What follows belongs to an exercise in optimizing a design on an open flow for small area, a short achievable clock period and few clock cycles; a production flow would make more cautious choices. In this exercise RTL edits were held to simulation tests only and were not proved equivalent to the original. The series may have gaps, and a smaller design here may also do less where the tests do not look.

File: flow/config.mk
export PLATFORM = sky130hd
export DESIGN_NAME = ascon_CORE
export DESIGN_NICKNAME = ascon_CORE
export VERILOG_FILES = /design/flow/design.v
export SDC_FILE = /design/flow/constraint.sdc
export NUM_CORES = 4
export LEC_CHECK = 0
export CAP_MARGIN = 30
export CORE_MARGIN = 2
export CORE_UTILIZATION = 25
export PLACE_DENSITY = 0.35
export SLEW_MARGIN = 30
File: flow/constraint.sdc
create_clock -name core_clock -period 40.0 [get_ports {clk}]
set_input_delay 8.0000 -clock core_clock [delete_from_list [all_inputs] [get_ports {clk}]]
set_output_delay 8.0000 -clock core_clock [all_outputs]
set_load 0.01 [all_outputs]
File: flow/design.v
`timescale 1ns/1ps
module ASCON_ROUND_COMB (
    input  wire [319:0] state_in,
    input  wire [3:0]   ridx,
    output wire [319:0] state_out
);
    wire [63:0] x0 = state_in[319:256];
    wire [63:0] x1 = state_in[255:192];
    wire [63:0] x2 = state_in[191:128] ^ {56'h0, ~ridx, ridx};
    wire [63:0] x3 = state_in[127: 64];
    wire [63:0] x4 = state_in[ 63:  0];
    wire [63:0] v0 = x0 ^ x4;
    wire [63:0] v2 = x2 ^ x1;
    wire [63:0] v4 = x4 ^ x3;
    wire [63:0] u0 = v0 ^ (~x1 & v2);
    wire [63:0] u1 = x1 ^ (~v2 & x3);
    wire [63:0] u2 = v2 ^ (~x3 & v4);
    wire [63:0] u3 = x3 ^ (~v4 & v0);
    wire [63:0] u4 = v4 ^ (~v0 & x1);
    wire [63:0] s0 = u0 ^ u4;
    wire [63:0] s1 = u1 ^ u0;
    wire [63:0] s2 = ~u2;
    wire [63:0] s3 = u3 ^ u2;
    wire [63:0] s4 = u4;
    assign state_out = {
        s0 ^ {s0[18:0], s0[63:19]} ^ {s0[27:0], s0[63:28]},
        s1 ^ {s1[60:0], s1[63:61]} ^ {s1[38:0], s1[63:39]},
        s2 ^ {s2[ 0:0], s2[63: 1]} ^ {s2[ 5:0], s2[63: 6]},
        s3 ^ {s3[ 9:0], s3[63:10]} ^ {s3[16:0], s3[63:17]},
        s4 ^ {s4[ 6:0], s4[63: 7]} ^ {s4[40:0], s4[63:41]}
    };
endmodule
`timescale 1ns/1ps
module ascon_CORE (
    input  wire         clk,
    input  wire         rst_n,
    input  wire         start,
    input  wire [1:0]   mode,
    input  wire         enc_dec,
    input  wire [127:0] key_in,
    input  wire [127:0] nonce_in,
    input  wire [127:0] ad_in,
    input  wire         ad_valid,
    input  wire         ad_last,
    input  wire [127:0] data_in,
    input  wire         data_valid,
    input  wire         data_last,
    input  wire [6:0]   data_len,
    input  wire [127:0] tag_received,
    output wire [127:0] data_out,
    output wire         data_out_valid,
    output wire         data_ready,
    output wire         ad_ready,
    output wire [127:0] tag_out,
    output wire         tag_valid,
    output wire         tag_match,
    output wire         done,
    output wire         busy
);
    localparam integer NR = 3;    
    localparam [1:0] S_IDLE = 2'd0, S_RUN = 2'd1, S_DONE = 2'd2;
    localparam [1:0] P_INIT = 2'd0, P_B = 2'd1, P_FIN = 2'd2;
    function [63:0] bswap64;
        input [63:0] x;
        begin
            bswap64 = { x[ 7: 0], x[15: 8], x[23:16], x[31:24],
                        x[39:32], x[47:40], x[55:48], x[63:56] };
        end
    endfunction
    reg  [1:0]   fsm;
    reg  [1:0]   run;        
    reg  [3:0]   rnd;        
    reg          a128;       
    reg          dec;        
    reg          exp_ad;     
    reg          exp_dt;     
    reg          first_dt;   
    reg          bval;       
    reg          bad;        
    reg          blast;      
    reg  [4:0]   blen;       
    reg          dov;        
    reg  [127:0] blk;
    reg  [63:0]  x0, x1, x2, x3, x4;
    reg          tmatch;
    wire [319:0] chain [0:NR];
    assign chain[0] = {x0, x1, x2, x3, x4};
    genvar g;
    generate
        for (g = 0; g < NR; g = g + 1) begin : rounds
            ASCON_ROUND_COMB u_round (
                .state_in (chain[g]),
                .ridx     (rnd + g[3:0]),
                .state_out(chain[g+1])
            );
        end
    endgenerate
    wire last_chunk = ({1'b0, rnd} + NR) >= 5'd12;
    wire short      = ({1'b0, rnd} + NR) >  5'd12;
    wire [319:0] pout = short ? chain[2] : chain[NR];
    wire [63:0] r0 = pout[319:256];
    wire [63:0] r1 = pout[255:192];
    wire [63:0] r2 = pout[191:128];
    wire [63:0] r3 = pout[127: 64];
    wire [63:0] r4 = pout[ 63:  0];
    wire running  = (fsm == S_RUN);
    wire idle     = (fsm == S_IDLE);
    wire fin_end  = running && last_chunk && (run == P_FIN);
    wire absorb   = running && last_chunk && (run != P_FIN) && bval;
    wire stall    = running && last_chunk && (run != P_FIN) && !bval;
    wire ab_dt    = absorb && !bad;
    wire post_ini = absorb && (run == P_INIT);
    wire pre_fin  = ab_dt && blast;
    wire dom_sep  = ab_dt && first_dt;
    wire take_ad  = running && exp_ad && !bval && ad_valid;
    wire take_dt  = running && exp_dt && !bval && data_valid;
    wire [63:0] khi = bswap64(key_in[127:64]);
    wire [63:0] klo = bswap64(key_in[ 63: 0]);
    wire [127:0] rrate = {r0, r1};
    reg  [127:0] nrate;      
    reg  [127:0] tout;       
    integer i;
    reg [7:0] xb, bb, ub;
    reg       act, lt, eq;
    always @(*) begin
        nrate = rrate;
        tout  = 128'h0;
        for (i = 0; i < 16; i = i + 1) begin
            xb  = rrate[64 - 64*(i/8) + 8*(i%8) +: 8];
            bb  = blk[127 - 8*i -: 8];
            act = (i < 8) || a128;
            lt  = (i < blen);
            eq  = (i == blen);
            ub  = xb ^ (lt || (dec && !bad) ? bb : 8'h00);
            if (absorb && act) begin
                if (bad || !dec) begin
                    nrate[64 - 64*(i/8) + 8*(i%8) +: 8] = ub ^ {7'h0, eq};
                    tout[127 - 8*i -: 8] = ub ^ {7'h0, eq};
                end else begin
                    nrate[64 - 64*(i/8) + 8*(i%8) +: 8] = lt ? bb : (ub ^ {7'h0, eq});
                    tout[127 - 8*i -: 8] = ub;
                end
            end
        end
    end
    reg [63:0] n0, n1, n2, n3, n4;
    always @(*) begin
        if (idle) begin
            n0 = {18'h0, mode[0], ~mode[0], 44'h000_808c0001};
            n1 = khi;
            n2 = klo;
            n3 = bswap64(nonce_in[127:64]);
            n4 = bswap64(nonce_in[ 63: 0]);
        end else begin
            n0 = nrate[127:64];
            n1 = nrate[ 63: 0];
            n2 = r2 ^ (pre_fin ? khi : 64'h0);
            n3 = r3 ^ (post_ini || fin_end ? khi : 64'h0) ^ (pre_fin ? klo : 64'h0);
            n4 = r4 ^ (post_ini || fin_end ? klo : 64'h0) ^ {dom_sep, 63'h0};
        end
    end
    wire st_en = idle || (running && !stall);
    always @(posedge clk) begin
        if (st_en) begin
            x0 <= n0; x1 <= n1; x2 <= n2; x3 <= n3; x4 <= n4;
        end
    end
    wire [127:0] tag_pre = {bswap64(r3), bswap64(r4)};
    always @(posedge clk) begin
        if (fin_end)
            tmatch <= (tag_pre == blk);
    end
    always @(posedge clk) begin
        if (ab_dt)
            blk <= tout;
        else if (!bval) begin
            if (exp_ad)      blk <= ad_in;
            else if (exp_dt) blk <= data_in;
            else             blk <= tag_received ^ key_in;
        end
        if (!bval) begin
            blen  <= data_len[4:0];
            blast <= exp_ad ? ad_last : data_last;
            bad   <= exp_ad;
        end
    end
    always @(posedge clk or negedge rst_n) begin
        if (!rst_n) begin
            fsm      <= S_IDLE;
            run      <= P_INIT;
            rnd      <= 4'd0;
            a128     <= 1'b0;
            dec      <= 1'b0;
            exp_ad   <= 1'b0;
            exp_dt   <= 1'b0;
            first_dt <= 1'b0;
            bval     <= 1'b0;
            dov      <= 1'b0;
        end else begin
            dov <= ab_dt;
            case (fsm)
                S_IDLE: begin
                    bval <= 1'b0;
                    if (start) begin
                        fsm      <= S_RUN;
                        run      <= P_INIT;
                        rnd      <= 4'd0;
                        a128     <= mode[0];
                        dec      <= enc_dec;
                        exp_ad   <= ad_valid;
                        exp_dt   <= !ad_valid;
                        first_dt <= 1'b1;
                    end
                end
                S_RUN: begin
                    if (take_ad) begin
                        bval <= 1'b1;
                        if (ad_last) begin
                            exp_ad <= 1'b0;
                            exp_dt <= 1'b1;
                        end
                    end else if (take_dt) begin
                        bval <= 1'b1;
                        if (data_last)
                            exp_dt <= 1'b0;
                    end else if (absorb)
                        bval <= 1'b0;
                    if (!last_chunk)
                        rnd <= rnd + NR;
                    else if (fin_end)
                        fsm <= S_DONE;
                    else if (absorb) begin
                        if (ab_dt)
                            first_dt <= 1'b0;
                        if (pre_fin) begin
                            run <= P_FIN;
                            rnd <= 4'd0;
                        end else begin
                            run <= P_B;
                            rnd <= a128 ? 4'd4 : 4'd6;
                        end
                    end
                end
                default: begin
                    fsm <= S_IDLE;
                end
            endcase
        end
    end
    assign data_out       = blk;
    assign data_out_valid = dov;
    assign data_ready     = idle || (running && exp_dt && !bval);
    assign ad_ready       = running && exp_ad && !bval;
    assign tag_out        = {bswap64(x3), bswap64(x4)};
    assign tag_valid      = (fsm == S_DONE);
    assign tag_match      = tmatch;
    assign done           = (fsm == S_DONE);
    assign busy           = running;
endmodule
File: flow/run.sh
#!/bin/bash
# synth_recipe.tcl (not shown) runs the flow's synth.tcl, then flattens the netlist and writes it again
# the make line also repeats each setting of config.mk as NAME=value (left out here)
make -C /OpenROAD-flow-scripts/flow DESIGN_CONFIG=/design/flow/config.mk WORK_HOME=/design/flow/orfs CLKGATE_MAP_FILE= SYNTH_SCRIPT=/design/flow/synth_recipe.tcl finish
Figure 1. The metal 4 layer (run 1).
Scale: 1 px per µm. Supply wires on this layer in gray.
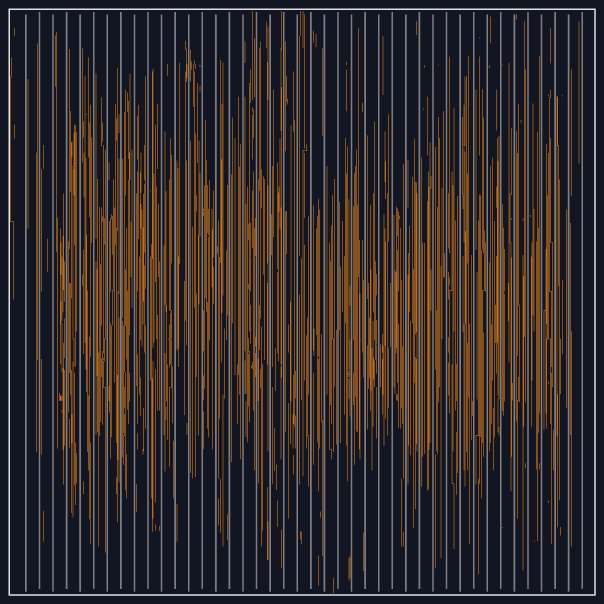
nets with wire on the layer = 505
wire length on this layer = 71.6 mm
main direction = vertical
total number of vias: 86,300
final WL: 786,000 µm

Figure 2. Routing view (run 1).
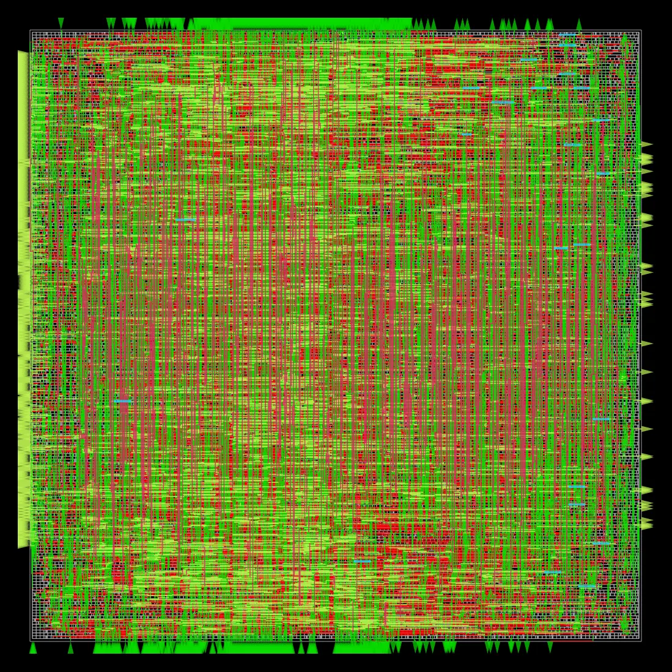
Met1 Routed Length: 321,000 µm
met2 wire length: 318,000 µm
Routed wire per std cell: 51.1 µm

Figure 3. Signal wires on met2 (run 1).
Scale: 1 px per µm. Cells faint in the background.
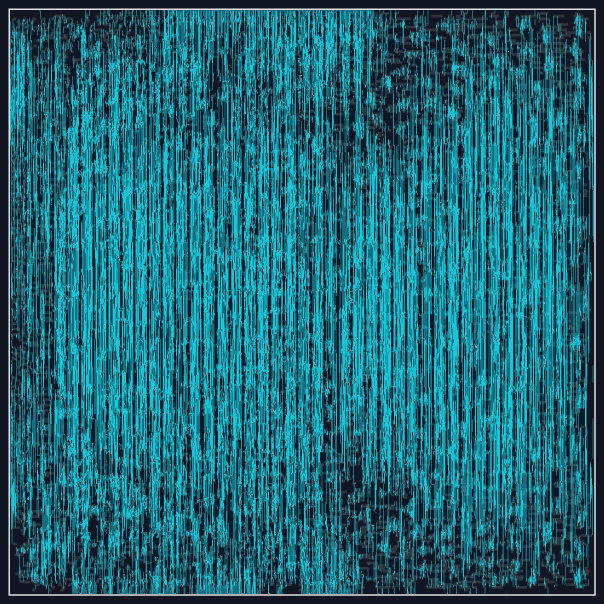
main direction = vertical
share of all routed wire = 40%
met2 GRT Util: 63.6%

==> flow_metrics.py, run 1 <==
metrics = {
    "timing": {
        "hold_ws_ns": 0.521,
        "worst_pin_slew_ns": 1.34,
        "finalHoldViolCount": 0,
        "fin_crit_sh_pct": 28.2,
        "slew_headroom_pct": 9.94,
        "tns_ns": 0,
        "max_freq_mhz": 88.7,
        "fin_ws_ns": 28.73,
        "rsz0062_at_grt": "false",
        "skew_ns": 0.0825,
        "fin_crit_ns": 11.27,
        "setup-violations-final": 0,
        "slew_violations": 0,
    },
    "grt": {
        "grt_usage_pct": 44.7,
        "antenna_found_initial": 149,
        "grt_max_degree": 142,
        "grt_pass1_vias": 76800,
        "grt_first_pass_wirelength_um": 948000,
        "overflow": 0,
    },
    "clock_tree": {
        "ctsHtreeMaxLevel": 3,
        "cts_setup_buffers": 0,
        "numCtsBuffers": 73,
        "cts_tree": "yes",
        "clk_pin_slew_worst_paths_ns": 0.06,
        "root_buffer": "clkbuf_16",
        "cts_sinks": 471,
        "cts_resized": 0,
        "max-clock-path-buffers": 4,
        "insertion_delay_ns": 0.85,
        "ctsHoldBuffers": 0,
    },
    "worst_setup_path": {
        "cpMaxStageDelayCell": "nor4_2",
        "arrival_ns": 11.96,
        "path_buf_inv": 1,
        "critical-path-top-delay-family": "XOR/XNOR gates",
        "cp-end-kind": "flip-flop",
        "startpoint_type": "flip-flop",
        "crit_top_cell": "xnor2_1",
        "cp_max_fo": 11,
        "criticalPathCategory": "reg2reg",
        "cp_slowest_stage_delay_ns": 0.90,
        "worstPathCellList": "xnor2_1 > ha_1 > xnor2_1 > xnor2_1 > xnor2_1 > ha_1 > xnor2_2 > xnor2_1 > xnor2_1 > xnor2_1 > ha_1 > xnor2_1 > xnor2_1 > xnor2_1 > xnor2_4 > a22o_1 > nor3_1 > o221ai_1 > nor4_1 > o2111ai_1 > nor4_2 > buf_4",
        "cp.required_ns": 40.69,
    },
    "place": {
        "io_buffers": 916,
        "preCtsSetupSlack_ns": 29.25,
        "postPlaceCellArea_mm2": 0.106,
        "place_hpwl_um": 698000,
        "place.gp.congestion": 1.09,
    },
    "synthesis": {
        "synth_area_mm2": 0.0842,
        "synth.largest_area_cell": "xnor2_1",
        "syn_avg_cell_area_um2": 8.74,
        "synth_edf_count": 456,
        "synth_nets": 10600,
        "ys_ff_latch": 471,
        "synth_flop_cell": "edfxtp_1",
        "synth_top_cell_area_share_pct": 22.8,
        "seq_area_frac_synth_pct": 16.7,
        "synth-async-reset-ratio_pct": 3.18,
        "ys_warn_count": 1,
        "synthCells": 9628,
        "synth_cell_types": 80,
        "synth_area_leaders": "xnor2_1, edfxtp_1, xnor3_1",
    },
    "layout": {
        "layout-drive-gt1-share_pct": 12.9,
        "area_delta_synth_final_pct": 29.2,
        "design_area_mm2": 0.109,
        "utilization_pct": 32.4,
        "nets": 11800,
    },
    "drt": {
        "drc_errors": 0,
        "drtIter0Drc": 14000,
        "vias_per_cell": 5.61,
        "highest_layer": "met5",
        "drtPass1Iterations": 6,
        "ant_nets": 0,
        "dr_wl_met3_um": 76100,
    },
    "die": {
        "fp.dieW_um": 584,
        "dieArea_mm2": 0.341,
        "rows": 213,
        "initial_core_util_pct": 25.1,
        "boundaryPins": 920,
        "die_height_um": 584,
        "core-area_mm2": 0.336,
    },
    "outcome": {
        "status": "finished clean",
    },
    "min_path": {
        "hold_path.class": "reg2reg",
    },
    "run": {
        "maxCapViolations": 0,
    },
}
Testbench counts for the RTL of run 1, summed over its fixed seeds: cycles 7,964.
[run 1: cell usage in the layout (no fill, tap or decap), types with 65 or more instances in the layout]
cell type        Yosys  final
a211oi_1            83     81
a21oi_1            741    699
buf_4              129    661
clkbuf_16            0     74
clkdlybuf4s50_1      0    915
diode_2              0    129
edfxtp_1           456    456
ha_1               330    330
inv_1              350    350
maj3_1              73     73
mux2i_1            280    267
nand2_1           1091   1090
nor2_1             900    889
nor2b_1             79     78
o21ai_0            405    326
o21ai_1             11     71
o22ai_1            137    137
xnor2_1           2192   1897
xnor2_2             69    317
xnor3_1            450    450
xor2_1             880    812
xor2_2              12     65
[run 1: cell families (layout without fill, tap and decap cells)]
logic type / after synthesis / in the layout / synth area share (%)
AOI/OAI and AO/OA: 1623 / 1623 / 11.0
xor gates and xnor gates: 3661 / 3661 / 47.2
adders and majority gates: 407 / 407 / 5.83
buffers and inverters: 844 / 2072 / 4.35
DFF: 471 / 471 / 16.7
muxes: 305 / 305 / 3.66
other: 0 / 129 / 0
and+or+nand+nor: 2317 / 2317 / 11.2
[run 1: path summary, 6_finish.rpt]
check / cells past startpoint / endpoint / start / slack (ns)
worst max-delay path: 22 / tmatch / rnd[3] / 28.73
worst min-delay path: 2 / rnd[1] / rnd[1] / 0.52
worst max register to register: 22 / tmatch / rnd[3] / 28.73
worst min register to register: 2 / rnd[1] / rnd[1] / 0.52
max in group asynchronous: 1 / exp_ad / rst_n / 31.81
min in group asynchronous: 1 / rnd[2] / rst_n / 7.63
[run 1: routing by layer]
metal / global-route usage (%) / up-vias
li1: - / 34800
met2: 63.6 / 6264
met5: 0 / -
met3: 12.1 / 1304
met1: 57.5 / 43900
met4: 32.9 / 46
[run 1: worst min-delay path: stages (launching register included)]
cell	delay [ns]
dfrtp_1	0.36
a21oi_1	0.06
o21ai_0	0.06
[run 1: flip-flops by register name, indices dropped and copies added (netlist names), 2 cells and up]
name / flops
x1: 64
x3: 64
x4: 64
run: 2
blk: 128
blen: 5
rnd: 4
x2: 64
fsm: 2
x0: 64
[run 1: synthesized netlist by cell type (79+ instances only)]
library cell and n:
inv_1 350, buf_4 129, xnor3_1 450, clkbuf_1 318, nor2b_1 79, edfxtp_1 456
nor2_1 900, o22ai_1 137, a211oi_1 83, xor2_1 880, ha_1 330, nand2_1 1091
a21oi_1 741, mux2i_1 280, o21ai_0 405, xnor2_1 2192
[run 1: through the flow]
stage	instances
floorplan	9628
global placement	15100
detailed placement	15100
CTS	15300
global route	15300
finish	15400
[run 1: cell type report]
type / instances / area [µm²]
clock buffer: 84 / 1900
timing repair buffer: 1592 / 14400
inverter: 355 / 1330
clock inverter: 41 / 474
tap: 4407 / 5510
sequential: 471 / 14100
fill: 35000 / 227000
multi-input combinational: 8313 / 70700
antenna: 129 / 323
--- run 2 (changed files replaced; the others as in run 1) ---
==> flow/design.v <==
`timescale 1ns/1ps
module ASCON_ROUND_COMB (
    input  wire [319:0] state_in,
    input  wire [3:0]   ridx,
    output wire [319:0] state_out
);
    wire [63:0] x0 = state_in[319:256];
    wire [63:0] x1 = state_in[255:192];
    wire [63:0] x2 = state_in[191:128] ^ {56'h0, ~ridx, ridx};
    wire [63:0] x3 = state_in[127: 64];
    wire [63:0] x4 = state_in[ 63:  0];
    wire [63:0] v0 = x0 ^ x4;
    wire [63:0] v2 = x2 ^ x1;
    wire [63:0] v4 = x4 ^ x3;
    wire [63:0] u0 = v0 ^ (~x1 & v2);
    wire [63:0] u1 = x1 ^ (~v2 & x3);
    wire [63:0] u2 = v2 ^ (~x3 & v4);
    wire [63:0] u3 = x3 ^ (~v4 & v0);
    wire [63:0] u4 = v4 ^ (~v0 & x1);
    wire [63:0] s0 = u0 ^ u4;
    wire [63:0] s1 = u1 ^ u0;
    wire [63:0] s2 = ~u2;
    wire [63:0] s3 = u3 ^ u2;
    wire [63:0] s4 = u4;
    assign state_out = {
        s0 ^ {s0[18:0], s0[63:19]} ^ {s0[27:0], s0[63:28]},
        s1 ^ {s1[60:0], s1[63:61]} ^ {s1[38:0], s1[63:39]},
        s2 ^ {s2[ 0:0], s2[63: 1]} ^ {s2[ 5:0], s2[63: 6]},
        s3 ^ {s3[ 9:0], s3[63:10]} ^ {s3[16:0], s3[63:17]},
        s4 ^ {s4[ 6:0], s4[63: 7]} ^ {s4[40:0], s4[63:41]}
    };
endmodule
`timescale 1ns/1ps
module ascon_CORE (
    input  wire         clk,
    input  wire         rst_n,
    input  wire         start,
    input  wire [1:0]   mode,
    input  wire         enc_dec,
    input  wire [127:0] key_in,
    input  wire [127:0] nonce_in,
    input  wire [127:0] ad_in,
    input  wire         ad_valid,
    input  wire         ad_last,
    input  wire [127:0] data_in,
    input  wire         data_valid,
    input  wire         data_last,
    input  wire [6:0]   data_len,
    input  wire [127:0] tag_received,
    output wire [127:0] data_out,
    output wire         data_out_valid,
    output wire         data_ready,
    output wire         ad_ready,
    output wire [127:0] tag_out,
    output wire         tag_valid,
    output wire         tag_match,
    output wire         done,
    output wire         busy
);
    localparam integer NR = 3;    
    localparam [1:0] S_IDLE = 2'd0, S_RUN = 2'd1, S_CMP = 2'd2, S_DONE = 2'd3;
    localparam [1:0] P_INIT = 2'd0, P_B = 2'd1, P_FIN = 2'd2;
    function [63:0] bswap64;
        input [63:0] x;
        begin
            bswap64 = { x[ 7: 0], x[15: 8], x[23:16], x[31:24],
                        x[39:32], x[47:40], x[55:48], x[63:56] };
        end
    endfunction
    reg  [1:0]   fsm;
    reg  [1:0]   run;        
    reg  [3:0]   rnd;        
    reg  [3:0]   ridx [0:NR-1];  
    reg          lchunk;     
    reg          shrt;       
    reg          a128;       
    reg          dec;        
    reg          exp_ad;     
    reg          exp_dt;     
    reg          first_dt;   
    reg          bval;       
    reg          bad;        
    reg          blast;      
    reg  [4:0]   blen;       
    reg          dov;        
    reg          busy_r, done_r, adr_r, dtr_r;
    reg  [127:0] blk;
    reg  [63:0]  x0, x1, x2, x3, x4;
    reg          tmatch;
    wire [319:0] chain [0:NR];
    assign chain[0] = {x0, x1, x2, x3, x4};
    genvar g;
    generate
        for (g = 0; g < NR; g = g + 1) begin : rounds
            ASCON_ROUND_COMB u_round (
                .state_in (chain[g]),
                .ridx     (ridx[g]),
                .state_out(chain[g+1])
            );
        end
    endgenerate
    wire [319:0] pout = shrt ? chain[2] : chain[NR];
    wire [63:0] r0 = pout[319:256];
    wire [63:0] r1 = pout[255:192];
    wire [63:0] r2 = pout[191:128];
    wire [63:0] r3 = pout[127: 64];
    wire [63:0] r4 = pout[ 63:  0];
    wire running  = (fsm == S_RUN);
    wire idle     = (fsm == S_IDLE);
    wire fin_end  = running && lchunk && (run == P_FIN);
    wire absorb   = running && lchunk && (run != P_FIN) && bval;
    wire stall    = running && lchunk && (run != P_FIN) && !bval;
    wire ab_dt    = absorb && !bad;
    wire post_ini = absorb && (run == P_INIT);
    wire pre_fin  = ab_dt && blast;
    wire dom_sep  = ab_dt && first_dt;
    wire take_ad  = running && exp_ad && !bval && ad_valid;
    wire take_dt  = running && exp_dt && !bval && data_valid;
    wire [63:0] khi = bswap64(key_in[127:64]);
    wire [63:0] klo = bswap64(key_in[ 63: 0]);
    wire [127:0] rrate = {r0, r1};
    reg  [127:0] nrate;      
    reg  [127:0] tout;       
    integer i;
    reg [7:0] xb, bb, ub;
    reg       act, lt, eq;
    always @(*) begin
        nrate = rrate;
        tout  = 128'h0;
        for (i = 0; i < 16; i = i + 1) begin
            xb  = rrate[64 - 64*(i/8) + 8*(i%8) +: 8];
            bb  = blk[127 - 8*i -: 8];
            act = (i < 8) || a128;
            lt  = (i < blen);
            eq  = (i == blen);
            ub  = xb ^ (lt || (dec && !bad) ? bb : 8'h00);
            if (absorb && act) begin
                if (bad || !dec) begin
                    nrate[64 - 64*(i/8) + 8*(i%8) +: 8] = ub ^ {7'h0, eq};
                    tout[127 - 8*i -: 8] = ub ^ {7'h0, eq};
                end else begin
                    nrate[64 - 64*(i/8) + 8*(i%8) +: 8] = lt ? bb : (ub ^ {7'h0, eq});
                    tout[127 - 8*i -: 8] = ub;
                end
            end
        end
    end
    reg [63:0] n0, n1, n2, n3, n4;
    always @(*) begin
        if (idle) begin
            n0 = {18'h0, mode[0], ~mode[0], 44'h000_808c0001};
            n1 = khi;
            n2 = klo;
            n3 = bswap64(nonce_in[127:64]);
            n4 = bswap64(nonce_in[ 63: 0]);
        end else begin
            n0 = nrate[127:64];
            n1 = nrate[ 63: 0];
            n2 = r2 ^ (pre_fin ? khi : 64'h0);
            n3 = r3 ^ (post_ini || fin_end ? khi : 64'h0) ^ (pre_fin ? klo : 64'h0);
            n4 = r4 ^ (post_ini || fin_end ? klo : 64'h0) ^ {dom_sep, 63'h0};
        end
    end
    wire st_en = idle || (running && !stall);
    always @(posedge clk) begin
        if (st_en) begin
            x0 <= n0; x1 <= n1; x2 <= n2; x3 <= n3; x4 <= n4;
        end
    end
    always @(posedge clk) begin
        if (fsm == S_CMP)
            tmatch <= ({bswap64(x3), bswap64(x4)} == blk);
    end
    always @(posedge clk) begin
        if (ab_dt)
            blk <= tout;
        else if (!bval) begin
            if (exp_ad)      blk <= ad_in;
            else if (exp_dt) blk <= data_in;
            else             blk <= tag_received;
        end
        if (!bval) begin
            blen  <= data_len[4:0];
            blast <= exp_ad ? ad_last : data_last;
            bad   <= exp_ad;
        end
    end
    reg [1:0] fsm_n, run_n;
    reg [3:0] rnd_n;
    reg       exp_ad_n, exp_dt_n, bval_n, first_dt_n, a128_n, dec_n;
    always @(*) begin
        fsm_n      = fsm;
        run_n      = run;
        rnd_n      = rnd;
        exp_ad_n   = exp_ad;
        exp_dt_n   = exp_dt;
        bval_n     = bval;
        first_dt_n = first_dt;
        a128_n     = a128;
        dec_n      = dec;
        case (fsm)
            S_IDLE: begin
                bval_n = 1'b0;
                if (start) begin
                    fsm_n      = S_RUN;
                    run_n      = P_INIT;
                    rnd_n      = 4'd0;
                    a128_n     = mode[0];
                    dec_n      = enc_dec;
                    exp_ad_n   = ad_valid;
                    exp_dt_n   = !ad_valid;
                    first_dt_n = 1'b1;
                end
            end
            S_RUN: begin
                if (take_ad) begin
                    bval_n = 1'b1;
                    if (ad_last) begin
                        exp_ad_n = 1'b0;
                        exp_dt_n = 1'b1;
                    end
                end else if (take_dt) begin
                    bval_n = 1'b1;
                    if (data_last)
                        exp_dt_n = 1'b0;
                end else if (absorb)
                    bval_n = 1'b0;
                if (!lchunk)
                    rnd_n = rnd + NR;
                else if (fin_end)
                    fsm_n = dec ? S_CMP : S_DONE;
                else if (absorb) begin
                    if (ab_dt)
                        first_dt_n = 1'b0;
                    if (pre_fin) begin
                        run_n = P_FIN;
                        rnd_n = 4'd0;
                    end else begin
                        run_n = P_B;
                        rnd_n = a128 ? 4'd4 : 4'd6;
                    end
                end
            end
            S_CMP:   fsm_n = S_DONE;
            default: fsm_n = S_IDLE;
        endcase
    end
    integer k;
    always @(posedge clk or negedge rst_n) begin
        if (!rst_n) begin
            fsm      <= S_IDLE;
            run      <= P_INIT;
            rnd      <= 4'd0;
            for (k = 0; k < NR; k = k + 1)
                ridx[k] <= k;
            lchunk   <= 1'b0;
            shrt     <= 1'b0;
            a128     <= 1'b0;
            dec      <= 1'b0;
            exp_ad   <= 1'b0;
            exp_dt   <= 1'b0;
            first_dt <= 1'b0;
            bval     <= 1'b0;
            dov      <= 1'b0;
            busy_r   <= 1'b0;
            done_r   <= 1'b0;
            adr_r    <= 1'b0;
            dtr_r    <= 1'b1;
        end else begin
            fsm      <= fsm_n;
            run      <= run_n;
            rnd      <= rnd_n;
            for (k = 0; k < NR; k = k + 1)
                ridx[k] <= rnd_n + k;
            lchunk   <= ({1'b0, rnd_n} + NR) >= 5'd12;
            shrt     <= ({1'b0, rnd_n} + NR) >  5'd12;
            a128     <= a128_n;
            dec      <= dec_n;
            exp_ad   <= exp_ad_n;
            exp_dt   <= exp_dt_n;
            first_dt <= first_dt_n;
            bval     <= bval_n;
            dov      <= ab_dt;
            busy_r   <= (fsm_n == S_RUN) || (fsm_n == S_CMP);
            done_r   <= (fsm_n == S_DONE);
            adr_r    <= (fsm_n == S_RUN) && exp_ad_n && !bval_n;
            dtr_r    <= (fsm_n == S_IDLE) || ((fsm_n == S_RUN) && exp_dt_n && !bval_n);
        end
    end
    assign data_out       = blk;
    assign data_out_valid = dov;
    assign data_ready     = dtr_r;
    assign ad_ready       = adr_r;
    assign tag_out        = {bswap64(x3), bswap64(x4)};
    assign tag_valid      = done_r;
    assign tag_match      = tmatch;
    assign done           = done_r;
    assign busy           = busy_r;
endmodule
==> flow/config.mk <==
export PLATFORM = sky130hd
export DESIGN_NAME = ascon_CORE
export DESIGN_NICKNAME = ascon_CORE
export VERILOG_FILES = /design/flow/design.v
export SDC_FILE = /design/flow/constraint.sdc
export NUM_CORES = 4
export LEC_CHECK = 0
export ABC_CLOCK_PERIOD_IN_PS = 8000
export CAP_MARGIN = 10
export CORE_MARGIN = 2
export CORE_UTILIZATION = 50
export PLACE_DENSITY = 0.6
export SLEW_MARGIN = 10
==> run 2 against run 1 <==
The flow now stops in global routing (5_1_grt). Synthesized cell count is 6.4% lower. Synthesized area is 0.68% lower.
==> flow_metrics.py, run 2 <==
metrics = {
    "place": {
        "postPlaceCellArea_mm2": 0.0964,
        "io_buffers": 916,
        "place_hpwl_um": 532000,
        "place.gp.congestion": 1.53,
    },
    "grt": {
        "overflow": 1283,
        "grt_usage_pct": 79.6,
        "grt_first_pass_wirelength_um": 927000,
        "grt_max_degree": 195,
        "grt_pass1_vias": 88600,
    },
    "clock_tree": {
        "root_buffer": "clkbuf_16",
        "cts_resized": 0,
        "cts_setup_buffers": 0,
        "ctsHoldBuffers": 0,
        "numCtsBuffers": 58,
        "max-clock-path-buffers": 3,
        "ctsHtreeMaxLevel": 2,
        "cts_sinks": 484,
    },
    "synthesis": {
        "synth_cell_types": 91,
        "synth_flop_cell": "edfxtp_1",
        "syn_avg_cell_area_um2": 9.27,
        "yosysMostFrequentCell": "xnor2_1",
        "synth_area_leaders": "xnor2_1, edfxtp_1, xnor3_1",
        "synth.largest_area_cell": "xnor2_1",
        "seq_area_frac_synth_pct": 17.2,
        "synthCells": 9013,
        "synth_common_cells": "xnor2_1, nand2_1, xor2_1, nor2_1, xnor3_1",
        "ys_warn_count": 3,
        "synth_area_mm2": 0.0836,
        "synth_nets": 10100,
        "ys_ff_latch": 484,
        "synth_edf_count": 456,
        "synth-async-reset-ratio_pct": 5.79,
        "synth_top_cell_area_share_pct": 20.8,
    },
    "outcome": {
        "error": "[ERROR GRT-0116] Global routing finished with congestion. Check the congestion regions in the DRC Viewer.",
        "lastStage": "global routing (5_1_grt)",
        "status": "did not finish",
    },
    "die": {
        "die_height_um": 413,
        "boundaryPins": 920,
        "initial_core_util_pct": 50.2,
        "fp.dieW_um": 413,
        "rows": 150,
    },
}
Testbench counts for the RTL of run 2, summed over its fixed seeds: cycles 8,157.
run 2: cell count changes after synthesis, moves of 54 or more:
cell      before   now
o21ai_1       11    65
nor2_1       900   599
xor2_1       880   747
mux2i_1      280   364
xnor2_1     2192  1985
ha_1         330   392
clkbuf_1     318   259
xnor2_2       69   138
a21oi_1      741   442
run 2: cell families after synthesis:
kind of cell | after synthesis | synth area share, %
buffers and inverters | 810 | 4.23
adders and majority gates | 516 | 7.37
xor gates and xnor gates | 3455 | 47.1
AOI/OAI and AO/OA | 1244 | 8.50
and+or+nand+nor | 2062 | 10.1
DFF | 484 | 17.2
muxes | 442 | 5.48
run 2: layer usage:
metal / GRT overflow / track usage (%)
met1: 4 / 81.7
met2: 776 / 91.9
met3: 25 / 69.3
met4: 471 / 73.7
met5: 7 / 37.9
run 2: through the flow:
step	worst slack [ns]	std cells
4_1_cts	29.25	12200
3_5_place_dp	28.52	12000
2_1_floorplan	21.34	9013
3_3_place_gp	28.73	12000
run 2: worst max-delay path by stage:
stage | startpoint | endpoint | slack (ns) | depth (start not counted)
floorplan | fsm[0] | x0[0] | 21.34 | 2
global placement | start | lchunk | 28.73 | 9
detailed placement | start | lchunk | 28.52 | 9
CTS | start | lchunk | 29.25 | 9
==> inputs of run 3 (changes only) <==
--- a/flow/config.mk
+++ b/flow/config.mk
@@ -7,3 +7,2 @@
 export LEC_CHECK = 0
-export ABC_CLOCK_PERIOD_IN_PS = 8000
 export CAP_MARGIN = 10
==> run 3 against run 2 <==
The run again fails in global routing (5_1_grt). Synthesized cell count stayed put. Synthesized area stayed put.
==> flow_metrics.py, run 3 <==
metrics = {
    "outcome": {
        "status": "did not finish",
        "lastStage": "global routing (5_1_grt)",
        "error": "[ERROR GRT-0116] Global routing finished with congestion. Check the congestion regions in the DRC Viewer.",
    },
    "die": {
        "fp.dieW_um": 413,
        "boundaryPins": 920,
        "rows": 150,
        "initial_core_util_pct": 50.2,
        "die_height_um": 413,
    },
    "clock_tree": {
        "ctsHoldBuffers": 0,
        "cts_setup_buffers": 0,
        "cts_sinks": 484,
        "numCtsBuffers": 58,
        "ctsHtreeMaxLevel": 2,
        "max-clock-path-buffers": 3,
        "cts_resized": 0,
        "root_buffer": "clkbuf_16",
    },
    "synthesis": {
        "syn_avg_cell_area_um2": 9.27,
        "ys_warn_count": 3,
        "synth.largest_area_cell": "xnor2_1",
        "synthCells": 9013,
        "synth_common_cells": "xnor2_1, nand2_1, xor2_1, nor2_1, xnor3_1",
        "synth_compound_area_share_pct": 8.50,
        "synth_area_mm2": 0.0836,
        "synth-async-reset-ratio_pct": 5.79,
        "synth_nets": 10100,
        "synth_fa_ha_area_share_pct": 7.37,
        "synth_top_cell_area_share_pct": 20.8,
        "synthSimpleGateAreaFrac_pct": 10.1,
        "yosysMostFrequentCell": "xnor2_1",
        "synth-xor-area-share_pct": 47.1,
        "synth_cell_types": 91,
        "synth_mux_area_share_pct": 5.48,
        "ys_ff_latch": 484,
        "synth_area_leaders": "xnor2_1, edfxtp_1, xnor3_1",
        "synth_top_family_by_area": "XOR/XNOR gates",
        "synth_flop_cell": "edfxtp_1",
        "seq_area_frac_synth_pct": 17.2,
        "synth_edf_count": 456,
    },
    "grt": {
        "grt_pass1_vias": 88600,
        "grt_usage_pct": 79.6,
        "grt_first_pass_wirelength_um": 927000,
        "overflow": 1283,
        "grt_max_degree": 195,
    },
    "place": {
        "place_hpwl_um": 532000,
        "preCtsSetupSlack_ns": 28.52,
        "place.gp.congestion": 1.53,
        "io_buffers": 916,
    },
}
-- run 3: stage by stage --
stage	hold slack, ns	std cells	cell area [µm²]
4_1_cts	0.553	12200	98400
3_5_place_dp	0.534	12000	96400
3_3_place_gp	0.496	12000	96400
2_1_floorplan	0.423	9013	83600
-- run 3: worst max path at each step --
stage               depth (start not counted)  endpoint
floorplan                                   2     x0[0]
global placement                            9    lchunk
detailed placement                          9    lchunk
CTS                                         9    lchunk
-- run 3: kinds of logic after synthesis --
group / count (synthesis)
AO/OA/AOI/OAI: 1244
XOR/XNOR: 3455
adder cells (fa/ha/maj): 516
buffers and inverters: 810
flip-flops: 484
multiplexers: 442
AND/OR/NAND/NOR: 2062
-- run 3: per-layer routing --
metal	overflow	global-route usage [%]
met1	4	81.7
met2	776	91.9
met3	25	69.3
met4	471	73.7
met5	7	37.9
==> inputs of run 4 (changes only) <==
==> flow/flow/run.sh (new file) <==
#!/bin/bash
# Standard layout (standard.sh), with two changes to how it is made:
#  - repair_timing works towards a setup slack margin of SETUP_MARGIN ns, so
#    that it sizes the logic for a short achieved period (the clock period and
#    all constraints stay the design's);
#  - every port still gets its own buffer, but a plain sky130 buffer instead
#    of the clkdlybuf4s50 delay cell buffer_ports picks by default.
# Each step's full output goes to a log file in this folder.
set -euo pipefail
SETUP_MARGIN=30
bash standard.sh synth > flow_synth.log 2>&1
bash standard.sh "SETUP_SLACK_MARGIN=${SETUP_MARGIN}" \
    "BUFFER_PORTS_ARGS=-buffer_cell sky130_fd_sc_hd__buf_2" finish > flow_layout.log 2>&1
cp -r orfs/logs flow_orfs_logs 2>/dev/null || true
==> flow/standard.sh (new file) <==
#!/bin/bash
# synth_recipe.tcl (not shown) runs the flow's synth.tcl, then flattens the netlist and writes it again
# the make line also repeats each setting of config.mk as NAME=value (left out here)
make -C /OpenROAD-flow-scripts/flow DESIGN_CONFIG=/design/flow/config.mk WORK_HOME=/design/flow/orfs CLKGATE_MAP_FILE= SYNTH_SCRIPT=/design/flow/synth_recipe.tcl "${@:-finish}"
--- a/flow/config.mk
+++ b/flow/config.mk
@@ -9,4 +9,4 @@
 export CORE_MARGIN = 2
-export CORE_UTILIZATION = 50
-export PLACE_DENSITY = 0.6
+export CORE_UTILIZATION = 33
+export PLACE_DENSITY = 0.45
 export SLEW_MARGIN = 10
removed: flow/run.sh
Figure 4. Signal wires on met2 (run 4).
Scale: 1 px per µm. Cells faint in the background.
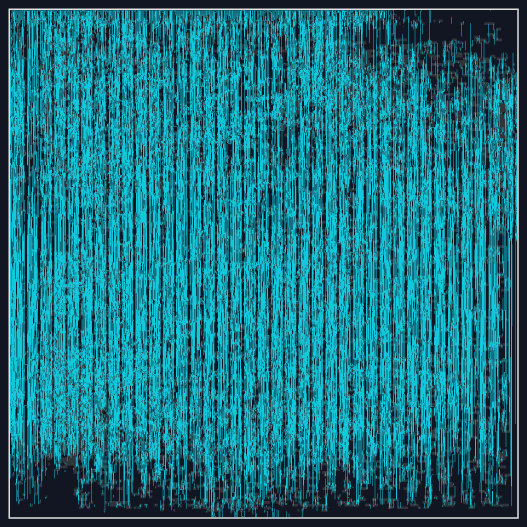
nets with wire on the layer = 9,481
main direction = vertical
total number of vias: 87,300
met2 GRT Util: 73.9%
final WL: 753,000 µm

==> run 4 against run 3 <==
Now fails the layout checks on max-capacitance violations, max-slew violations. Synthesized area unchanged. Synthesized cell count unchanged.
==> flow_metrics.py, run 4 <==
metrics = {
    "grt": {
        "overflow": 0,
        "antenna_found_initial": 170,
        "grt_max_degree": 141,
        "grt_first_pass_wirelength_um": 912000,
        "grt_pass1_vias": 75800,
    },
    "timing": {
        "fin_ws_ns": 29.52,
        "max_freq_mhz": 95.4,
        "slew_headroom_pct": -5.04,
        "worst_pin_slew_ns": 1.57,
        "slew_violations": 8,
        "setup-violations-final": 0,
        "fin_crit_sh_pct": 26.2,
        "skew_ns": 0.0723,
        "tns_ns": 0,
        "fin_crit_ns": 10.48,
        "finalHoldViolCount": 0,
        "rsz0062_at_grt": "false",
    },
    "die": {
        "dieArea_mm2": 0.257,
        "boundaryPins": 920,
        "rows": 184,
        "initial_core_util_pct": 33.2,
        "core-area_mm2": 0.252,
        "die_height_um": 507,
        "fp.dieW_um": 507,
    },
    "drt": {
        "drc_errors": 0,
        "drtPass1Iterations": 8,
        "ant_nets": 0,
        "drtIter0Drc": 17800,
        "vias_per_cell": 6.39,
    },
    "clock_tree": {
        "insertion_delay_ns": 0.80,
        "ctsHtreeMaxLevel": 3,
        "clk_pin_slew_worst_paths_ns": 0.06,
        "cts_sinks": 484,
        "numCtsBuffers": 67,
        "cts_tree": "yes",
        "root_buffer": "clkbuf_16",
        "max-clock-path-buffers": 3,
        "ctsHoldBuffers": 0,
    },
    "synthesis": {
        "yosysMostFrequentCell": "xnor2_1",
        "synth_flop_cell": "edfxtp_1",
        "synth_top_cell_area_share_pct": 20.8,
        "synth-async-reset-ratio_pct": 5.79,
        "synth_edf_count": 456,
        "syn_avg_cell_area_um2": 9.27,
        "synthCells": 9013,
        "synth_area_leaders": "xnor2_1, edfxtp_1, xnor3_1",
        "ys_warn_count": 3,
        "ys_ff_latch": 484,
        "synth_cell_types": 91,
        "synth_area_mm2": 0.0836,
        "synth.largest_area_cell": "xnor2_1",
        "synth_common_cells": "xnor2_1, nand2_1, xor2_1, nor2_1, xnor3_1",
        "seq_area_frac_synth_pct": 17.2,
        "synth_nets": 10100,
    },
    "min_path": {
        "hold_path.class": "reg2reg",
    },
    "place": {
        "place.gp.congestion": 1.21,
        "preCtsSetupSlack_ns": 29.50,
        "postPlaceCellArea_mm2": 0.0953,
        "io_buffers": 916,
        "place_hpwl_um": 653000,
    },
    "layout": {
        "largest_register_ff_count": 128,
        "design_area_mm2": 0.0988,
        "final_cell_mix": "xnor2_1, nand2_1, buf_2",
        "top_register": "blk",
        "nets": 11100,
        "layout-drive-gt1-share_pct": 20.2,
        "final_common_cell": "xnor2_1",
        "area_delta_synth_final_pct": 18.2,
    },
    "run": {
        "maxCapViolations": 5,
    },
    "outcome": {
        "status": "complete, but fails checks",
        "failed_checks": "max-capacitance violations, max-slew violations",
    },
    "worst_setup_path": {
        "criticalPathCategory": "reg2reg",
        "cp-end-kind": "flip-flop",
        "cp_max_fo": 5,
        "arrival_ns": 10.95,
        "startpoint_type": "flip-flop",
        "cp.required_ns": 40.47,
    },
}
Figure 5. Routing view (run 4).
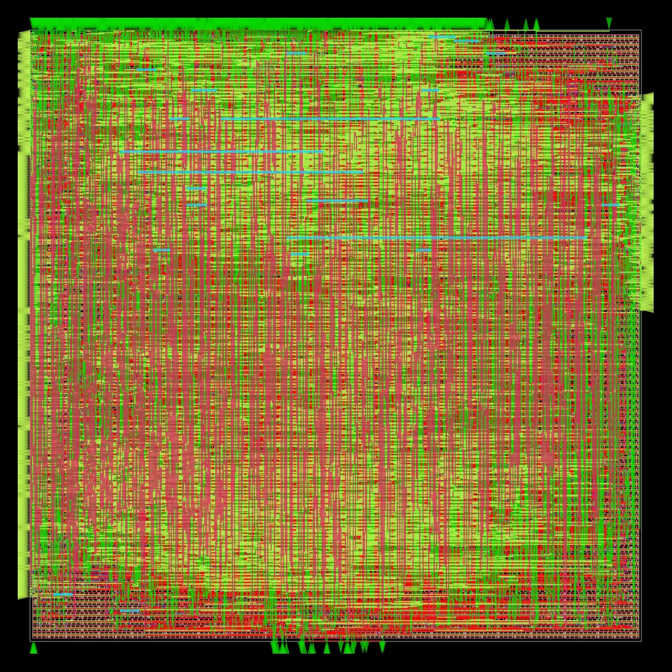
met2 wire length: 281,000 µm
gr usage total: 56.6%
highest metal used: met5
met3 WL post-DR: 122,000 µm
Routed wire per std cell: 55.1 µm

==> run 4: cell counts after synthesis <==
Identical to the previous run, type by type.
==> run 4: cell families (layout without fill, tap and decap cells) <==
group / after synthesis / count (layout) / synth area share, %
other cells: 0 / 163 / 0
flops: 484 / 484 / 17.2
compound gates: 1244 / 1244 / 8.50
simple gates: 2062 / 2062 / 10.1
xor+xnor: 3455 / 3455 / 47.1
buf+inv: 810 / 1951 / 4.23
fa+ha+maj: 516 / 516 / 7.37
mux: 442 / 442 / 5.48
==> run 4: cell type report <==
cell class              count  area (µm²)
clock inverters            46         572
clock buffers              77        1780
repair buffers           1446        8860
multi-input cells        7719       67100
inverters                 382        1440
diodes                    163         408
well taps                3348        4190
flip-flops and latches    484       14400
fillers                 25300      153000
==> run 4: what timing repair did <==
| item | 4_1_cts | 5_1_grt |
|---|---|---|
| cloned | 0 | 0 |
| endpoints found under the setup margin | 15 | 9 |
| setup buffers | 33 | 8 |
| resized for setup | 0 | 3 |
==> run 4: path summary, 6_finish.rpt <==
path                        start     end  slack [ns]  cells past startpoint
setup / recovery           x4[23]  x0[36]       29.52                     18
setup reg to reg           x4[23]  x0[36]       29.52                     18
hold / removal               a128    a128        0.56                      1
max in group asynchronous   rst_n    shrt       31.86                      1
hold reg to reg              a128    a128        0.56                      1
min in group asynchronous   rst_n     dov        7.35                      1
==> run 4: layer usage <==
layer | vias to the layer above | wire length (µm) | part of all wire (%) | GRT usage, %
met1 | 42700 | 249000 | 33 | 60.7
met5 | - | 1060 | 0.14 | 3.28
met3 | 2650 | 122000 | 16 | 33.1
met4 | 42 | 99600 | 13 | 58.6
li1 | 32700 | - | - | -
met2 | 9283 | 281000 | 37 | 73.9
==> run 4: stage by stage <==
step,cells,hold slack (ns),util [%]
after floorplan,9013,0.423,-
after global placement,13300,0.521,37.8
after detailed placement,13300,0.544,37.9
after CTS,13500,0.557,38.9
after global routing,13600,0.588,39.2
final,13700,0.561,39.3
==> run 4: worst max-delay path: stages, from the launching register on <==
cell      delay [ns]
edfxtp_1        1.06
ha_1            0.30
xor2_1          0.87
xor2_1          1.10
xnor3_1         0.78
inv_1           0.12
ha_1            0.24
xnor2_1         0.67
xnor2_1         0.55
xnor2_1         0.53
inv_1           0.10
ha_1            0.24
xor2_1          0.18
xnor2_1         0.99
xor3_1          0.72
o21ai_1         0.68
a21oi_1         0.14
nand3b_1        0.19
a21oi_1         0.66
Figure 6. Met1 routing (run 4).
Scale: 1 px per µm. Supply wires on this layer in gray. Cells faint in the background.
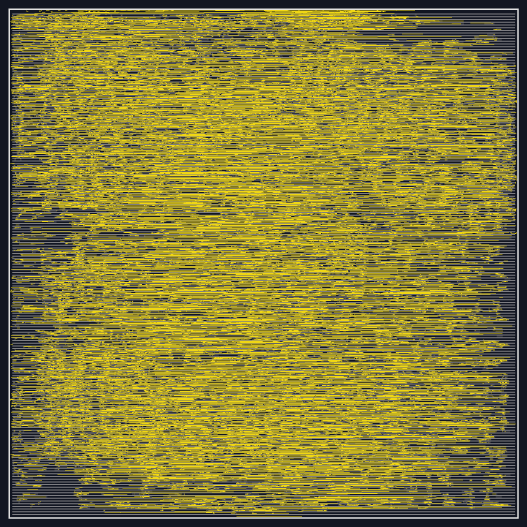

==> inputs of run 5 (changes only) <==
--- a/flow/design.v
+++ b/flow/design.v
@@ -59,3 +59,3 @@
 );
-    localparam integer NR = 3;    
+    localparam integer NR = 4;    
     localparam [1:0] S_IDLE = 2'd0, S_RUN = 2'd1, S_CMP = 2'd2, S_DONE = 2'd3;
--- a/flow/flow/run.sh
+++ b/flow/flow/run.sh
@@ -9,3 +9,3 @@
 set -euo pipefail
-SETUP_MARGIN=30
+SETUP_MARGIN=31
 bash standard.sh synth > flow_synth.log 2>&1
--- a/flow/config.mk
+++ b/flow/config.mk
@@ -7,6 +7,6 @@
 export LEC_CHECK = 0
-export CAP_MARGIN = 10
+export CAP_MARGIN = 25
 export CORE_MARGIN = 2
-export CORE_UTILIZATION = 33
-export PLACE_DENSITY = 0.45
-export SLEW_MARGIN = 10
+export CORE_UTILIZATION = 28
+export PLACE_DENSITY = 0.4
+export SLEW_MARGIN = 25
Figure 7. Met1 routing (run 5).
Scale: 1 px per µm. Supply wires on this layer in gray. Cells faint in the background.
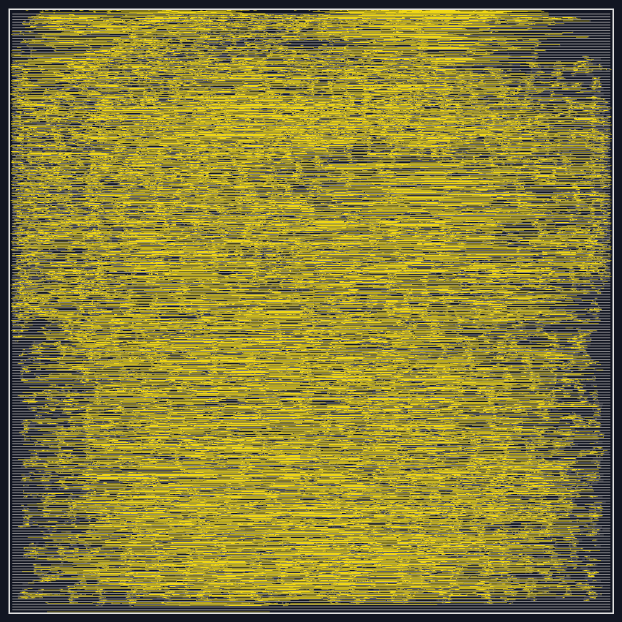
longest straight run = 272 µm
share of all routed wire = 37%
wire length on this layer = 366 mm
GR Util met1: 62.9%
total number of vias: 104,000
final WL: 988,000 µm

==> run 5 against run 4 <==
Now clean on timing, DRC and antenna. Synthesized cell count rose by 17%. First-iteration DRC count rose by 8.8%. Register-to-register slack improved by 1.1 ns. Clock skew fell by 0.018 ns. Clock-buffer cell count fell by 15. Flip-flop and latch count rose by 3. Via count rose by 19%. Fmax rose by 8.9%. Die area rose by 41%. Wire length rose by 31%. Critical path type is now reg2out. Highest routed layer unchanged.
==> flow_metrics.py, run 5 <==
metrics = {
    "drt": {
        "drtPass1Iterations": 9,
        "vias_per_cell": 5.99,
        "ant_nets": 0,
        "detail_route.wl_per_cell_um": 57.0,
        "drtIter0Drc": 19400,
        "drc_errors": 0,
    },
    "place": {
        "place.gp.congestion": 1.18,
        "place_hpwl_um": 870000,
        "preCtsSetupSlack_ns": 27.85,
        "io_buffers": 916,
    },
    "synthesis": {
        "yosysMostFrequentCell": "xnor2_1",
        "synth_nets": 11700,
        "ys_ff_latch": 487,
        "syn_avg_cell_area_um2": 9.54,
        "synth_top_cell_area_share_pct": 21.4,
        "synth_flop_cell": "edfxtp_1",
        "synth_area_leaders": "xnor2_1, xnor3_1, edfxtp_1",
        "synth_cell_types": 93,
        "ys_warn_count": 3,
        "synth_area_mm2": 0.100,
        "synthCells": 10500,
        "synth-async-reset-ratio_pct": 6.37,
        "seq_area_frac_synth_pct": 14.4,
        "synth_edf_count": 456,
        "synth_common_cells": "xnor2_1, nand2_1, xor2_1, xnor3_1, nor2_1",
        "synth.largest_area_cell": "xnor2_1",
    },
    "clock_tree": {
        "cts_tree": "yes",
        "root_buffer": "clkbuf_16",
        "cts_sinks": 487,
        "numCtsBuffers": 55,
        "max-clock-path-buffers": 3,
        "insertion_delay_ns": 0.75,
        "ctsHtreeMaxLevel": 2,
        "clk_pin_slew_worst_paths_ns": 0.07,
    },
    "layout": {
        "largest_register_ff_count": 128,
        "nets": 13600,
        "top_register": "blk",
        "area_delta_synth_final_pct": 35.7,
        "final_common_cell": "xnor2_1",
        "final_cell_mix": "xnor2_1, nand2_1, buf_4",
        "layout-drive-gt1-share_pct": 31.6,
    },
    "timing": {
        "slew_headroom_pct": 11.7,
        "setup-violations-final": 0,
        "fin_ws_ns": 30.38,
        "rsz0062_at_grt": "true",
        "fin_crit_ns": 9.62,
        "finalHoldViolCount": 0,
        "fin_crit_sh_pct": 24.1,
        "skew_ns": 0.0539,
        "tns_ns": 0,
        "slew_violations": 0,
        "worst_pin_slew_ns": 1.29,
        "max_freq_mhz": 104,
        "hold_ws_ns": 0.508,
    },
    "grt": {
        "grt_max_degree": 126,
        "antenna_found_initial": 170,
        "overflow": 0,
        "grt_first_pass_wirelength_um": 1170000,
        "grt_pass1_vias": 91800,
        "grt_usage_pct": 52.4,
    },
    "min_path": {
        "hold_path.class": "reg2reg",
    },
    "die": {
        "initial_core_util_pct": 28.2,
        "rows": 219,
        "boundaryPins": 920,
        "core-area_mm2": 0.356,
        "die_height_um": 603,
        "dieArea_mm2": 0.363,
        "fp.dieW_um": 603,
    },
    "worst_setup_path": {
        "cp_max_fo": 3,
        "worst_r2r_startpoint": "x4[15]",
        "reg2reg_depth": 29,
        "criticalPathCategory": "reg2out",
        "cp.required_ns": 32.00,
        "endpoint": "tag_out[32]",
        "arrival_ns": 1.62,
        "startpoint_type": "flip-flop",
        "cp-end-kind": "primary output",
        "r2r_slack_ns": 30.57,
        "cp-startpoint": "x4[24]",
        "r2r-end": "x0[34]",
    },
    "run": {
        "maxCapViolations": 0,
    },
    "outcome": {
        "status": "finished clean",
    },
}
Testbench counts for the RTL of run 5, summed over its fixed seeds: cycles 6,733.
Figure 8. The metal 4 layer (run 5).
Scale: 1 px per µm. Supply wires on this layer in gray.
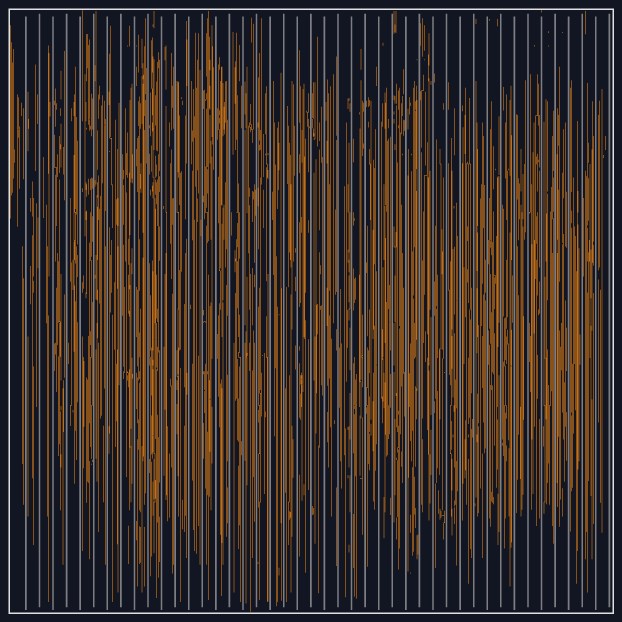
nets with wire on the layer = 830
share of all routed wire = 10%
main direction = vertical
wire length on this layer = 103 mm

run 5: layout make-up:
cell class | instances | area (µm²)
repair buffers | 2275 | 18100
inverters | 513 | 1950
diodes | 113 | 283
clock inverters | 42 | 370
flip-flops and latches | 487 | 14500
fillers | 35400 | 220000
clock buffers | 62 | 1500
multi-input cells | 9094 | 93400
well taps | 4751 | 5940
run 5: metrics by stage:
stage / utilization (%) / instance area, µm² / cells
detailed placement: 32.8 / 117000 / 16400
finish: 38.2 / 136000 / 17300
CTS: 37.1 / 132000 / 17100
floorplan: - / 100000 / 10500
global route: 38.1 / 136000 / 17300
global placement: 32.5 / 116000 / 16400
run 5: worst min path at each step:
| stage | start | to | slack (ns) | cells past startpoint |
|---|---|---|---|---|
| after floorplan | exp_ad | bad | 0.42 | 0 |
| after global placement | first_dt | first_dt | 0.47 | 2 |
| final | first_dt | first_dt | 0.51 | 2 |
| after detailed placement | first_dt | first_dt | 0.48 | 2 |
| after CTS | first_dt | first_dt | 0.50 | 2 |
| after global routing | first_dt | first_dt | 0.52 | 2 |
run 5: worst max-delay path, cell delays in order, from the launching register on:
cell      delay [ns]
edfxtp_1        0.42
buf_12          0.17
buf_12          0.15
buf_6           0.13
run 5: logic make-up after synthesis:
logic type | count (synthesis) | share of synthesized area [%]
multiplexers | 469 | 4.79
AND/OR/NAND/NOR | 2174 | 9.06
buffers and inverters | 937 | 4.00
flip-flops | 487 | 14.4
XOR/XNOR | 4501 | 52.2
adder cells (fa/ha/maj) | 711 | 8.40
AO/OA/AOI/OAI | 1239 | 7.13
run 5: what timing repair did:
action                     in CTS  in global routing
hold buffers                    0                  0
pin swaps                      81                 87
resized for setup            1218                290
buffers inserted              550                151
setup endpoints to repair     711                588
hold endpoints to repair        0                  0
run 5: per-layer routing:
metal  wire length [µm]  GRT usage [%]  vias to the layer above
li1                   -              -                    39000
met2             359000           66.8                     9707
met3             158000           29.0                     2141
met1             366000           62.9                    53000
met4             103000           43.1                       68
met5               1960           1.61                        -
Figure 9. Routing view (run 5).
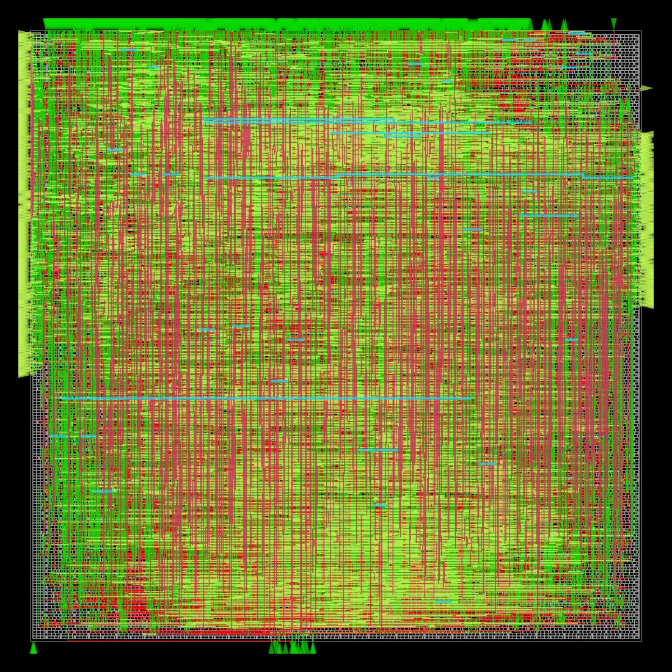

==> inputs of run 6 (changes only) <==
--- a/flow/flow/run.sh
+++ b/flow/flow/run.sh
@@ -9,3 +9,3 @@
 set -euo pipefail
-SETUP_MARGIN=31
+SETUP_MARGIN=31.5
 bash standard.sh synth > flow_synth.log 2>&1
Figure 10. Routing view (run 6).
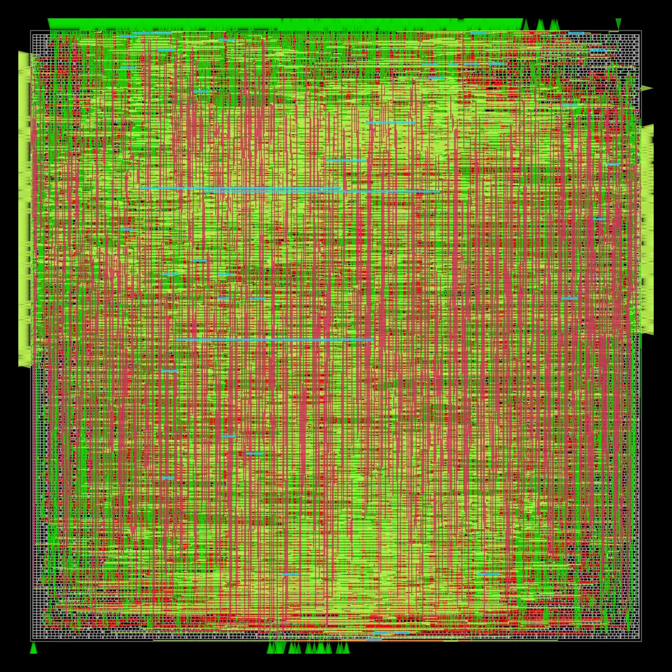
gr usage total: 52.7%
met2 wire length: 368,000 µm

==> run 6 against run 5 <==
Critical path type unchanged. Fmax shrank 0.97%. Global-route usage is 0.28 points higher. Critical endpoint is now tag_out[71]. Hold slack worse by 0.0065 ns. Largest cell class unchanged.
==> flow_metrics.py, run 6 <==
metrics = {
    "layout": {
        "area_delta_synth_final_pct": 48.7,
        "largest_register_ff_count": 128,
        "final_common_cell": "xnor2_1",
        "nets": 14000,
        "layout-drive-gt1-share_pct": 39.4,
        "fill_cells": 34200,
        "final_cell_mix": "xnor2_1, buf_4, nand2_1",
        "fin_cells": 17800,
        "top_register": "blk",
        "seqCellArea_mm2": 0.0145,
        "utilization_pct": 41.9,
        "multi_input_area_mm2": 0.101,
    },
    "drt": {
        "vias_per_cell": 5.96,
        "ant_nets": 0,
        "drc_errors": 0,
        "drtPass1Iterations": 9,
        "detail_route.wl_per_cell_um": 55.8,
        "drtIter0Drc": 18500,
    },
    "place": {
        "io_buffers": 916,
        "dp.cells": 16400,
        "place.gp.congestion": 1.19,
        "place_hpwl_um": 867000,
    },
    "clock_tree": {
        "ctsHoldBuffers": 0,
        "root_buffer": "clkbuf_16",
        "numCtsBuffers": 76,
        "clk_pin_slew_worst_paths_ns": 0.06,
        "insertion_delay_ns": 0.94,
        "ctsHtreeMaxLevel": 3,
        "cts_tree": "yes",
        "max-clock-path-buffers": 4,
        "cts_sinks": 487,
    },
    "outcome": {
        "status": "finished clean",
    },
    "synthesis": {
        "seq_area_frac_synth_pct": 14.4,
        "synth_cell_types": 93,
        "ys_warn_count": 3,
        "synthCells": 10500,
        "synth_top_cell_area_share_pct": 21.4,
        "synth_edf_count": 456,
        "synth.largest_area_cell": "xnor2_1",
        "synth-async-reset-ratio_pct": 6.37,
        "syn_avg_cell_area_um2": 9.54,
        "synth_common_cells": "xnor2_1, nand2_1, xor2_1, xnor3_1, nor2_1",
        "synth_area_leaders": "xnor2_1, xnor3_1, edfxtp_1",
        "synth_area_mm2": 0.100,
        "yosysMostFrequentCell": "xnor2_1",
        "synth_nets": 11700,
        "synth_flop_cell": "edfxtp_1",
        "ys_ff_latch": 487,
    },
    "grt": {
        "grt_first_pass_wirelength_um": 1180000,
        "antenna_found_initial": 179,
        "grt_max_degree": 140,
        "grt_pass1_vias": 93400,
        "overflow": 0,
    },
    "worst_setup_path": {
        "cp_max_fo": 2,
        "cp-startpoint": "x3[63]",
        "arrival_ns": 1.72,
        "startpoint_type": "flip-flop",
        "cp.required_ns": 32.00,
        "cpMaxStageDelayCell": "edfxtp_1",
        "cp-end-kind": "primary output",
        "criticalPathCategory": "reg2out",
        "cp_slowest_stage_delay_ns": 0.50,
        "critical-path-top-delay-family": "flip-flops",
        "worst_r2r_startpoint": "x1[60]",
        "path_buf_inv": 2,
        "worstPathCellList": "buf_8 > buf_6",
    },
    "run": {
        "maxCapViolations": 0,
    },
    "timing": {
        "worst_pin_slew_ns": 1.30,
        "rsz0062_at_grt": "true",
        "finalHoldViolCount": 0,
        "tns_ns": 0,
        "fin_crit_sh_pct": 24.3,
        "fin_crit_ns": 9.72,
        "skew_ns": 0.164,
        "setup-violations-final": 0,
        "slew_violations": 0,
        "slew_headroom_pct": 12.7,
        "max_freq_mhz": 103,
    },
    "die": {
        "rows": 219,
        "core-area_mm2": 0.356,
        "die_height_um": 603,
        "dieArea_mm2": 0.363,
        "boundaryPins": 920,
        "fp.dieW_um": 603,
        "initial_core_util_pct": 28.2,
    },
    "min_path": {
        "min_from": "first_dt",
        "hold_path.class": "reg2reg",
    },
}
Figure 11. The metal 4 layer (run 6).
Scale: 1 px per µm. Supply wires on this layer in gray.
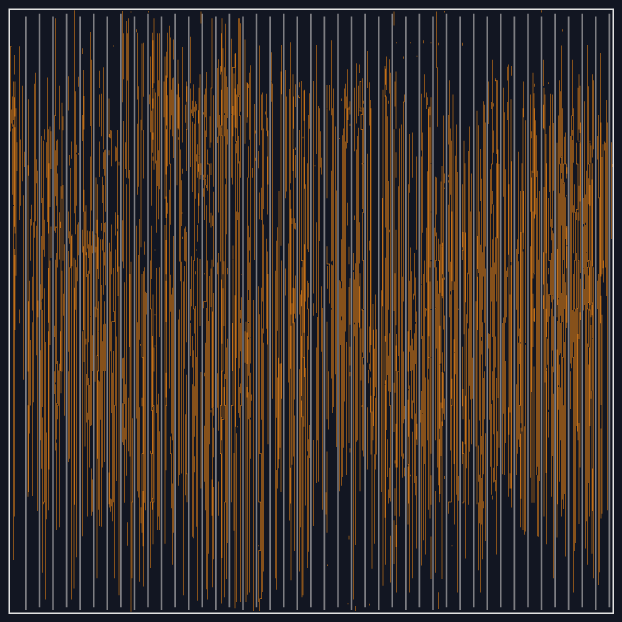
wire length on this layer = 111 mm
longest straight run = 496 µm
share of all routed wire = 11%
total number of vias: 106,000
final WL: 993,000 µm

[run 6: cell counts after synthesis]
No cell type changed its count.
[run 6: stage by stage]
stage | area [µm²] | worst slack [ns] | hold slack, ns
floorplan | 103000 | 30.95 | 0.423
CTS | 141000 | 30.26 | 0.495
finish | 149000 | 30.28 | 0.502
global placement | 117000 | 27.59 | 0.470
detailed placement | 119000 | 28.07 | 0.480
global route | 149000 | 30.29 | 0.529
[run 6: worst register-to-register path, stage by stage (launching register included)]
cell,delay [ns]
edfxtp_1,0.66
inv_1,0.14
ha_1,0.37
xnor2_4,0.20
xnor2_4,0.39
xnor3_2,0.69
inv_1,0.13
ha_1,0.28
xnor2_1,0.29
xnor2_2,0.15
buf_4,0.28
xnor3_1,0.42
buf_4,0.24
xor2_2,0.39
xnor3_4,0.62
buf_4,0.26
xnor2_2,0.37
ha_1,0.30
xnor3_2,0.74
xnor2_1,0.27
nor2_1,0.09
a21oi_4,0.35
a21oi_1,0.17
o31ai_4,0.70
[run 6: cells by family (layout without fill, tap and decap cells)]
family          after synthesis  count (layout)  synth area share (%)
xor+xnor                   4501            4501                  52.2
other cells                   0             135                     0
buf+inv                     937            3328                  4.00
flops                       487             487                  14.4
simple gates               2174            2174                  9.06
mux                         469             469                  4.79
fa+ha+maj                   711             711                  8.40
compound gates             1239            1239                  7.13
[run 6: repair_timing]
action                                  in CTS  in global routing
pin swaps                                  287                291
gates cloned                                 0                  0
resized for setup                         1762                641
endpoints found under the setup margin     719                601
setup buffers                              789                325
[run 6: final cells by class]
| class | count | share of cell area, % |
|---|---|---|
| well taps | 4751 | 3.99 |
| repair buffers | 2681 | 15.6 |
| diodes | 135 | 0.227 |
| flip-flops and latches | 487 | 9.72 |
| clock buffers | 92 | 1.35 |
| clock inverters | 42 | 0.354 |
| multi-input cells | 9094 | 67.5 |
| inverters | 513 | 1.30 |
[run 6: final timing paths]
check                               to  cells past startpoint  slack (ns)
min                           first_dt                      2        0.50
max in group asynchronous         shrt                      1       32.13
max                        tag_out[71]                      2       30.28
max reg2reg                     x1[49]                     23       31.10
min reg2reg                   first_dt                      2        0.50
min in group asynchronous       done_r                      1        7.22
[run 6: per-layer routing]
metal  vias up  wire (µm)  track usage, %
li1      39900          -               -
met1     54000     360000            62.5
met2      9766     368000            68.8
met3      2351     153000            26.8
met4        78     111000            46.1
met5         -       1150            1.14
Figure 12. Met1 routing (run 6).
Scale: 1 px per µm. Supply wires on this layer in gray. Cells faint in the background.
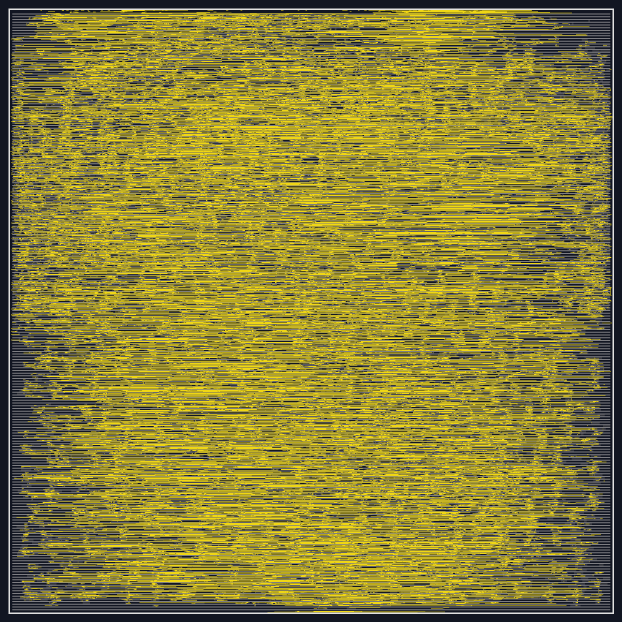

==> inputs of run 7 (changes only) <==
--- a/flow/design.v
+++ b/flow/design.v
@@ -169,5 +169,7 @@
     end
+    wire         cmp     = (fsm == S_CMP);
+    wire [127:0] tag_st  = {bswap64(x3), bswap64(x4)};
     always @(posedge clk) begin
-        if (fsm == S_CMP)
-            tmatch <= ({bswap64(x3), bswap64(x4)} == blk);
+        if (cmp)
+            tmatch <= (tag_st == blk);
     end
@@ -176,2 +178,6 @@
             blk <= tout;
+        else if (fin_end && !dec)
+            blk <= {bswap64(r3), bswap64(r4)} ^ key_in;
+        else if (cmp)
+            blk <= tag_st;
         else if (!bval) begin
@@ -293,3 +299,3 @@
     assign ad_ready       = adr_r;
-    assign tag_out        = {bswap64(x3), bswap64(x4)};
+    assign tag_out        = blk;
     assign tag_valid      = done_r;
--- a/flow/flow/run.sh
+++ b/flow/flow/run.sh
@@ -9,3 +9,3 @@
 set -euo pipefail
-SETUP_MARGIN=31.5
+SETUP_MARGIN=30
 bash standard.sh synth > flow_synth.log 2>&1
--- a/flow/config.mk
+++ b/flow/config.mk
@@ -7,3 +7,3 @@
 export LEC_CHECK = 0
-export CAP_MARGIN = 25
+export CAP_MARGIN = 35
 export CORE_MARGIN = 2
@@ -11,2 +11,2 @@
 export PLACE_DENSITY = 0.4
-export SLEW_MARGIN = 25
+export SLEW_MARGIN = 35
Figure 13. Met1 routing (run 7).
Scale: 1 px per µm. Supply wires on this layer in gray. Cells faint in the background.
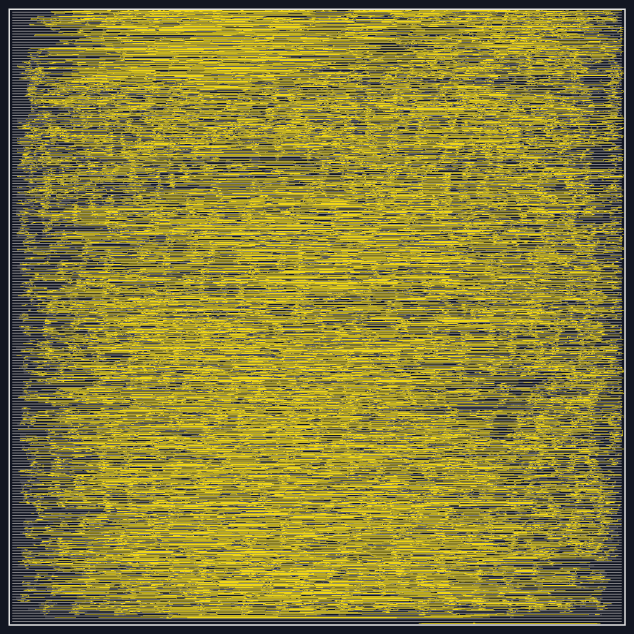
longest straight run = 317 µm
nets with wire on the layer = 12,645
share of all routed wire = 38%
main direction = horizontal
GR Util met1: 61.9%
total number of vias: 105,000
final WL: 1,010,000 µm

Figure 14. Metal 3 (run 7).
Scale: 1 px per µm.
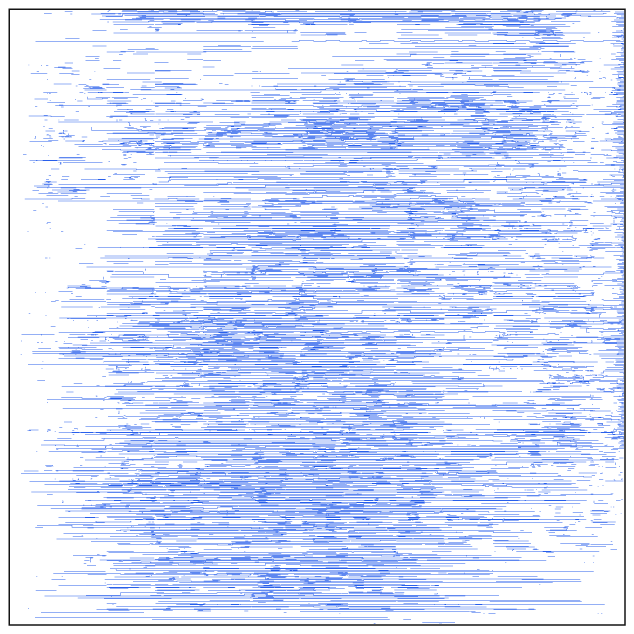
main direction = horizontal
longest straight run = 424 µm
nets with wire on the layer = 2,922
global routing usage on met3: 28.2%

==> run 7 against run 6 <==
Critical endpoint is now blk[107]. Clock skew decreased by 0.073 ns. Largest cell class unchanged. Utilization fell by 7.3 points. Synthesized cell count increased by 5.3%.
==> flow_metrics.py, run 7 <==
metrics = {
    "outcome": {
        "status": "finished clean",
    },
    "worst_setup_path": {
        "cp-end-kind": "flip-flop",
        "arrival_ns": 10.90,
        "cp.required_ns": 40.41,
        "startpoint_type": "flip-flop",
        "cpMaxStageDelayCell": "xnor2_2",
        "cp_slowest_stage_delay_ns": 0.81,
        "path_buf_inv": 3,
        "critical-path-top-delay-family": "XOR/XNOR gates",
    },
    "clock_tree": {
        "cts_tree": "yes",
        "root_buffer": "clkbuf_16",
        "numCtsBuffers": 69,
        "max-clock-path-buffers": 3,
        "ctsHoldBuffers": 0,
        "cts_sinks": 487,
        "clk_pin_slew_worst_paths_ns": 0.06,
        "insertion_delay_ns": 0.78,
        "ctsHtreeMaxLevel": 3,
    },
    "grt": {
        "grt_pass1_vias": 92800,
        "antenna_found_initial": 242,
        "grt_first_pass_wirelength_um": 1210000,
        "grt_usage_pct": 51.7,
        "grt_max_degree": 111,
        "grt_util_met2_pct": 66.9,
        "overflow": 0,
        "grt-busiest-layer": "met2",
    },
    "die": {
        "dieArea_mm2": 0.377,
        "fp.dieW_um": 614,
        "rows": 224,
        "boundaryPins": 920,
        "core-area_mm2": 0.371,
        "initial_core_util_pct": 28.1,
    },
    "drt": {
        "detail_route.wl_per_cell_um": 58.0,
        "drtIter0Drc": 18900,
        "vias_per_cell": 6.04,
        "drc_errors": 0,
        "drtPass1Iterations": 8,
    },
    "timing": {
        "fin_ws_ns": 29.52,
        "worst_pin_slew_ns": 1.24,
        "slew_violations": 0,
        "finalHoldViolCount": 0,
        "skew_ns": 0.0911,
        "tns_ns": 0,
        "rsz0062_at_grt": "true",
        "fin_crit_ns": 10.48,
        "max_freq_mhz": 95.4,
    },
    "layout": {
        "nets": 13400,
        "final_cell_mix": "xnor2_1, nand2_1, xor2_1",
        "area_delta_synth_final_pct": 23.2,
        "largest_register_ff_count": 128,
        "final_common_cell": "xnor2_1",
        "design_area_mm2": 0.128,
        "fill_cells": 38000,
    },
    "place": {
        "preCtsSetupSlack_ns": 28.86,
        "postPlaceCellArea_mm2": 0.124,
        "place.gp.congestion": 1.27,
        "place_hpwl_um": 893000,
        "io_buffers": 916,
    },
    "synthesis": {
        "ys_warn_count": 3,
        "synth_common_cells": "xnor2_1, nand2_1, xor2_1, xnor3_1, nor2_1",
        "synth_edf_count": 456,
        "synth_compound_area_share_pct": 8.01,
        "synth_mux_area_share_pct": 5.04,
        "synth-async-reset-ratio_pct": 6.37,
        "synth.largest_area_cell": "xnor2_1",
        "synth_flop_cell": "edfxtp_1",
        "yosysMostFrequentCell": "xnor2_1",
        "synthCells": 11100,
        "synthSimpleGateAreaFrac_pct": 9.29,
        "seq_area_frac_synth_pct": 13.9,
        "synth_top_cell_area_share_pct": 19.2,
        "synth_nets": 12300,
        "syn_avg_cell_area_um2": 9.41,
        "synth_fa_ha_area_share_pct": 8.22,
        "synth_area_mm2": 0.104,
        "synth_top_family_by_area": "XOR/XNOR gates",
        "synth_cell_types": 92,
    },
    "run": {
        "maxCapViolations": 0,
    },
    "min_path": {
        "hold_path.class": "reg2reg",
    },
}
Testbench counts for the RTL of run 7, summed over its fixed seeds: cycles 6,733.
==> run 7: what timing repair did <==
item / 4_1_cts / 5_1_grt
gates resized for setup: 92 / 61
endpoints found under the setup margin: 301 / 113
pin swaps: 1 / 8
setup buffers: 5 / 10
gates cloned: 0 / 0
==> run 7: worst min-delay path, stage by stage (launching register included) <==
cell,delay (ns)
dfrtp_1,0.36
nand2_1,0.05
nand2_1,0.06
==> run 7: area by class of cell <==
class / count / area (µm²) / area share (%)
Sequential cell: 487 / 14500 / 11.3
Timing Repair Buffer: 1616 / 10200 / 7.93
Clock inverter: 37 / 420 / 0.327
Clock buffer: 87 / 1850 / 1.44
Antenna cell: 139 / 348 / 0.271
Tap cell: 4972 / 6220 / 4.84
Multi-Input combinational cell: 9494 / 92700 / 72.1
Inverter: 601 / 2270 / 1.77
==> run 7: cell families (layout without fill, tap and decap cells) <==
kind of cell | Yosys count | after routing
AOI/OAI and AO/OA | 1420 | 1420
xor gates and xnor gates | 4502 | 4502
adders and majority gates | 724 | 724
buffers and inverters | 1097 | 2341
DFF | 487 | 487
muxes | 507 | 507
other | 0 | 139
and+or+nand+nor | 2341 | 2341
==> run 7: stage by stage <==
| stage | hold slack, ns | utilization [%] |
|---|---|---|
| final | 0.500 | 34.6 |
| after global routing | 0.510 | 34.5 |
| after CTS | 0.493 | 34.2 |
| after detailed placement | 0.476 | 33.4 |
| after global placement | 0.473 | 32.4 |
| after floorplan | 0.423 | - |
==> run 7: path summary, 6_finish.rpt <==
path,to,startpoint,slack [ns],depth (start not counted)
worst min register to register,first_dt,first_dt,0.50,2
worst min-delay path,first_dt,first_dt,0.50,2
min in group asynchronous,done_r,rst_n,7.25,1
max in group asynchronous,shrt,rst_n,32.28,1
worst max-delay path,blk[107],ridx[2][0],29.52,25
worst max register to register,blk[107],ridx[2][0],29.52,25
==> run 7: layer usage <==
layer  wire length (µm)  part of all wire (%)
met4              99800                   9.9
met1             383000                    38
met5               1130                  0.11
met3             150000                    15
met2             377000                    37
Figure 15. Routing view (run 7).
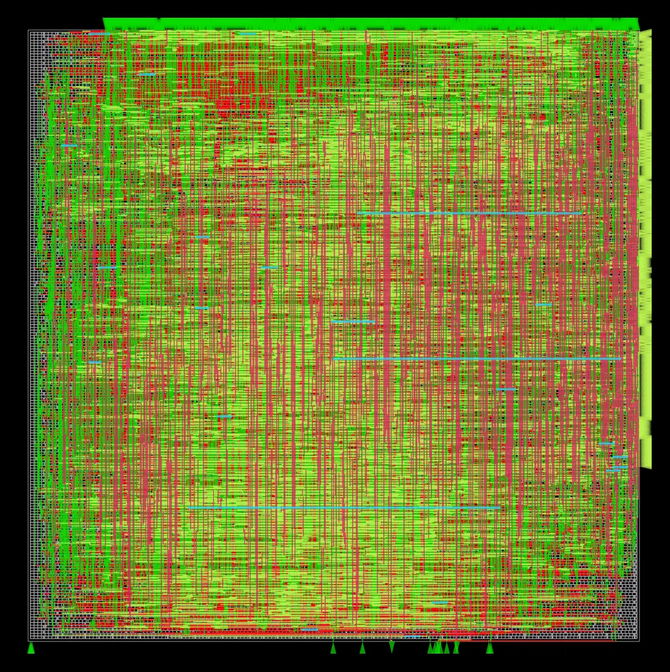

==> inputs of run 8 (changes only) <==
--- a/flow/design.v
+++ b/flow/design.v
@@ -59,3 +59,3 @@
 );
-    localparam integer NR = 4;    
+    localparam integer NR = 3;    
     localparam [1:0] S_IDLE = 2'd0, S_RUN = 2'd1, S_CMP = 2'd2, S_DONE = 2'd3;
--- a/flow/flow/run.sh
+++ b/flow/flow/run.sh
@@ -9,3 +9,3 @@
 set -euo pipefail
-SETUP_MARGIN=30
+SETUP_MARGIN=31
 bash standard.sh synth > flow_synth.log 2>&1
Figure 16. Routing view (run 8).
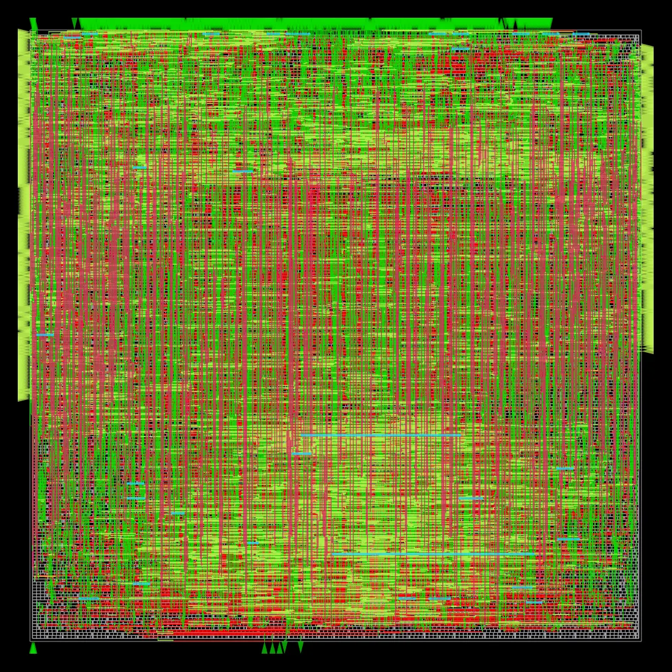
Met1 Routed Length: 296,000 µm
total number of vias: 88,600

Figure 17. Signal wires on met2 (run 8).
Scale: 1 px per µm. Cells faint in the background.
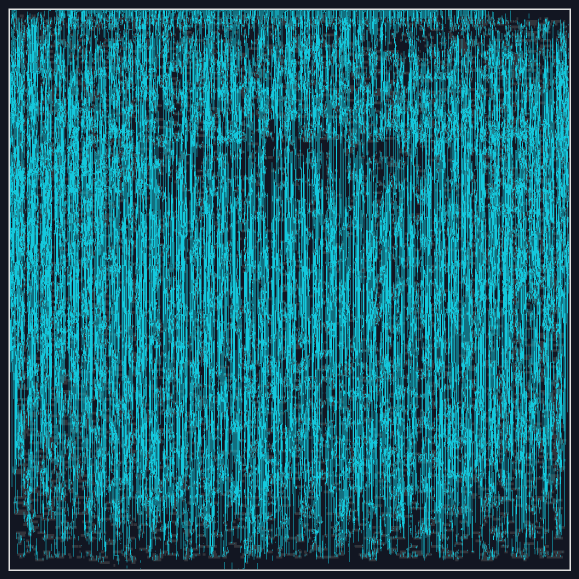
nets with wire on the layer = 10,261
longest straight run = 304 µm
main direction = vertical
share of all routed wire = 40%
wire length on this layer = 311 mm
final WL: 784,000 µm
met2 GRT Util: 67.2%

==> run 8 against run 7 <==
Fmax up 9.7%. Clock-buffer cell count up 8. Critical endpoint is now tag_out[126]. Utilization up 1.0 points. Global-route usage down 3.5 points. Non-clock buffer count up 81. Synthesized cell count down 12%.
==> flow_metrics.py, run 8 <==
metrics = {
    "worst_setup_path": {
        "cpMaxStageDelayCell": "edfxtp_1",
        "worst-path-stages": 1,
        "cp.required_ns": 32.00,
        "critical-path-top-delay-family": "flip-flops",
        "r2r_slack_ns": 30.46,
        "reg2reg_depth": 18,
        "worst_r2r_startpoint": "x3[2]",
        "cp-end-kind": "primary output",
        "path_buf_inv": 1,
        "r2r-end": "x0[31]",
    },
    "synthesis": {
        "synth-async-reset-ratio_pct": 5.79,
        "synth_top_family_by_area": "XOR/XNOR gates",
        "synth_cell_types": 90,
        "seq_area_frac_synth_pct": 16.7,
        "yosysMostFrequentCell": "xnor2_1",
        "synthSimpleGateAreaFrac_pct": 10.4,
        "synth.largest_area_cell": "xnor2_1",
        "synth_common_cells": "xnor2_1, nand2_1, xor2_1, o21ai_0, nor2_1",
        "synth_edf_count": 456,
        "synth_fa_ha_area_share_pct": 7.10,
        "ys_warn_count": 3,
        "synth_compound_area_share_pct": 10.5,
        "synth_area_mm2": 0.0864,
        "synthCells": 9776,
    },
    "clock_tree": {
        "ctsHtreeMaxLevel": 3,
        "cts_tree": "yes",
        "cts_sinks": 484,
        "max-clock-path-buffers": 3,
        "root_buffer": "clkbuf_16",
        "insertion_delay_ns": 0.76,
        "clk_pin_slew_worst_paths_ns": 0.06,
        "numCtsBuffers": 72,
    },
    "die": {
        "fp.dieW_um": 559,
        "initial_core_util_pct": 28.2,
        "dieArea_mm2": 0.313,
        "rows": 203,
    },
    "grt": {
        "overflow": 0,
        "grt_usage_pct": 48.2,
        "grt_max_degree": 136,
        "antenna_found_initial": 135,
        "grt_first_pass_wirelength_um": 951000,
        "grt_pass1_vias": 80100,
    },
    "place": {
        "place_hpwl_um": 687000,
        "preCtsSetupSlack_ns": 29.97,
        "io_buffers": 916,
        "postPlaceCellArea_mm2": 0.103,
        "place.gp.congestion": 1.12,
    },
    "layout": {
        "final_cell_mix": "xnor2_1, nand2_1, xor2_1",
        "final_common_cell": "xnor2_1",
        "largest_register_ff_count": 128,
        "design_area_mm2": 0.109,
        "area_delta_synth_final_pct": 26.2,
        "utilization_pct": 35.6,
        "nets": 12100,
    },
    "min_path": {
        "hold_path.class": "reg2reg",
        "holdPathStages": 2,
        "min_from": "first_dt",
    },
    "drt": {
        "drtIter0Drc": 14200,
        "drtPass1Iterations": 6,
        "highest_layer": "met5",
        "detail_route.wl_per_cell_um": 51.3,
        "drc_errors": 0,
        "routed-wl-met2_um": 311000,
    },
    "timing": {
        "skew_ns": 0.0635,
        "tns_ns": 0,
        "max_freq_mhz": 105,
        "worst_pin_slew_ns": 1.14,
        "fin_ws_ns": 30.44,
        "fin_crit_ns": 9.56,
        "hold_ws_ns": 0.498,
        "finalHoldViolCount": 0,
        "rsz0062_at_grt": "true",
    },
    "outcome": {
        "status": "finished clean",
    },
}
Testbench counts for the RTL of run 8, summed over its fixed seeds: cycles 8,157.
==> run 8: changes by cell type after synthesis, moves of 61 or more <==
cell and change:
ha_1 -126, a21oi_1 +89, inv_1 -144, xnor2_1 -305, nor2_1 -75, xnor2_2 -145
xnor3_1 -361, mux2i_1 -61, maj3_1 -70
==> run 8: cell type report <==
class	instances	area, µm²
Inverter	449	1700
Antenna cell	76	190
Fill cell	31700	197000
Clock buffer	95	1970
Sequential cell	484	14400
Timing Repair Buffer	1697	11900
Tap cell	4100	5130
Multi-Input combinational cell	8351	73300
Clock inverter	37	445
==> run 8: cell families after synthesis <==
kind of cell | after synthesis
flip-flops | 484
buffers and inverters | 941
XOR/XNOR | 3683
adder cells (fa/ha/maj) | 514
AND/OR/NAND/NOR | 2205
multiplexers | 389
AO/OA/AOI/OAI | 1560
==> run 8: what timing repair did <==
action                     4_1_cts  5_1_grt
gates resized for setup        241       36
setup buffers                  211       14
setup endpoints to repair      283      291
pin swaps                        2        4
hold buffers                     0        0
==> run 8: worst min-delay path: stages (launching register included) <==
cell and delay (ns):
dfrtp_1 0.34, nand2_1 0.06, nand2_1 0.06
==> run 8: how the worst max path moves through the flow <==
stage | end | slack, ns | start
finish | tag_out[126] | 30.44 | blk[126]
detailed placement | lchunk | 29.97 | start
global placement | blk[65] | 29.98 | x3[27]
global route | data_out[111] | 30.43 | blk[111]
CTS | data_out[111] | 30.45 | blk[111]
floorplan | lchunk | 30.75 | start
==> run 8: layer usage <==
| metal | GRT usage (%) | vias up |
|---|---|---|
| met3 | 16.2 | 1614 |
| li1 | - | 35300 |
| met2 | 67.2 | 6836 |
| met5 | 0.457 | - |
| met1 | 57.7 | 44800 |
| met4 | 45.5 | 60 |
Figure 18. The metal 4 layer (run 8).
Scale: 1 px per µm. Supply wires on this layer in gray.
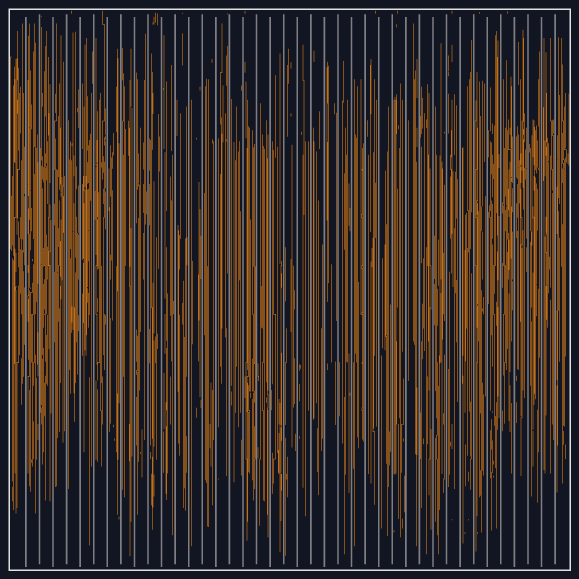

==> inputs of run 9 (changes only) <==
--- a/flow/flow/run.sh
+++ b/flow/flow/run.sh
@@ -9,3 +9,3 @@
 set -euo pipefail
-SETUP_MARGIN=31
+SETUP_MARGIN=31.5
 bash standard.sh synth > flow_synth.log 2>&1
--- a/flow/config.mk
+++ b/flow/config.mk
@@ -7,3 +7,3 @@
 export LEC_CHECK = 0
-export CAP_MARGIN = 35
+export CAP_MARGIN = 30
 export CORE_MARGIN = 2
@@ -11,2 +11,2 @@
 export PLACE_DENSITY = 0.4
-export SLEW_MARGIN = 35
+export SLEW_MARGIN = 30
Figure 19. The metal 4 layer (run 9).
Scale: 1 px per µm. Supply wires on this layer in gray.
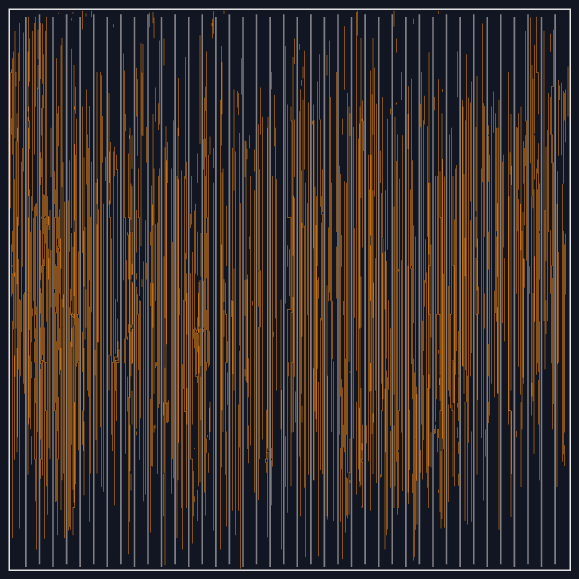
longest straight run = 450 µm
share of all routed wire = 11%
total number of vias: 88,300
final WL: 776,000 µm

Figure 20. Routing view (run 9).
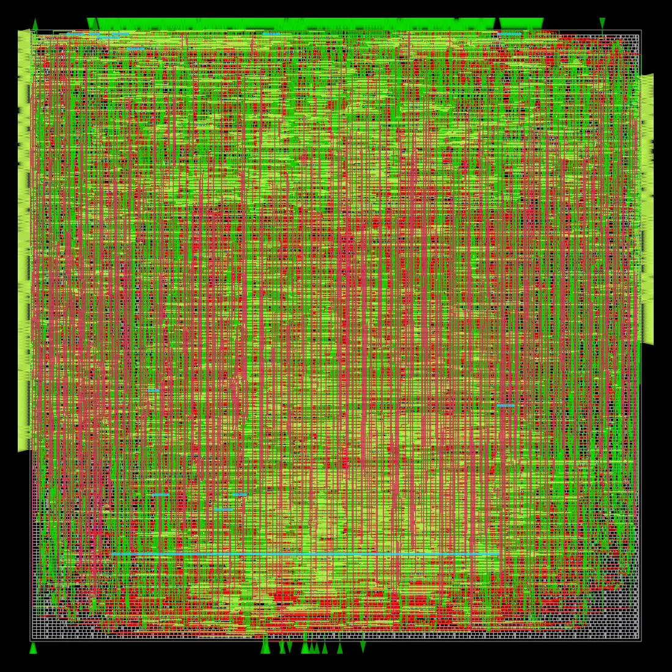
Routed wire per std cell: 50.8 µm
met3 WL post-DR: 85,900 µm
Met1 Routed Length: 292,000 µm

==> run 9 against run 8 <==
Highest routed layer unchanged. Synthesized area unchanged. Utilization increased by 0.48 points. Die area unchanged. Synthesized cell count is the same. First-iteration DRC count down 5.6%. Still clean on timing, DRC and antenna. Critical path depth did not move. Sequential share of layout area down 0.17 points. Fmax down 1.2%. Largest cell class unchanged. Clock skew up 0.046 ns. Non-clock buffer count rose by 14. Critical path type unchanged. Hold slack got worse by 0.0064 ns.
==> flow_metrics.py, run 9 <==
metrics = {
    "outcome": {
        "status": "finished clean",
    },
    "clock_tree": {
        "cts_tree": "yes",
        "ctsHtreeMaxLevel": 3,
        "ctsHoldBuffers": 0,
        "max-clock-path-buffers": 4,
        "cts_sinks": 484,
        "clk_pin_slew_worst_paths_ns": 0.07,
        "numCtsBuffers": 78,
        "root_buffer": "clkbuf_16",
        "insertion_delay_ns": 0.87,
    },
    "grt": {
        "grt_pass1_vias": 80200,
        "overflow": 0,
        "antenna_found_initial": 107,
        "grt_first_pass_wirelength_um": 944000,
        "grt_max_degree": 134,
        "grt_usage_pct": 47.8,
    },
    "synthesis": {
        "synth_edf_count": 456,
        "synth.largest_area_cell": "xnor2_1",
        "synth_area_mm2": 0.0864,
        "synthCells": 9776,
        "synth_common_cells": "xnor2_1, nand2_1, xor2_1, o21ai_0, nor2_1",
        "synth_nets": 10800,
        "seq_area_frac_synth_pct": 16.7,
        "ys_warn_count": 3,
        "synth-async-reset-ratio_pct": 5.79,
        "syn_avg_cell_area_um2": 8.84,
        "ys_ff_latch": 484,
        "yosysMostFrequentCell": "xnor2_1",
        "synth_cell_types": 90,
        "synth_area_leaders": "xnor2_1, edfxtp_1, xor2_1",
    },
    "die": {
        "fp.dieW_um": 559,
        "rows": 203,
        "dieArea_mm2": 0.313,
        "initial_core_util_pct": 28.2,
        "die_height_um": 559,
        "boundaryPins": 920,
    },
    "worst_setup_path": {
        "path_buf_inv": 1,
        "cp-end-kind": "primary output",
        "cpMaxStageDelayCell": "edfxtp_1",
        "worstPathCellList": "buf_2",
        "critical-path-top-delay-family": "flip-flops",
        "criticalPathCategory": "reg2out",
        "cp.required_ns": 32.00,
        "cp_max_fo": 3,
    },
    "layout": {
        "seqCellArea_mm2": 0.0144,
        "area_delta_synth_final_pct": 27.9,
        "final_common_cell": "xnor2_1",
        "fill_cells": 31600,
        "final_cell_mix": "xnor2_1, nand2_1, xor2_1",
        "multi_input_area_mm2": 0.0745,
        "nets": 12100,
        "largest_register_ff_count": 128,
        "fin_cells": 15300,
    },
    "timing": {
        "slew_violations": 0,
        "worst_pin_slew_ns": 1.26,
        "hold_ws_ns": 0.491,
        "rsz0062_at_grt": "true",
        "max_freq_mhz": 103,
        "fin_crit_ns": 9.68,
        "finalHoldViolCount": 0,
        "tns_ns": 0,
        "skew_ns": 0.109,
    },
    "drt": {
        "drtPass1Iterations": 6,
        "drc_errors": 0,
        "drtIter0Drc": 13400,
        "ant_nets": 0,
    },
    "place": {
        "io_buffers": 916,
        "dp.cells": 14900,
        "place_hpwl_um": 679000,
        "place.gp.congestion": 1.16,
    },
    "min_path": {
        "hold_path.class": "reg2reg",
    },
}
==> run 9: final timing paths <==
kind | start | endpoint | slack (ns) | cells past startpoint
setup / recovery | blk[71] | tag_out[71] | 30.32 | 1
hold / removal | first_dt | first_dt | 0.49 | 2
setup reg to reg | x3[3] | x0[36] | 30.98 | 17
hold reg to reg | first_dt | first_dt | 0.49 | 2
max in group asynchronous | rst_n | shrt | 32.33 | 1
min in group asynchronous | rst_n | done_r | 7.13 | 1
==> run 9: timing repair <==
item | CTS | global route
buffers inserted | 212 | 23
gates resized for setup | 327 | 116
pin swaps | 11 | 27
endpoints found under the setup margin | 437 | 335
==> run 9: cell type report <==
class	count	area share, %
timing repair buffer	1711	11.0
tap	4100	4.64
clock buffer	99	1.93
inverter	449	1.53
multi-input combinational	8351	67.5
sequential	484	13.0
antenna	62	0.140
clock inverter	32	0.301
==> run 9: per-stage QoR <==
| stage | util [%] | setup slack (ns) | cell area [µm²] |
|---|---|---|---|
| after global placement | 33.3 | 29.98 | 102000 |
| final | 36.1 | 30.32 | 110000 |
| after detailed placement | 33.7 | 29.97 | 103000 |
| after floorplan | - | 30.75 | 88500 |
| after CTS | 35.7 | 30.32 | 109000 |
| after global routing | 36.0 | 30.36 | 110000 |
==> run 9: routing by layer <==
layer | vias to the layer above | track usage [%] | share of wire [%]
li1 | 35400 | - | -
met1 | 44700 | 57.2 | 38
met2 | 6681 | 67.0 | 40
met3 | 1526 | 15.5 | 11
met4 | 26 | 44.8 | 11
met5 | - | 0 | 0.067
==> run 9: cell families after synthesis <==
group	count (synthesis)	share of synthesized area, %
adder cells (fa/ha/maj)	514	7.10
AO/OA/AOI/OAI	1560	10.5
AND/OR/NAND/NOR	2205	10.4
multiplexers	389	4.59
buffers and inverters	941	4.65
flip-flops	484	16.7
XOR/XNOR	3683	46.0
Figure 21. Metal 3 (run 9).
Scale: 1 px per µm.
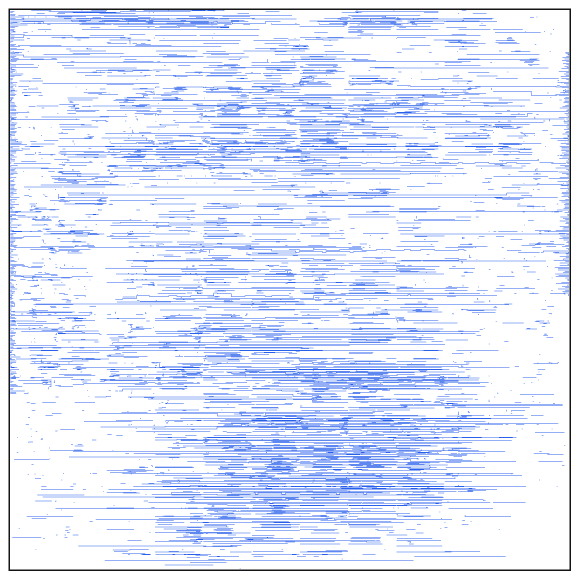

==> inputs of run 10 (changes only) <==
--- a/flow/flow/run.sh
+++ b/flow/flow/run.sh
@@ -9,3 +9,3 @@
 set -euo pipefail
-SETUP_MARGIN=31.5
+SETUP_MARGIN=31
 bash standard.sh synth > flow_synth.log 2>&1
--- a/flow/config.mk
+++ b/flow/config.mk
@@ -7,3 +7,3 @@
 export LEC_CHECK = 0
-export CAP_MARGIN = 30
+export CAP_MARGIN = 25
 export CORE_MARGIN = 2
@@ -11,2 +11,2 @@
 export PLACE_DENSITY = 0.4
-export SLEW_MARGIN = 30
+export SLEW_MARGIN = 25
Figure 22. Metal 3 (run 10).
Scale: 1 px per µm.
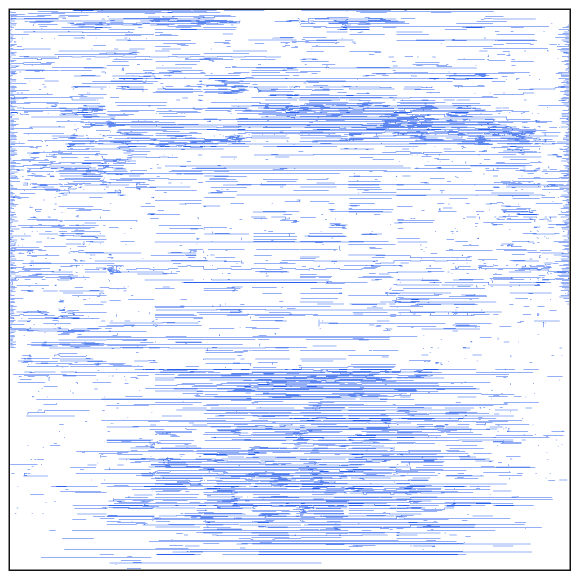
main direction = horizontal
longest straight run = 438 µm
nets with wire on the layer = 2,357
share of all routed wire = 11%
wire length on this layer = 84.9 mm
global routing usage on met3: 16.3%
total number of vias: 88,500
final WL: 784,000 µm

==> run 10 against run 9 <==
Synthesized area unchanged. Hold slack worse by 0.0053 ns. Clock-buffer cell count is 3 lower. Worst setup slack improved by 0.13 ns. Flip-flop and latch count did not move. Critical path type unchanged. Global-route usage increased by 0.43 points. Fmax grew 1.3%. Non-clock buffer count down 1. Still clean. Critical path depth grew 1. Register-to-register slack got worse by 0.50 ns. Die area unchanged.
==> flow_metrics.py, run 10 <==
metrics = {
    "timing": {
        "skew_ns": 0.0747,
        "slew_violations": 0,
        "finalHoldViolCount": 0,
        "worst_pin_slew_ns": 1.33,
        "max_freq_mhz": 105,
        "fin_crit_ns": 9.55,
        "tns_ns": 0,
        "fin_crit_sh_pct": 23.9,
        "setup-violations-final": 0,
        "slew_headroom_pct": 10.6,
        "rsz0062_at_grt": "true",
    },
    "die": {
        "die_height_um": 559,
        "fp.dieW_um": 559,
        "initial_core_util_pct": 28.2,
        "rows": 203,
        "boundaryPins": 920,
        "dieArea_mm2": 0.313,
        "core-area_mm2": 0.306,
    },
    "place": {
        "place_hpwl_um": 686000,
        "postPlaceCellArea_mm2": 0.101,
        "place.gp.congestion": 1.12,
        "io_buffers": 916,
    },
    "layout": {
        "final_common_cell": "xnor2_1",
        "nets": 12100,
        "largest_register_ff_count": 128,
        "final_cell_mix": "xnor2_1, nand2_1, xor2_1",
        "seqCellArea_mm2": 0.0144,
        "area_delta_synth_final_pct": 24.5,
        "layout-drive-gt1-share_pct": 22.5,
        "design_area_mm2": 0.108,
        "top_register": "blk",
        "fill_cells": 31900,
        "multi_input_area_mm2": 0.0717,
    },
    "worst_setup_path": {
        "arrival_ns": 1.55,
        "cp_slowest_stage_delay_ns": 0.47,
        "worstPathCellList": "buf_12 > buf_6",
        "critical-path-top-delay-family": "flip-flops",
        "cp_max_fo": 3,
        "startpoint_type": "flip-flop",
        "cpMaxStageDelayCell": "edfxtp_1",
        "criticalPathCategory": "reg2out",
        "cp.required_ns": 32.00,
        "path_buf_inv": 2,
        "cp-end-kind": "primary output",
    },
    "synthesis": {
        "yosysMostFrequentCell": "xnor2_1",
        "synthCells": 9776,
        "synth.largest_area_cell": "xnor2_1",
        "synth_cell_types": 90,
        "synth_area_leaders": "xnor2_1, edfxtp_1, xor2_1",
        "synth_top_cell_area_share_pct": 20.1,
        "synth_flop_cell": "edfxtp_1",
        "synth-async-reset-ratio_pct": 5.79,
        "ys_ff_latch": 484,
        "synth_nets": 10800,
        "synth_area_mm2": 0.0864,
        "ys_warn_count": 3,
        "syn_avg_cell_area_um2": 8.84,
        "seq_area_frac_synth_pct": 16.7,
        "synth_common_cells": "xnor2_1, nand2_1, xor2_1, o21ai_0, nor2_1",
        "synth_edf_count": 456,
    },
    "grt": {
        "grt_max_degree": 136,
        "grt_first_pass_wirelength_um": 950000,
        "overflow": 0,
        "antenna_found_initial": 126,
        "grt_pass1_vias": 80000,
        "grt_usage_pct": 48.2,
    },
    "drt": {
        "dr_wl_met3_um": 84900,
        "drtIter0Drc": 14400,
        "routed-wl-met2_um": 309000,
        "vias_per_cell": 5.78,
        "drtPass1Iterations": 8,
        "detail_route.wl_per_cell_um": 51.2,
        "drt-met1-wl_um": 297000,
        "ant_nets": 0,
        "drc_errors": 0,
        "highest_layer": "met5",
    },
    "run": {
        "maxCapViolations": 0,
    },
    "clock_tree": {
        "root_buffer": "clkbuf_16",
        "ctsHtreeMaxLevel": 3,
        "clk_pin_slew_worst_paths_ns": 0.06,
        "max-clock-path-buffers": 3,
        "cts_sinks": 484,
        "insertion_delay_ns": 0.76,
        "numCtsBuffers": 71,
        "cts_tree": "yes",
        "ctsHoldBuffers": 0,
    },
    "min_path": {
        "hold_path.class": "reg2reg",
    },
    "outcome": {
        "status": "finished clean",
    },
}
Figure 23. The metal 4 layer (run 10).
Scale: 1 px per µm. Supply wires on this layer in gray.
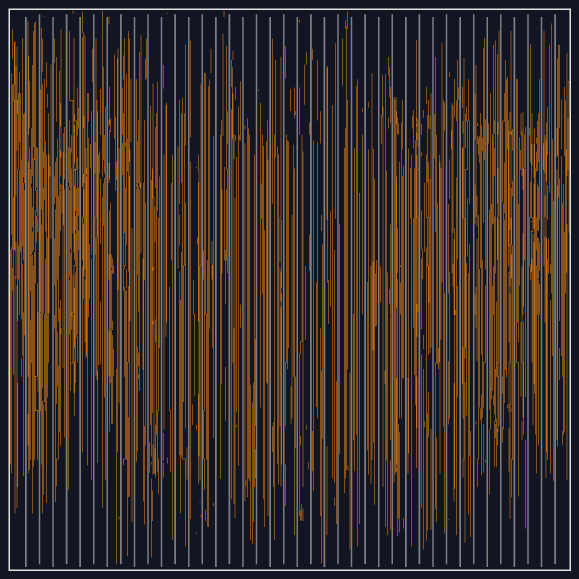
share of all routed wire = 12%
nets with wire on the layer = 590
longest straight run = 467 µm

-- run 10: cell counts after synthesis --
No cell type changed its count.
-- run 10: worst register-to-register path: stages, from the launching register on --
cell and delay, ns:
edfxtp_1 0.86, inv_1 0.61, ha_1 0.54, xnor2_2 0.88, xnor3_1 0.36, inv_1 0.07
ha_1 0.19, xnor2_1 0.17, buf_4 0.27, xor2_4 0.61, xnor2_1 0.18, xnor2_1 0.83
inv_1 0.22, ha_1 0.33, xnor2_4 0.75, xor2_2 0.65, xnor2_1 0.24, a221oi_1 1.01
xor2_1 0.15, o211ai_1 0.21, o21ai_0 0.11
-- run 10: what timing repair did --
action / CTS / global route
pin swaps: 8 / 10
endpoints found under the setup margin: 336 / 323
gates resized for setup: 281 / 58
setup buffers: 218 / 26
endpoints found under the hold margin: 0 / 0
-- run 10: worst paths after layout --
check	from	slack [ns]	to	cells after the start
max	blk[111]	30.45	data_out[111]	2
min	first_dt	0.49	first_dt	2
max reg2reg	x3[1]	30.48	blk[127]	20
min reg2reg	first_dt	0.49	first_dt	2
max in group asynchronous	rst_n	31.79	shrt	1
min in group asynchronous	rst_n	7.38	exp_dt	1
-- run 10: metal layers --
layer  vias to the layer above  global-route usage (%)
met1                     44900                    57.5
met4                        42                    46.8
met2                      6638                    66.6
li1                      35400                       -
met5                         -                       0
met3                      1593                    16.3
-- run 10: cell families after synthesis --
| group | share of synthesized area (%) |
|---|---|
| xor+xnor | 46.0 |
| buf+inv | 4.65 |
| mux | 4.59 |
| flops | 16.7 |
| simple gates | 10.4 |
| compound gates | 10.5 |
| fa+ha+maj | 7.10 |
-- run 10: area by class of cell --
cell class | count | area share, %
tap | 4100 | 4.77
multi-input combinational | 8351 | 66.6
timing repair buffer | 1710 | 11.1
inverter | 449 | 1.58
clock inverter | 34 | 0.486
antenna | 92 | 0.214
clock buffer | 96 | 1.80
sequential | 484 | 13.4
-- run 10: through the flow --
stage | hold WS (ns) | setup slack (ns) | std cells | util [%]
global route | 0.510 | 30.43 | 15200 | 35.1
CTS | 0.486 | 30.45 | 15200 | 34.8
floorplan | 0.423 | 30.75 | 9776 | -
global placement | 0.475 | 29.98 | 14800 | 32.7
finish | 0.486 | 30.45 | 15300 | 35.1
detailed placement | 0.470 | 29.96 | 14800 | 32.9
Figure 24. Signal wires on met2 (run 10).
Scale: 1 px per µm. Cells faint in the background.
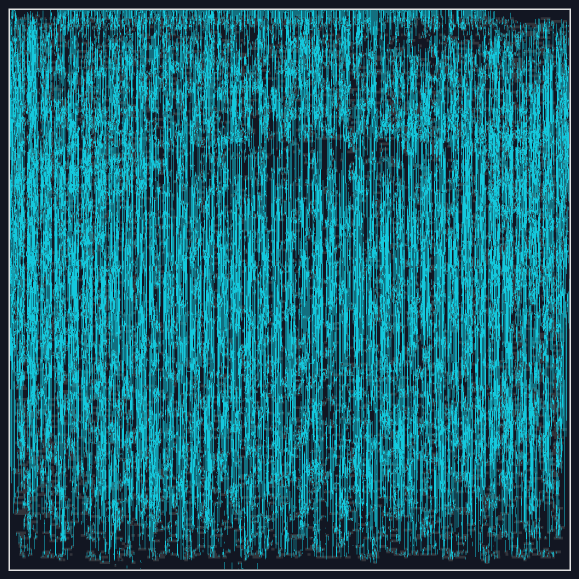

==> inputs of run 11 (changes only) <==
--- a/flow/design.v
+++ b/flow/design.v
@@ -60,3 +60,3 @@
     localparam integer NR = 3;    
-    localparam [1:0] S_IDLE = 2'd0, S_RUN = 2'd1, S_CMP = 2'd2, S_DONE = 2'd3;
+    localparam [1:0] S_IDLE = 2'd0, S_RUN = 2'd1, S_DONE = 2'd2;
     localparam [1:0] P_INIT = 2'd0, P_B = 2'd1, P_FIN = 2'd2;
@@ -159,4 +159,4 @@
             n2 = r2 ^ (pre_fin ? khi : 64'h0);
-            n3 = r3 ^ (post_ini || fin_end ? khi : 64'h0) ^ (pre_fin ? klo : 64'h0);
-            n4 = r4 ^ (post_ini || fin_end ? klo : 64'h0) ^ {dom_sep, 63'h0};
+            n3 = r3 ^ (post_ini ? khi : 64'h0) ^ (pre_fin ? klo : 64'h0);
+            n4 = r4 ^ (post_ini ? klo : 64'h0) ^ {dom_sep, 63'h0};
         end
@@ -169,7 +169,6 @@
     end
-    wire         cmp     = (fsm == S_CMP);
-    wire [127:0] tag_st  = {bswap64(x3), bswap64(x4)};
+    wire [127:0] tag_pre = {bswap64(r3), bswap64(r4)};
     always @(posedge clk) begin
-        if (cmp)
-            tmatch <= (tag_st == blk);
+        if (fin_end)
+            tmatch <= (tag_pre == blk);
     end
@@ -178,6 +177,4 @@
             blk <= tout;
-        else if (fin_end && !dec)
-            blk <= {bswap64(r3), bswap64(r4)} ^ key_in;
-        else if (cmp)
-            blk <= tag_st;
+        else if (fin_end)
+            blk <= tag_pre ^ key_in;
         else if (!bval) begin
@@ -185,3 +182,3 @@
             else if (exp_dt) blk <= data_in;
-            else             blk <= tag_received;
+            else             blk <= tag_received ^ key_in;
         end
@@ -236,3 +233,3 @@
                 else if (fin_end)
-                    fsm_n = dec ? S_CMP : S_DONE;
+                    fsm_n = S_DONE;
                 else if (absorb) begin
@@ -249,3 +246,2 @@
             end
-            S_CMP:   fsm_n = S_DONE;
             default: fsm_n = S_IDLE;
@@ -289,3 +285,3 @@
             dov      <= ab_dt;
-            busy_r   <= (fsm_n == S_RUN) || (fsm_n == S_CMP);
+            busy_r   <= (fsm_n == S_RUN);
             done_r   <= (fsm_n == S_DONE);
--- a/flow/flow/run.sh
+++ b/flow/flow/run.sh
@@ -9,3 +9,3 @@
 set -euo pipefail
-SETUP_MARGIN=31
+SETUP_MARGIN=30
 bash standard.sh synth > flow_synth.log 2>&1
Figure 25. Signal wires on met2 (run 11).
Scale: 1 px per µm. Cells faint in the background.
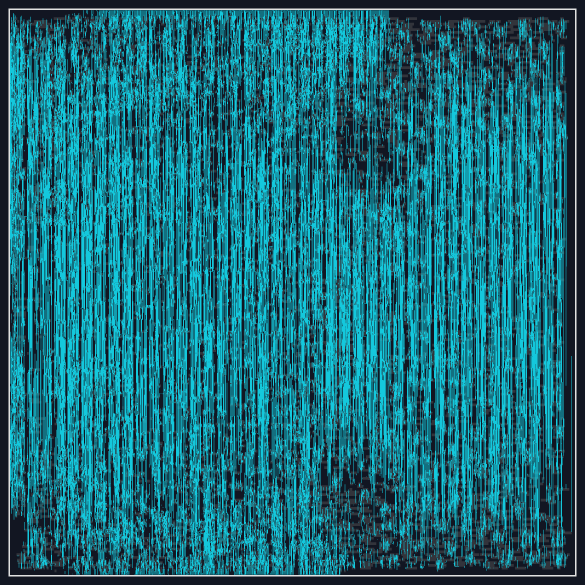
main direction = vertical
share of all routed wire = 40%
final WL: 786,000 µm
total number of vias: 89,500

Figure 26. Routing view (run 11).
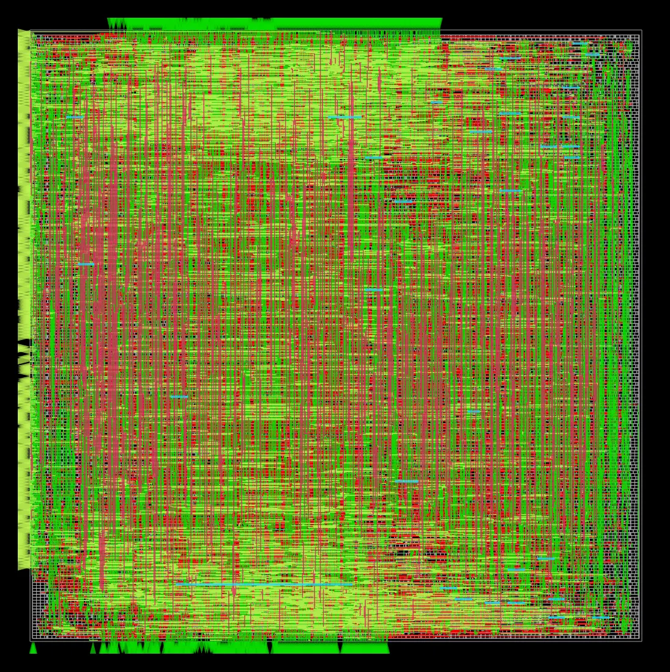
gr usage total: 47.7%
Routed wire per std cell: 51.0 µm
met3 WL post-DR: 90,700 µm

==> run 11 against run 10 <==
Now fails the layout checks on max-capacitance violations, max-slew violations. Clock-buffer cell count fell by 10. Synthesized area up 2.0%. Die area increased by 2.0%. Final area fell by 1.2%. Critical path depth up 19. Fmax shrank 9.7%. Via count is 1.1% higher. Global-route usage is 0.47 points lower. Hold slack improved by 0.0035 ns.
==> flow_metrics.py, run 11 <==
metrics = {
    "die": {
        "boundaryPins": 920,
        "core-area_mm2": 0.312,
        "rows": 205,
        "fp.dieW_um": 565,
        "initial_core_util_pct": 28.2,
        "dieArea_mm2": 0.319,
        "die_height_um": 565,
    },
    "worst_setup_path": {
        "r2r-end": "tmatch",
        "cp-end-kind": "flip-flop",
        "cpMaxStageDelayCell": "dfrtp_1",
        "cp_max_fo": 7,
        "cp.required_ns": 40.58,
        "cp_slowest_stage_delay_ns": 0.93,
        "worstPathCellList": "xor2_1 > ha_1 > xnor2_1 > xor2_1 > xnor3_1 > inv_1 > ha_1 > xnor2_1 > xor2_1 > xor2_1 > xnor2_2 > buf_4 > xnor2_4 > xor2_1 > xnor2_1 > mux2i_1 > xnor2_1 > nand4_1 > nor4_1 > nand3_1 > nor4_2",
        "startpoint_type": "flip-flop",
        "crit_top_cell": "xor2_1",
        "arrival_ns": 11.16,
        "criticalPathCategory": "reg2reg",
        "r2r_slack_ns": 29.42,
        "worst_r2r_startpoint": "ridx[0][2]",
        "reg2reg_depth": 21,
    },
    "layout": {
        "utilization_pct": 34.0,
        "final_common_cell": "xnor2_1",
        "fill_cells": 32600,
        "design_area_mm2": 0.106,
        "seqCellArea_mm2": 0.0144,
        "area_delta_synth_final_pct": 20.6,
        "nets": 12000,
        "largest_register_ff_count": 128,
        "top_register": "blk",
        "final_cell_mix": "xnor2_1, nand2_1, buf_2",
        "layout-drive-gt1-share_pct": 21.3,
        "multi_input_area_mm2": 0.0728,
        "fin_cells": 15400,
    },
    "timing": {
        "worst_pin_slew_ns": 1.58,
        "skew_ns": 0.0733,
        "fin_crit_sh_pct": 26.4,
        "fin_ws_ns": 29.42,
        "slew_headroom_pct": -5.89,
        "max_freq_mhz": 94.6,
        "rsz0062_at_grt": "true",
        "hold_ws_ns": 0.489,
        "setup-violations-final": 0,
        "tns_ns": 0,
        "finalHoldViolCount": 0,
        "fin_crit_ns": 10.58,
        "slew_violations": 12,
    },
    "min_path": {
        "min_from": "first_dt",
        "holdPathStages": 2,
        "hold_path.class": "reg2reg",
        "min_to": "first_dt",
    },
    "outcome": {
        "failed_checks": "max-capacitance violations, max-slew violations",
        "status": "complete, but fails checks",
    },
    "grt": {
        "grt_first_pass_wirelength_um": 948000,
        "overflow": 0,
        "grt_pass1_vias": 79000,
        "grtUsageMet3_pct": 17.6,
        "grt_util_met2_pct": 67.1,
        "grt_max_degree": 146,
        "antenna_found_initial": 153,
        "grt-busiest-layer": "met2",
        "grt_use_met1_pct": 58.2,
    },
    "synthesis": {
        "synth_common_cells": "xnor2_1, nand2_1, xor2_1, nor2_1, o21ai_0",
        "yosysMostFrequentCell": "xnor2_1",
        "synth-async-reset-ratio_pct": 5.79,
        "ys_warn_count": 3,
        "syn_avg_cell_area_um2": 8.89,
        "synth_compound_area_share_pct": 10.9,
        "synth_top_family_by_area": "XOR/XNOR gates",
        "synthSimpleGateAreaFrac_pct": 10.9,
        "synth_fa_ha_area_share_pct": 5.55,
        "synth_mux_area_share_pct": 4.15,
        "synth_top_cell_area_share_pct": 21.9,
        "synth.largest_area_cell": "xnor2_1",
        "seq_area_frac_synth_pct": 16.3,
        "synth_flop_cell": "edfxtp_1",
        "synth_nets": 10900,
        "synth_area_leaders": "xnor2_1, edfxtp_1, xnor3_1",
        "ys_ff_latch": 484,
        "synth-xor-area-share_pct": 47.8,
        "synth_cell_types": 95,
        "synth_edf_count": 456,
        "synthCells": 9908,
        "synth_area_mm2": 0.0881,
    },
    "drt": {
        "vias_per_cell": 5.80,
        "drtPass1Iterations": 7,
        "drtIter0Drc": 14200,
        "ant_nets": 0,
        "drc_errors": 0,
    },
    "place": {
        "io_buffers": 916,
        "preCtsSetupSlack_ns": 29.34,
        "dp.cells": 15100,
        "place.gp.congestion": 1.08,
        "postPlaceCellArea_mm2": 0.103,
        "place_hpwl_um": 693000,
    },
    "clock_tree": {
        "clk_pin_slew_worst_paths_ns": 0.07,
        "root_buffer": "clkbuf_16",
        "numCtsBuffers": 74,
        "cts_tree": "yes",
        "ctsHtreeMaxLevel": 3,
        "insertion_delay_ns": 0.82,
        "cts_sinks": 484,
        "max-clock-path-buffers": 4,
    },
    "run": {
        "maxCapViolations": 1,
    },
}
Testbench counts for the RTL of run 11, summed over its fixed seeds: cycles 7,964.
==> run 11: cell types whose count changed after synthesis, moves of 35 or more <==
| cell | previous run | this run |
|---|---|---|
| a21oi_1 | 398 | 529 |
| ha_1 | 392 | 330 |
| inv_1 | 440 | 380 |
| maj3_1 | 115 | 67 |
| mux2i_1 | 358 | 323 |
| nand2_1 | 1338 | 1231 |
| nor2_1 | 532 | 704 |
| o21ai_1 | 131 | 16 |
| o22ai_1 | 79 | 123 |
| xnor2_1 | 1986 | 2206 |
| xnor3_1 | 394 | 438 |
| xor2_1 | 1088 | 861 |
==> run 11: logic make-up after synthesis <==
kind of cell	Yosys count
simple gates	2321
buf+inv	900
compound gates	1649
flops	484
mux	358
fa+ha+maj	405
xor+xnor	3791
==> run 11: what timing repair did <==
item	4_1_cts	5_1_grt
endpoints found under the setup margin	13	2
hold buffers	0	0
setup buffers	10	0
endpoints found under the hold margin	0	0
pin swaps	0	0
gates resized for setup	5	3
==> run 11: area by class of cell <==
| class | instances | share of cell area, % |
|---|---|---|
| Timing Repair Buffer | 1572 | 9.06 |
| Inverter | 386 | 1.37 |
| Clock inverter | 44 | 0.366 |
| Multi-Input combinational cell | 8524 | 68.5 |
| Antenna cell | 192 | 0.452 |
| Clock buffer | 86 | 1.79 |
| Sequential cell | 484 | 13.6 |
| Tap cell | 4140 | 4.87 |
==> run 11: how the worst max path moves through the flow <==
stage               depth (start not counted)      to  slack, ns  startpoint
CTS                                        21  tmatch      29.79  ridx[0][1]
global route                               22  tmatch      29.80      x4[30]
floorplan                                   8  lchunk      30.25       start
detailed placement                         10  lchunk      29.34       start
finish                                     21  tmatch      29.42  ridx[0][2]
global placement                           10  lchunk      29.15       start
==> run 11: routing by layer <==
metal	part of all wire [%]	wire, µm
met5	0.077	602
met4	9.6	75700
met3	12	90700
met2	40	317000
met1	39	303000
==> run 11: worst max-delay path, delay by kind of cell (launching register included) <==
family	cells	cell delay (ns)
DFF	1	0.93
xor gates and xnor gates	12	6.35
buffers and inverters	2	0.39
and+or+nand+nor	4	1.54
adders and majority gates	2	0.56
muxes	1	0.52

==> screenshots <==
The metal 4 layer.
Scale: 1 px per µm. Supply wires on this layer in gray.
image #1
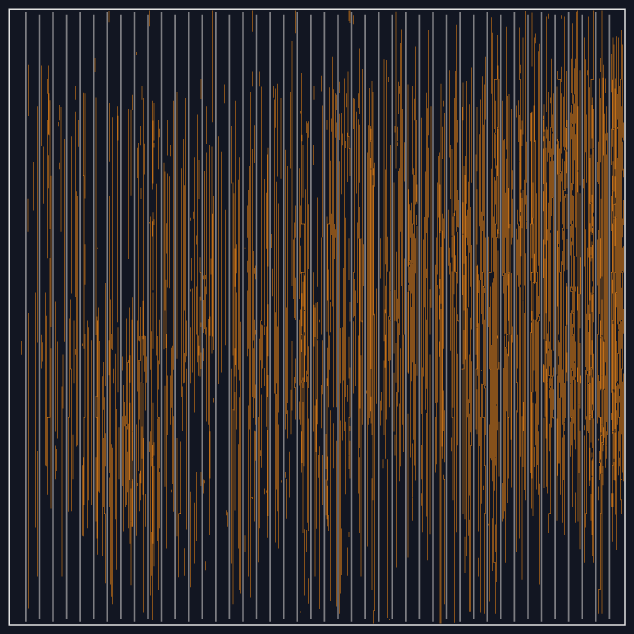
image #2
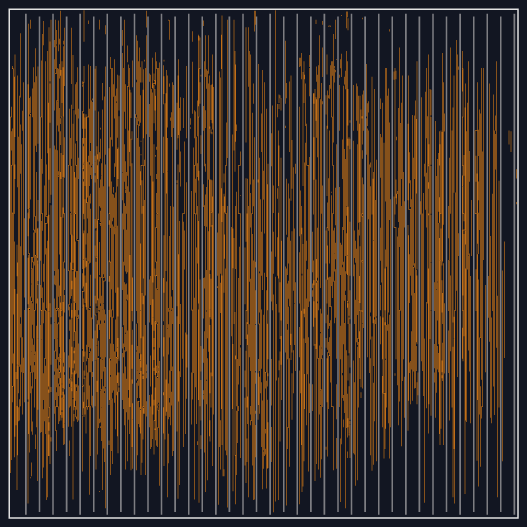
image #3
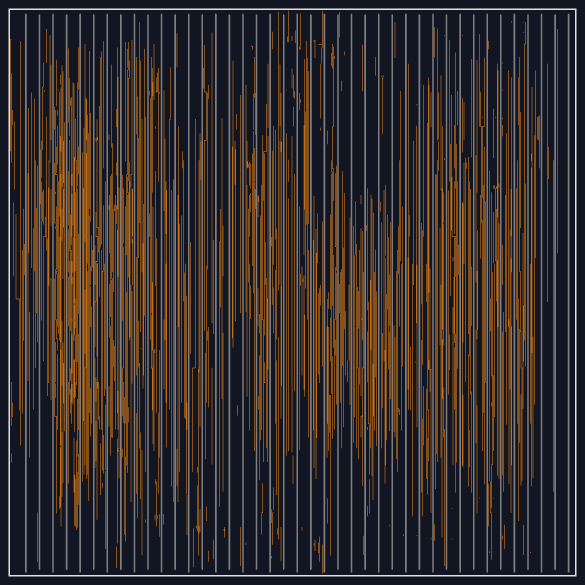
- smallest die: image #2
- largest die: image #1
run 11: image #3
run 7: image #1
run 4: image #2

Key to image #2:
nets with wire on the layer = 865
share of all routed wire = 13%
wire length on this layer = 99.6 mm


## Gallery

Metal 3.
Scale: 1 px per µm.
shot_01.png
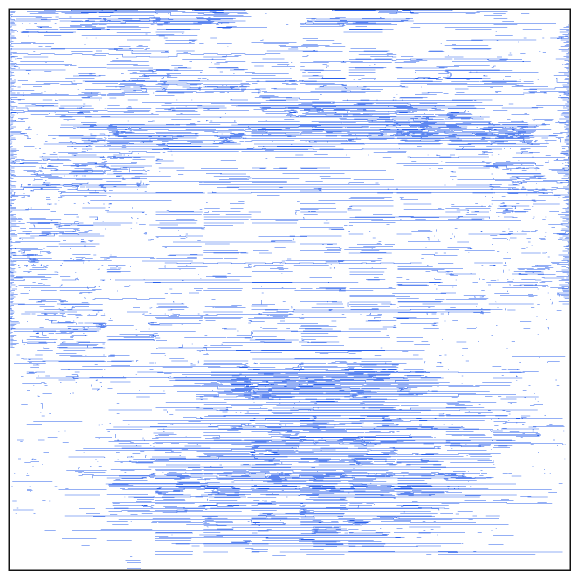
shot_02.png
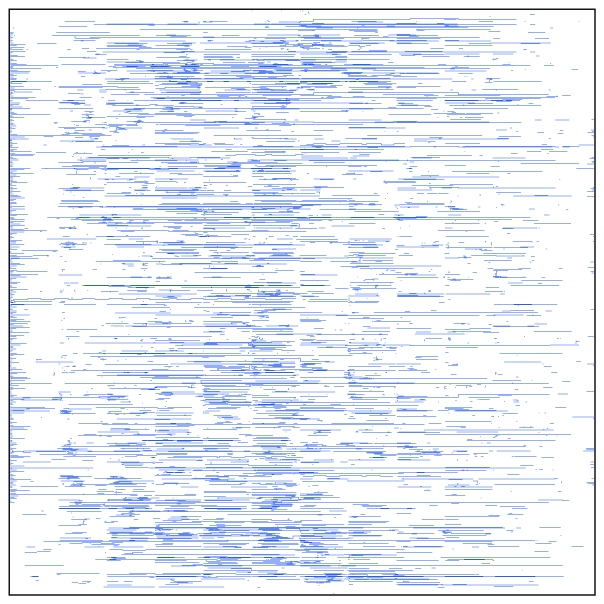
shot_03.png
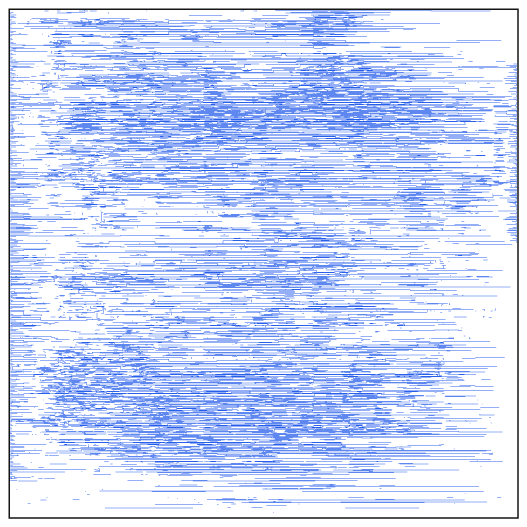
shot_04.png
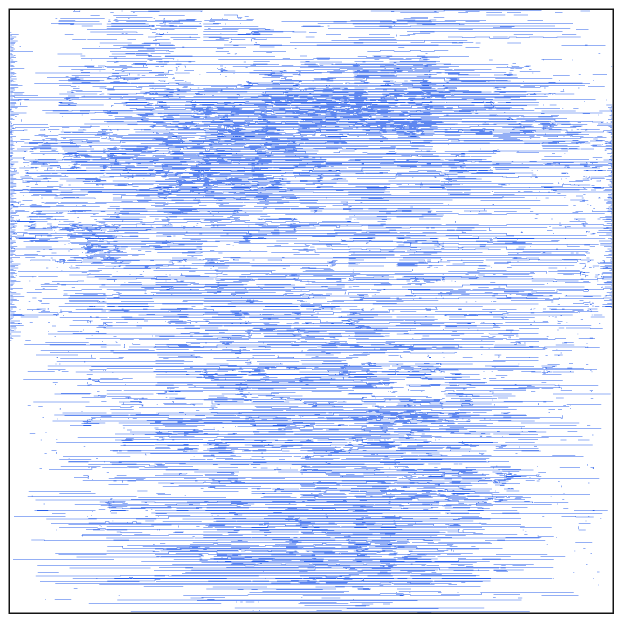
shot_05.png
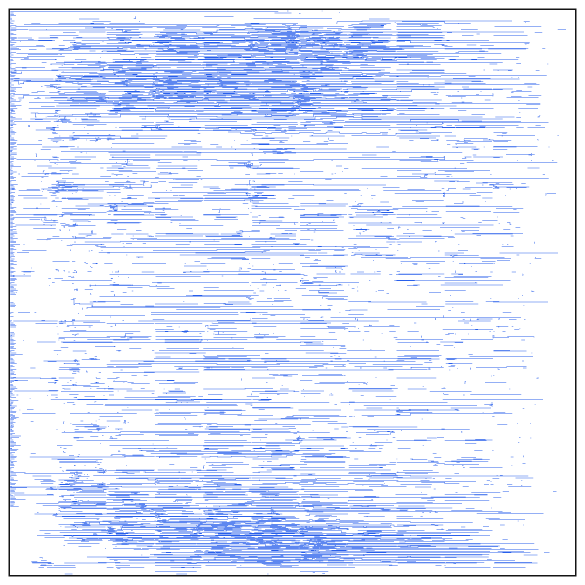
- smallest die: shot_03.png
shot_03.png is run 4.
shot_05.png is run 11.
shot_04.png is run 6.
shot_02.png is run 1.
shot_01.png is run 8.

Key to shot_04.png:
wire length on this layer = 153 mm
main direction = horizontal
longest straight run = 435 µm
nets with wire on the layer = 3,293

==> re-timing with driven ports <==
The flow's constraints put no driver on any port. The routed layouts listed below were extracted and timed again, unchanged, in two steps. Step 1: set_driving_cell puts a clkbuf_16 on clk and a buf_2 on each other input, an assumption about the parent block. Step 2, shift: input delay + t, output delay - t, t = (earliest + latest rising clock arrival at the registers) / 2. This alone moves slack from input paths to output paths. Slacks: ideal / step 1 / step 2; pairs: ideal / step 1.
| run | shift t [ns] | slack for setup (ns) | worst hold slack (ns) | slew at the worst register clock pin (ns) | worst slew at a driven data input, ns |
|---|---|---|---|---|---|
| run 1 | 0.927 | 28.732 / 28.732 / 28.732 | 0.521 / 0.521 / 0.521 | 0.09 / 0.09 | 0.14 |
| run 4 | 0.865 | 29.517 / 29.517 / 29.517 | 0.561 / 0.561 / 0.561 | 0.08 / 0.08 | 0.54 |
| run 5 | 0.823 | 30.376 / 30.278 / 30.013 | 0.508 / 0.508 / 0.508 | 0.09 / 0.09 | 0.27 |
| run 6 | 0.981 | 30.281 / 30.160 / 30.422 | 0.502 / 0.502 / 0.502 | 0.07 / 0.07 | 0.29 |
| run 7 | 0.871 | 29.516 / 29.516 / 29.406 | 0.500 / 0.500 / 0.500 | 0.08 / 0.08 | 0.55 |
| run 8 | 0.842 | 30.440 / 30.331 / 30.248 | 0.498 / 0.498 / 0.498 | 0.07 / 0.07 | 0.26 |
| run 9 | 0.934 | 30.323 / 30.203 / 30.311 | 0.491 / 0.491 / 0.491 | 0.08 / 0.08 | 0.22 |
| run 10 | 0.843 | 30.450 / 30.334 / 30.085 | 0.486 / 0.486 / 0.486 | 0.08 / 0.08 | 0.23 |
| run 11 | 0.899 | 29.424 / 29.424 / 29.195 | 0.489 / 0.489 / 0.489 | 0.07 / 0.07 | 0.42 |
For run 10, which loses most, drivers alone change the setup slack by -0.116 ns; drivers and shift together by -0.365 ns.
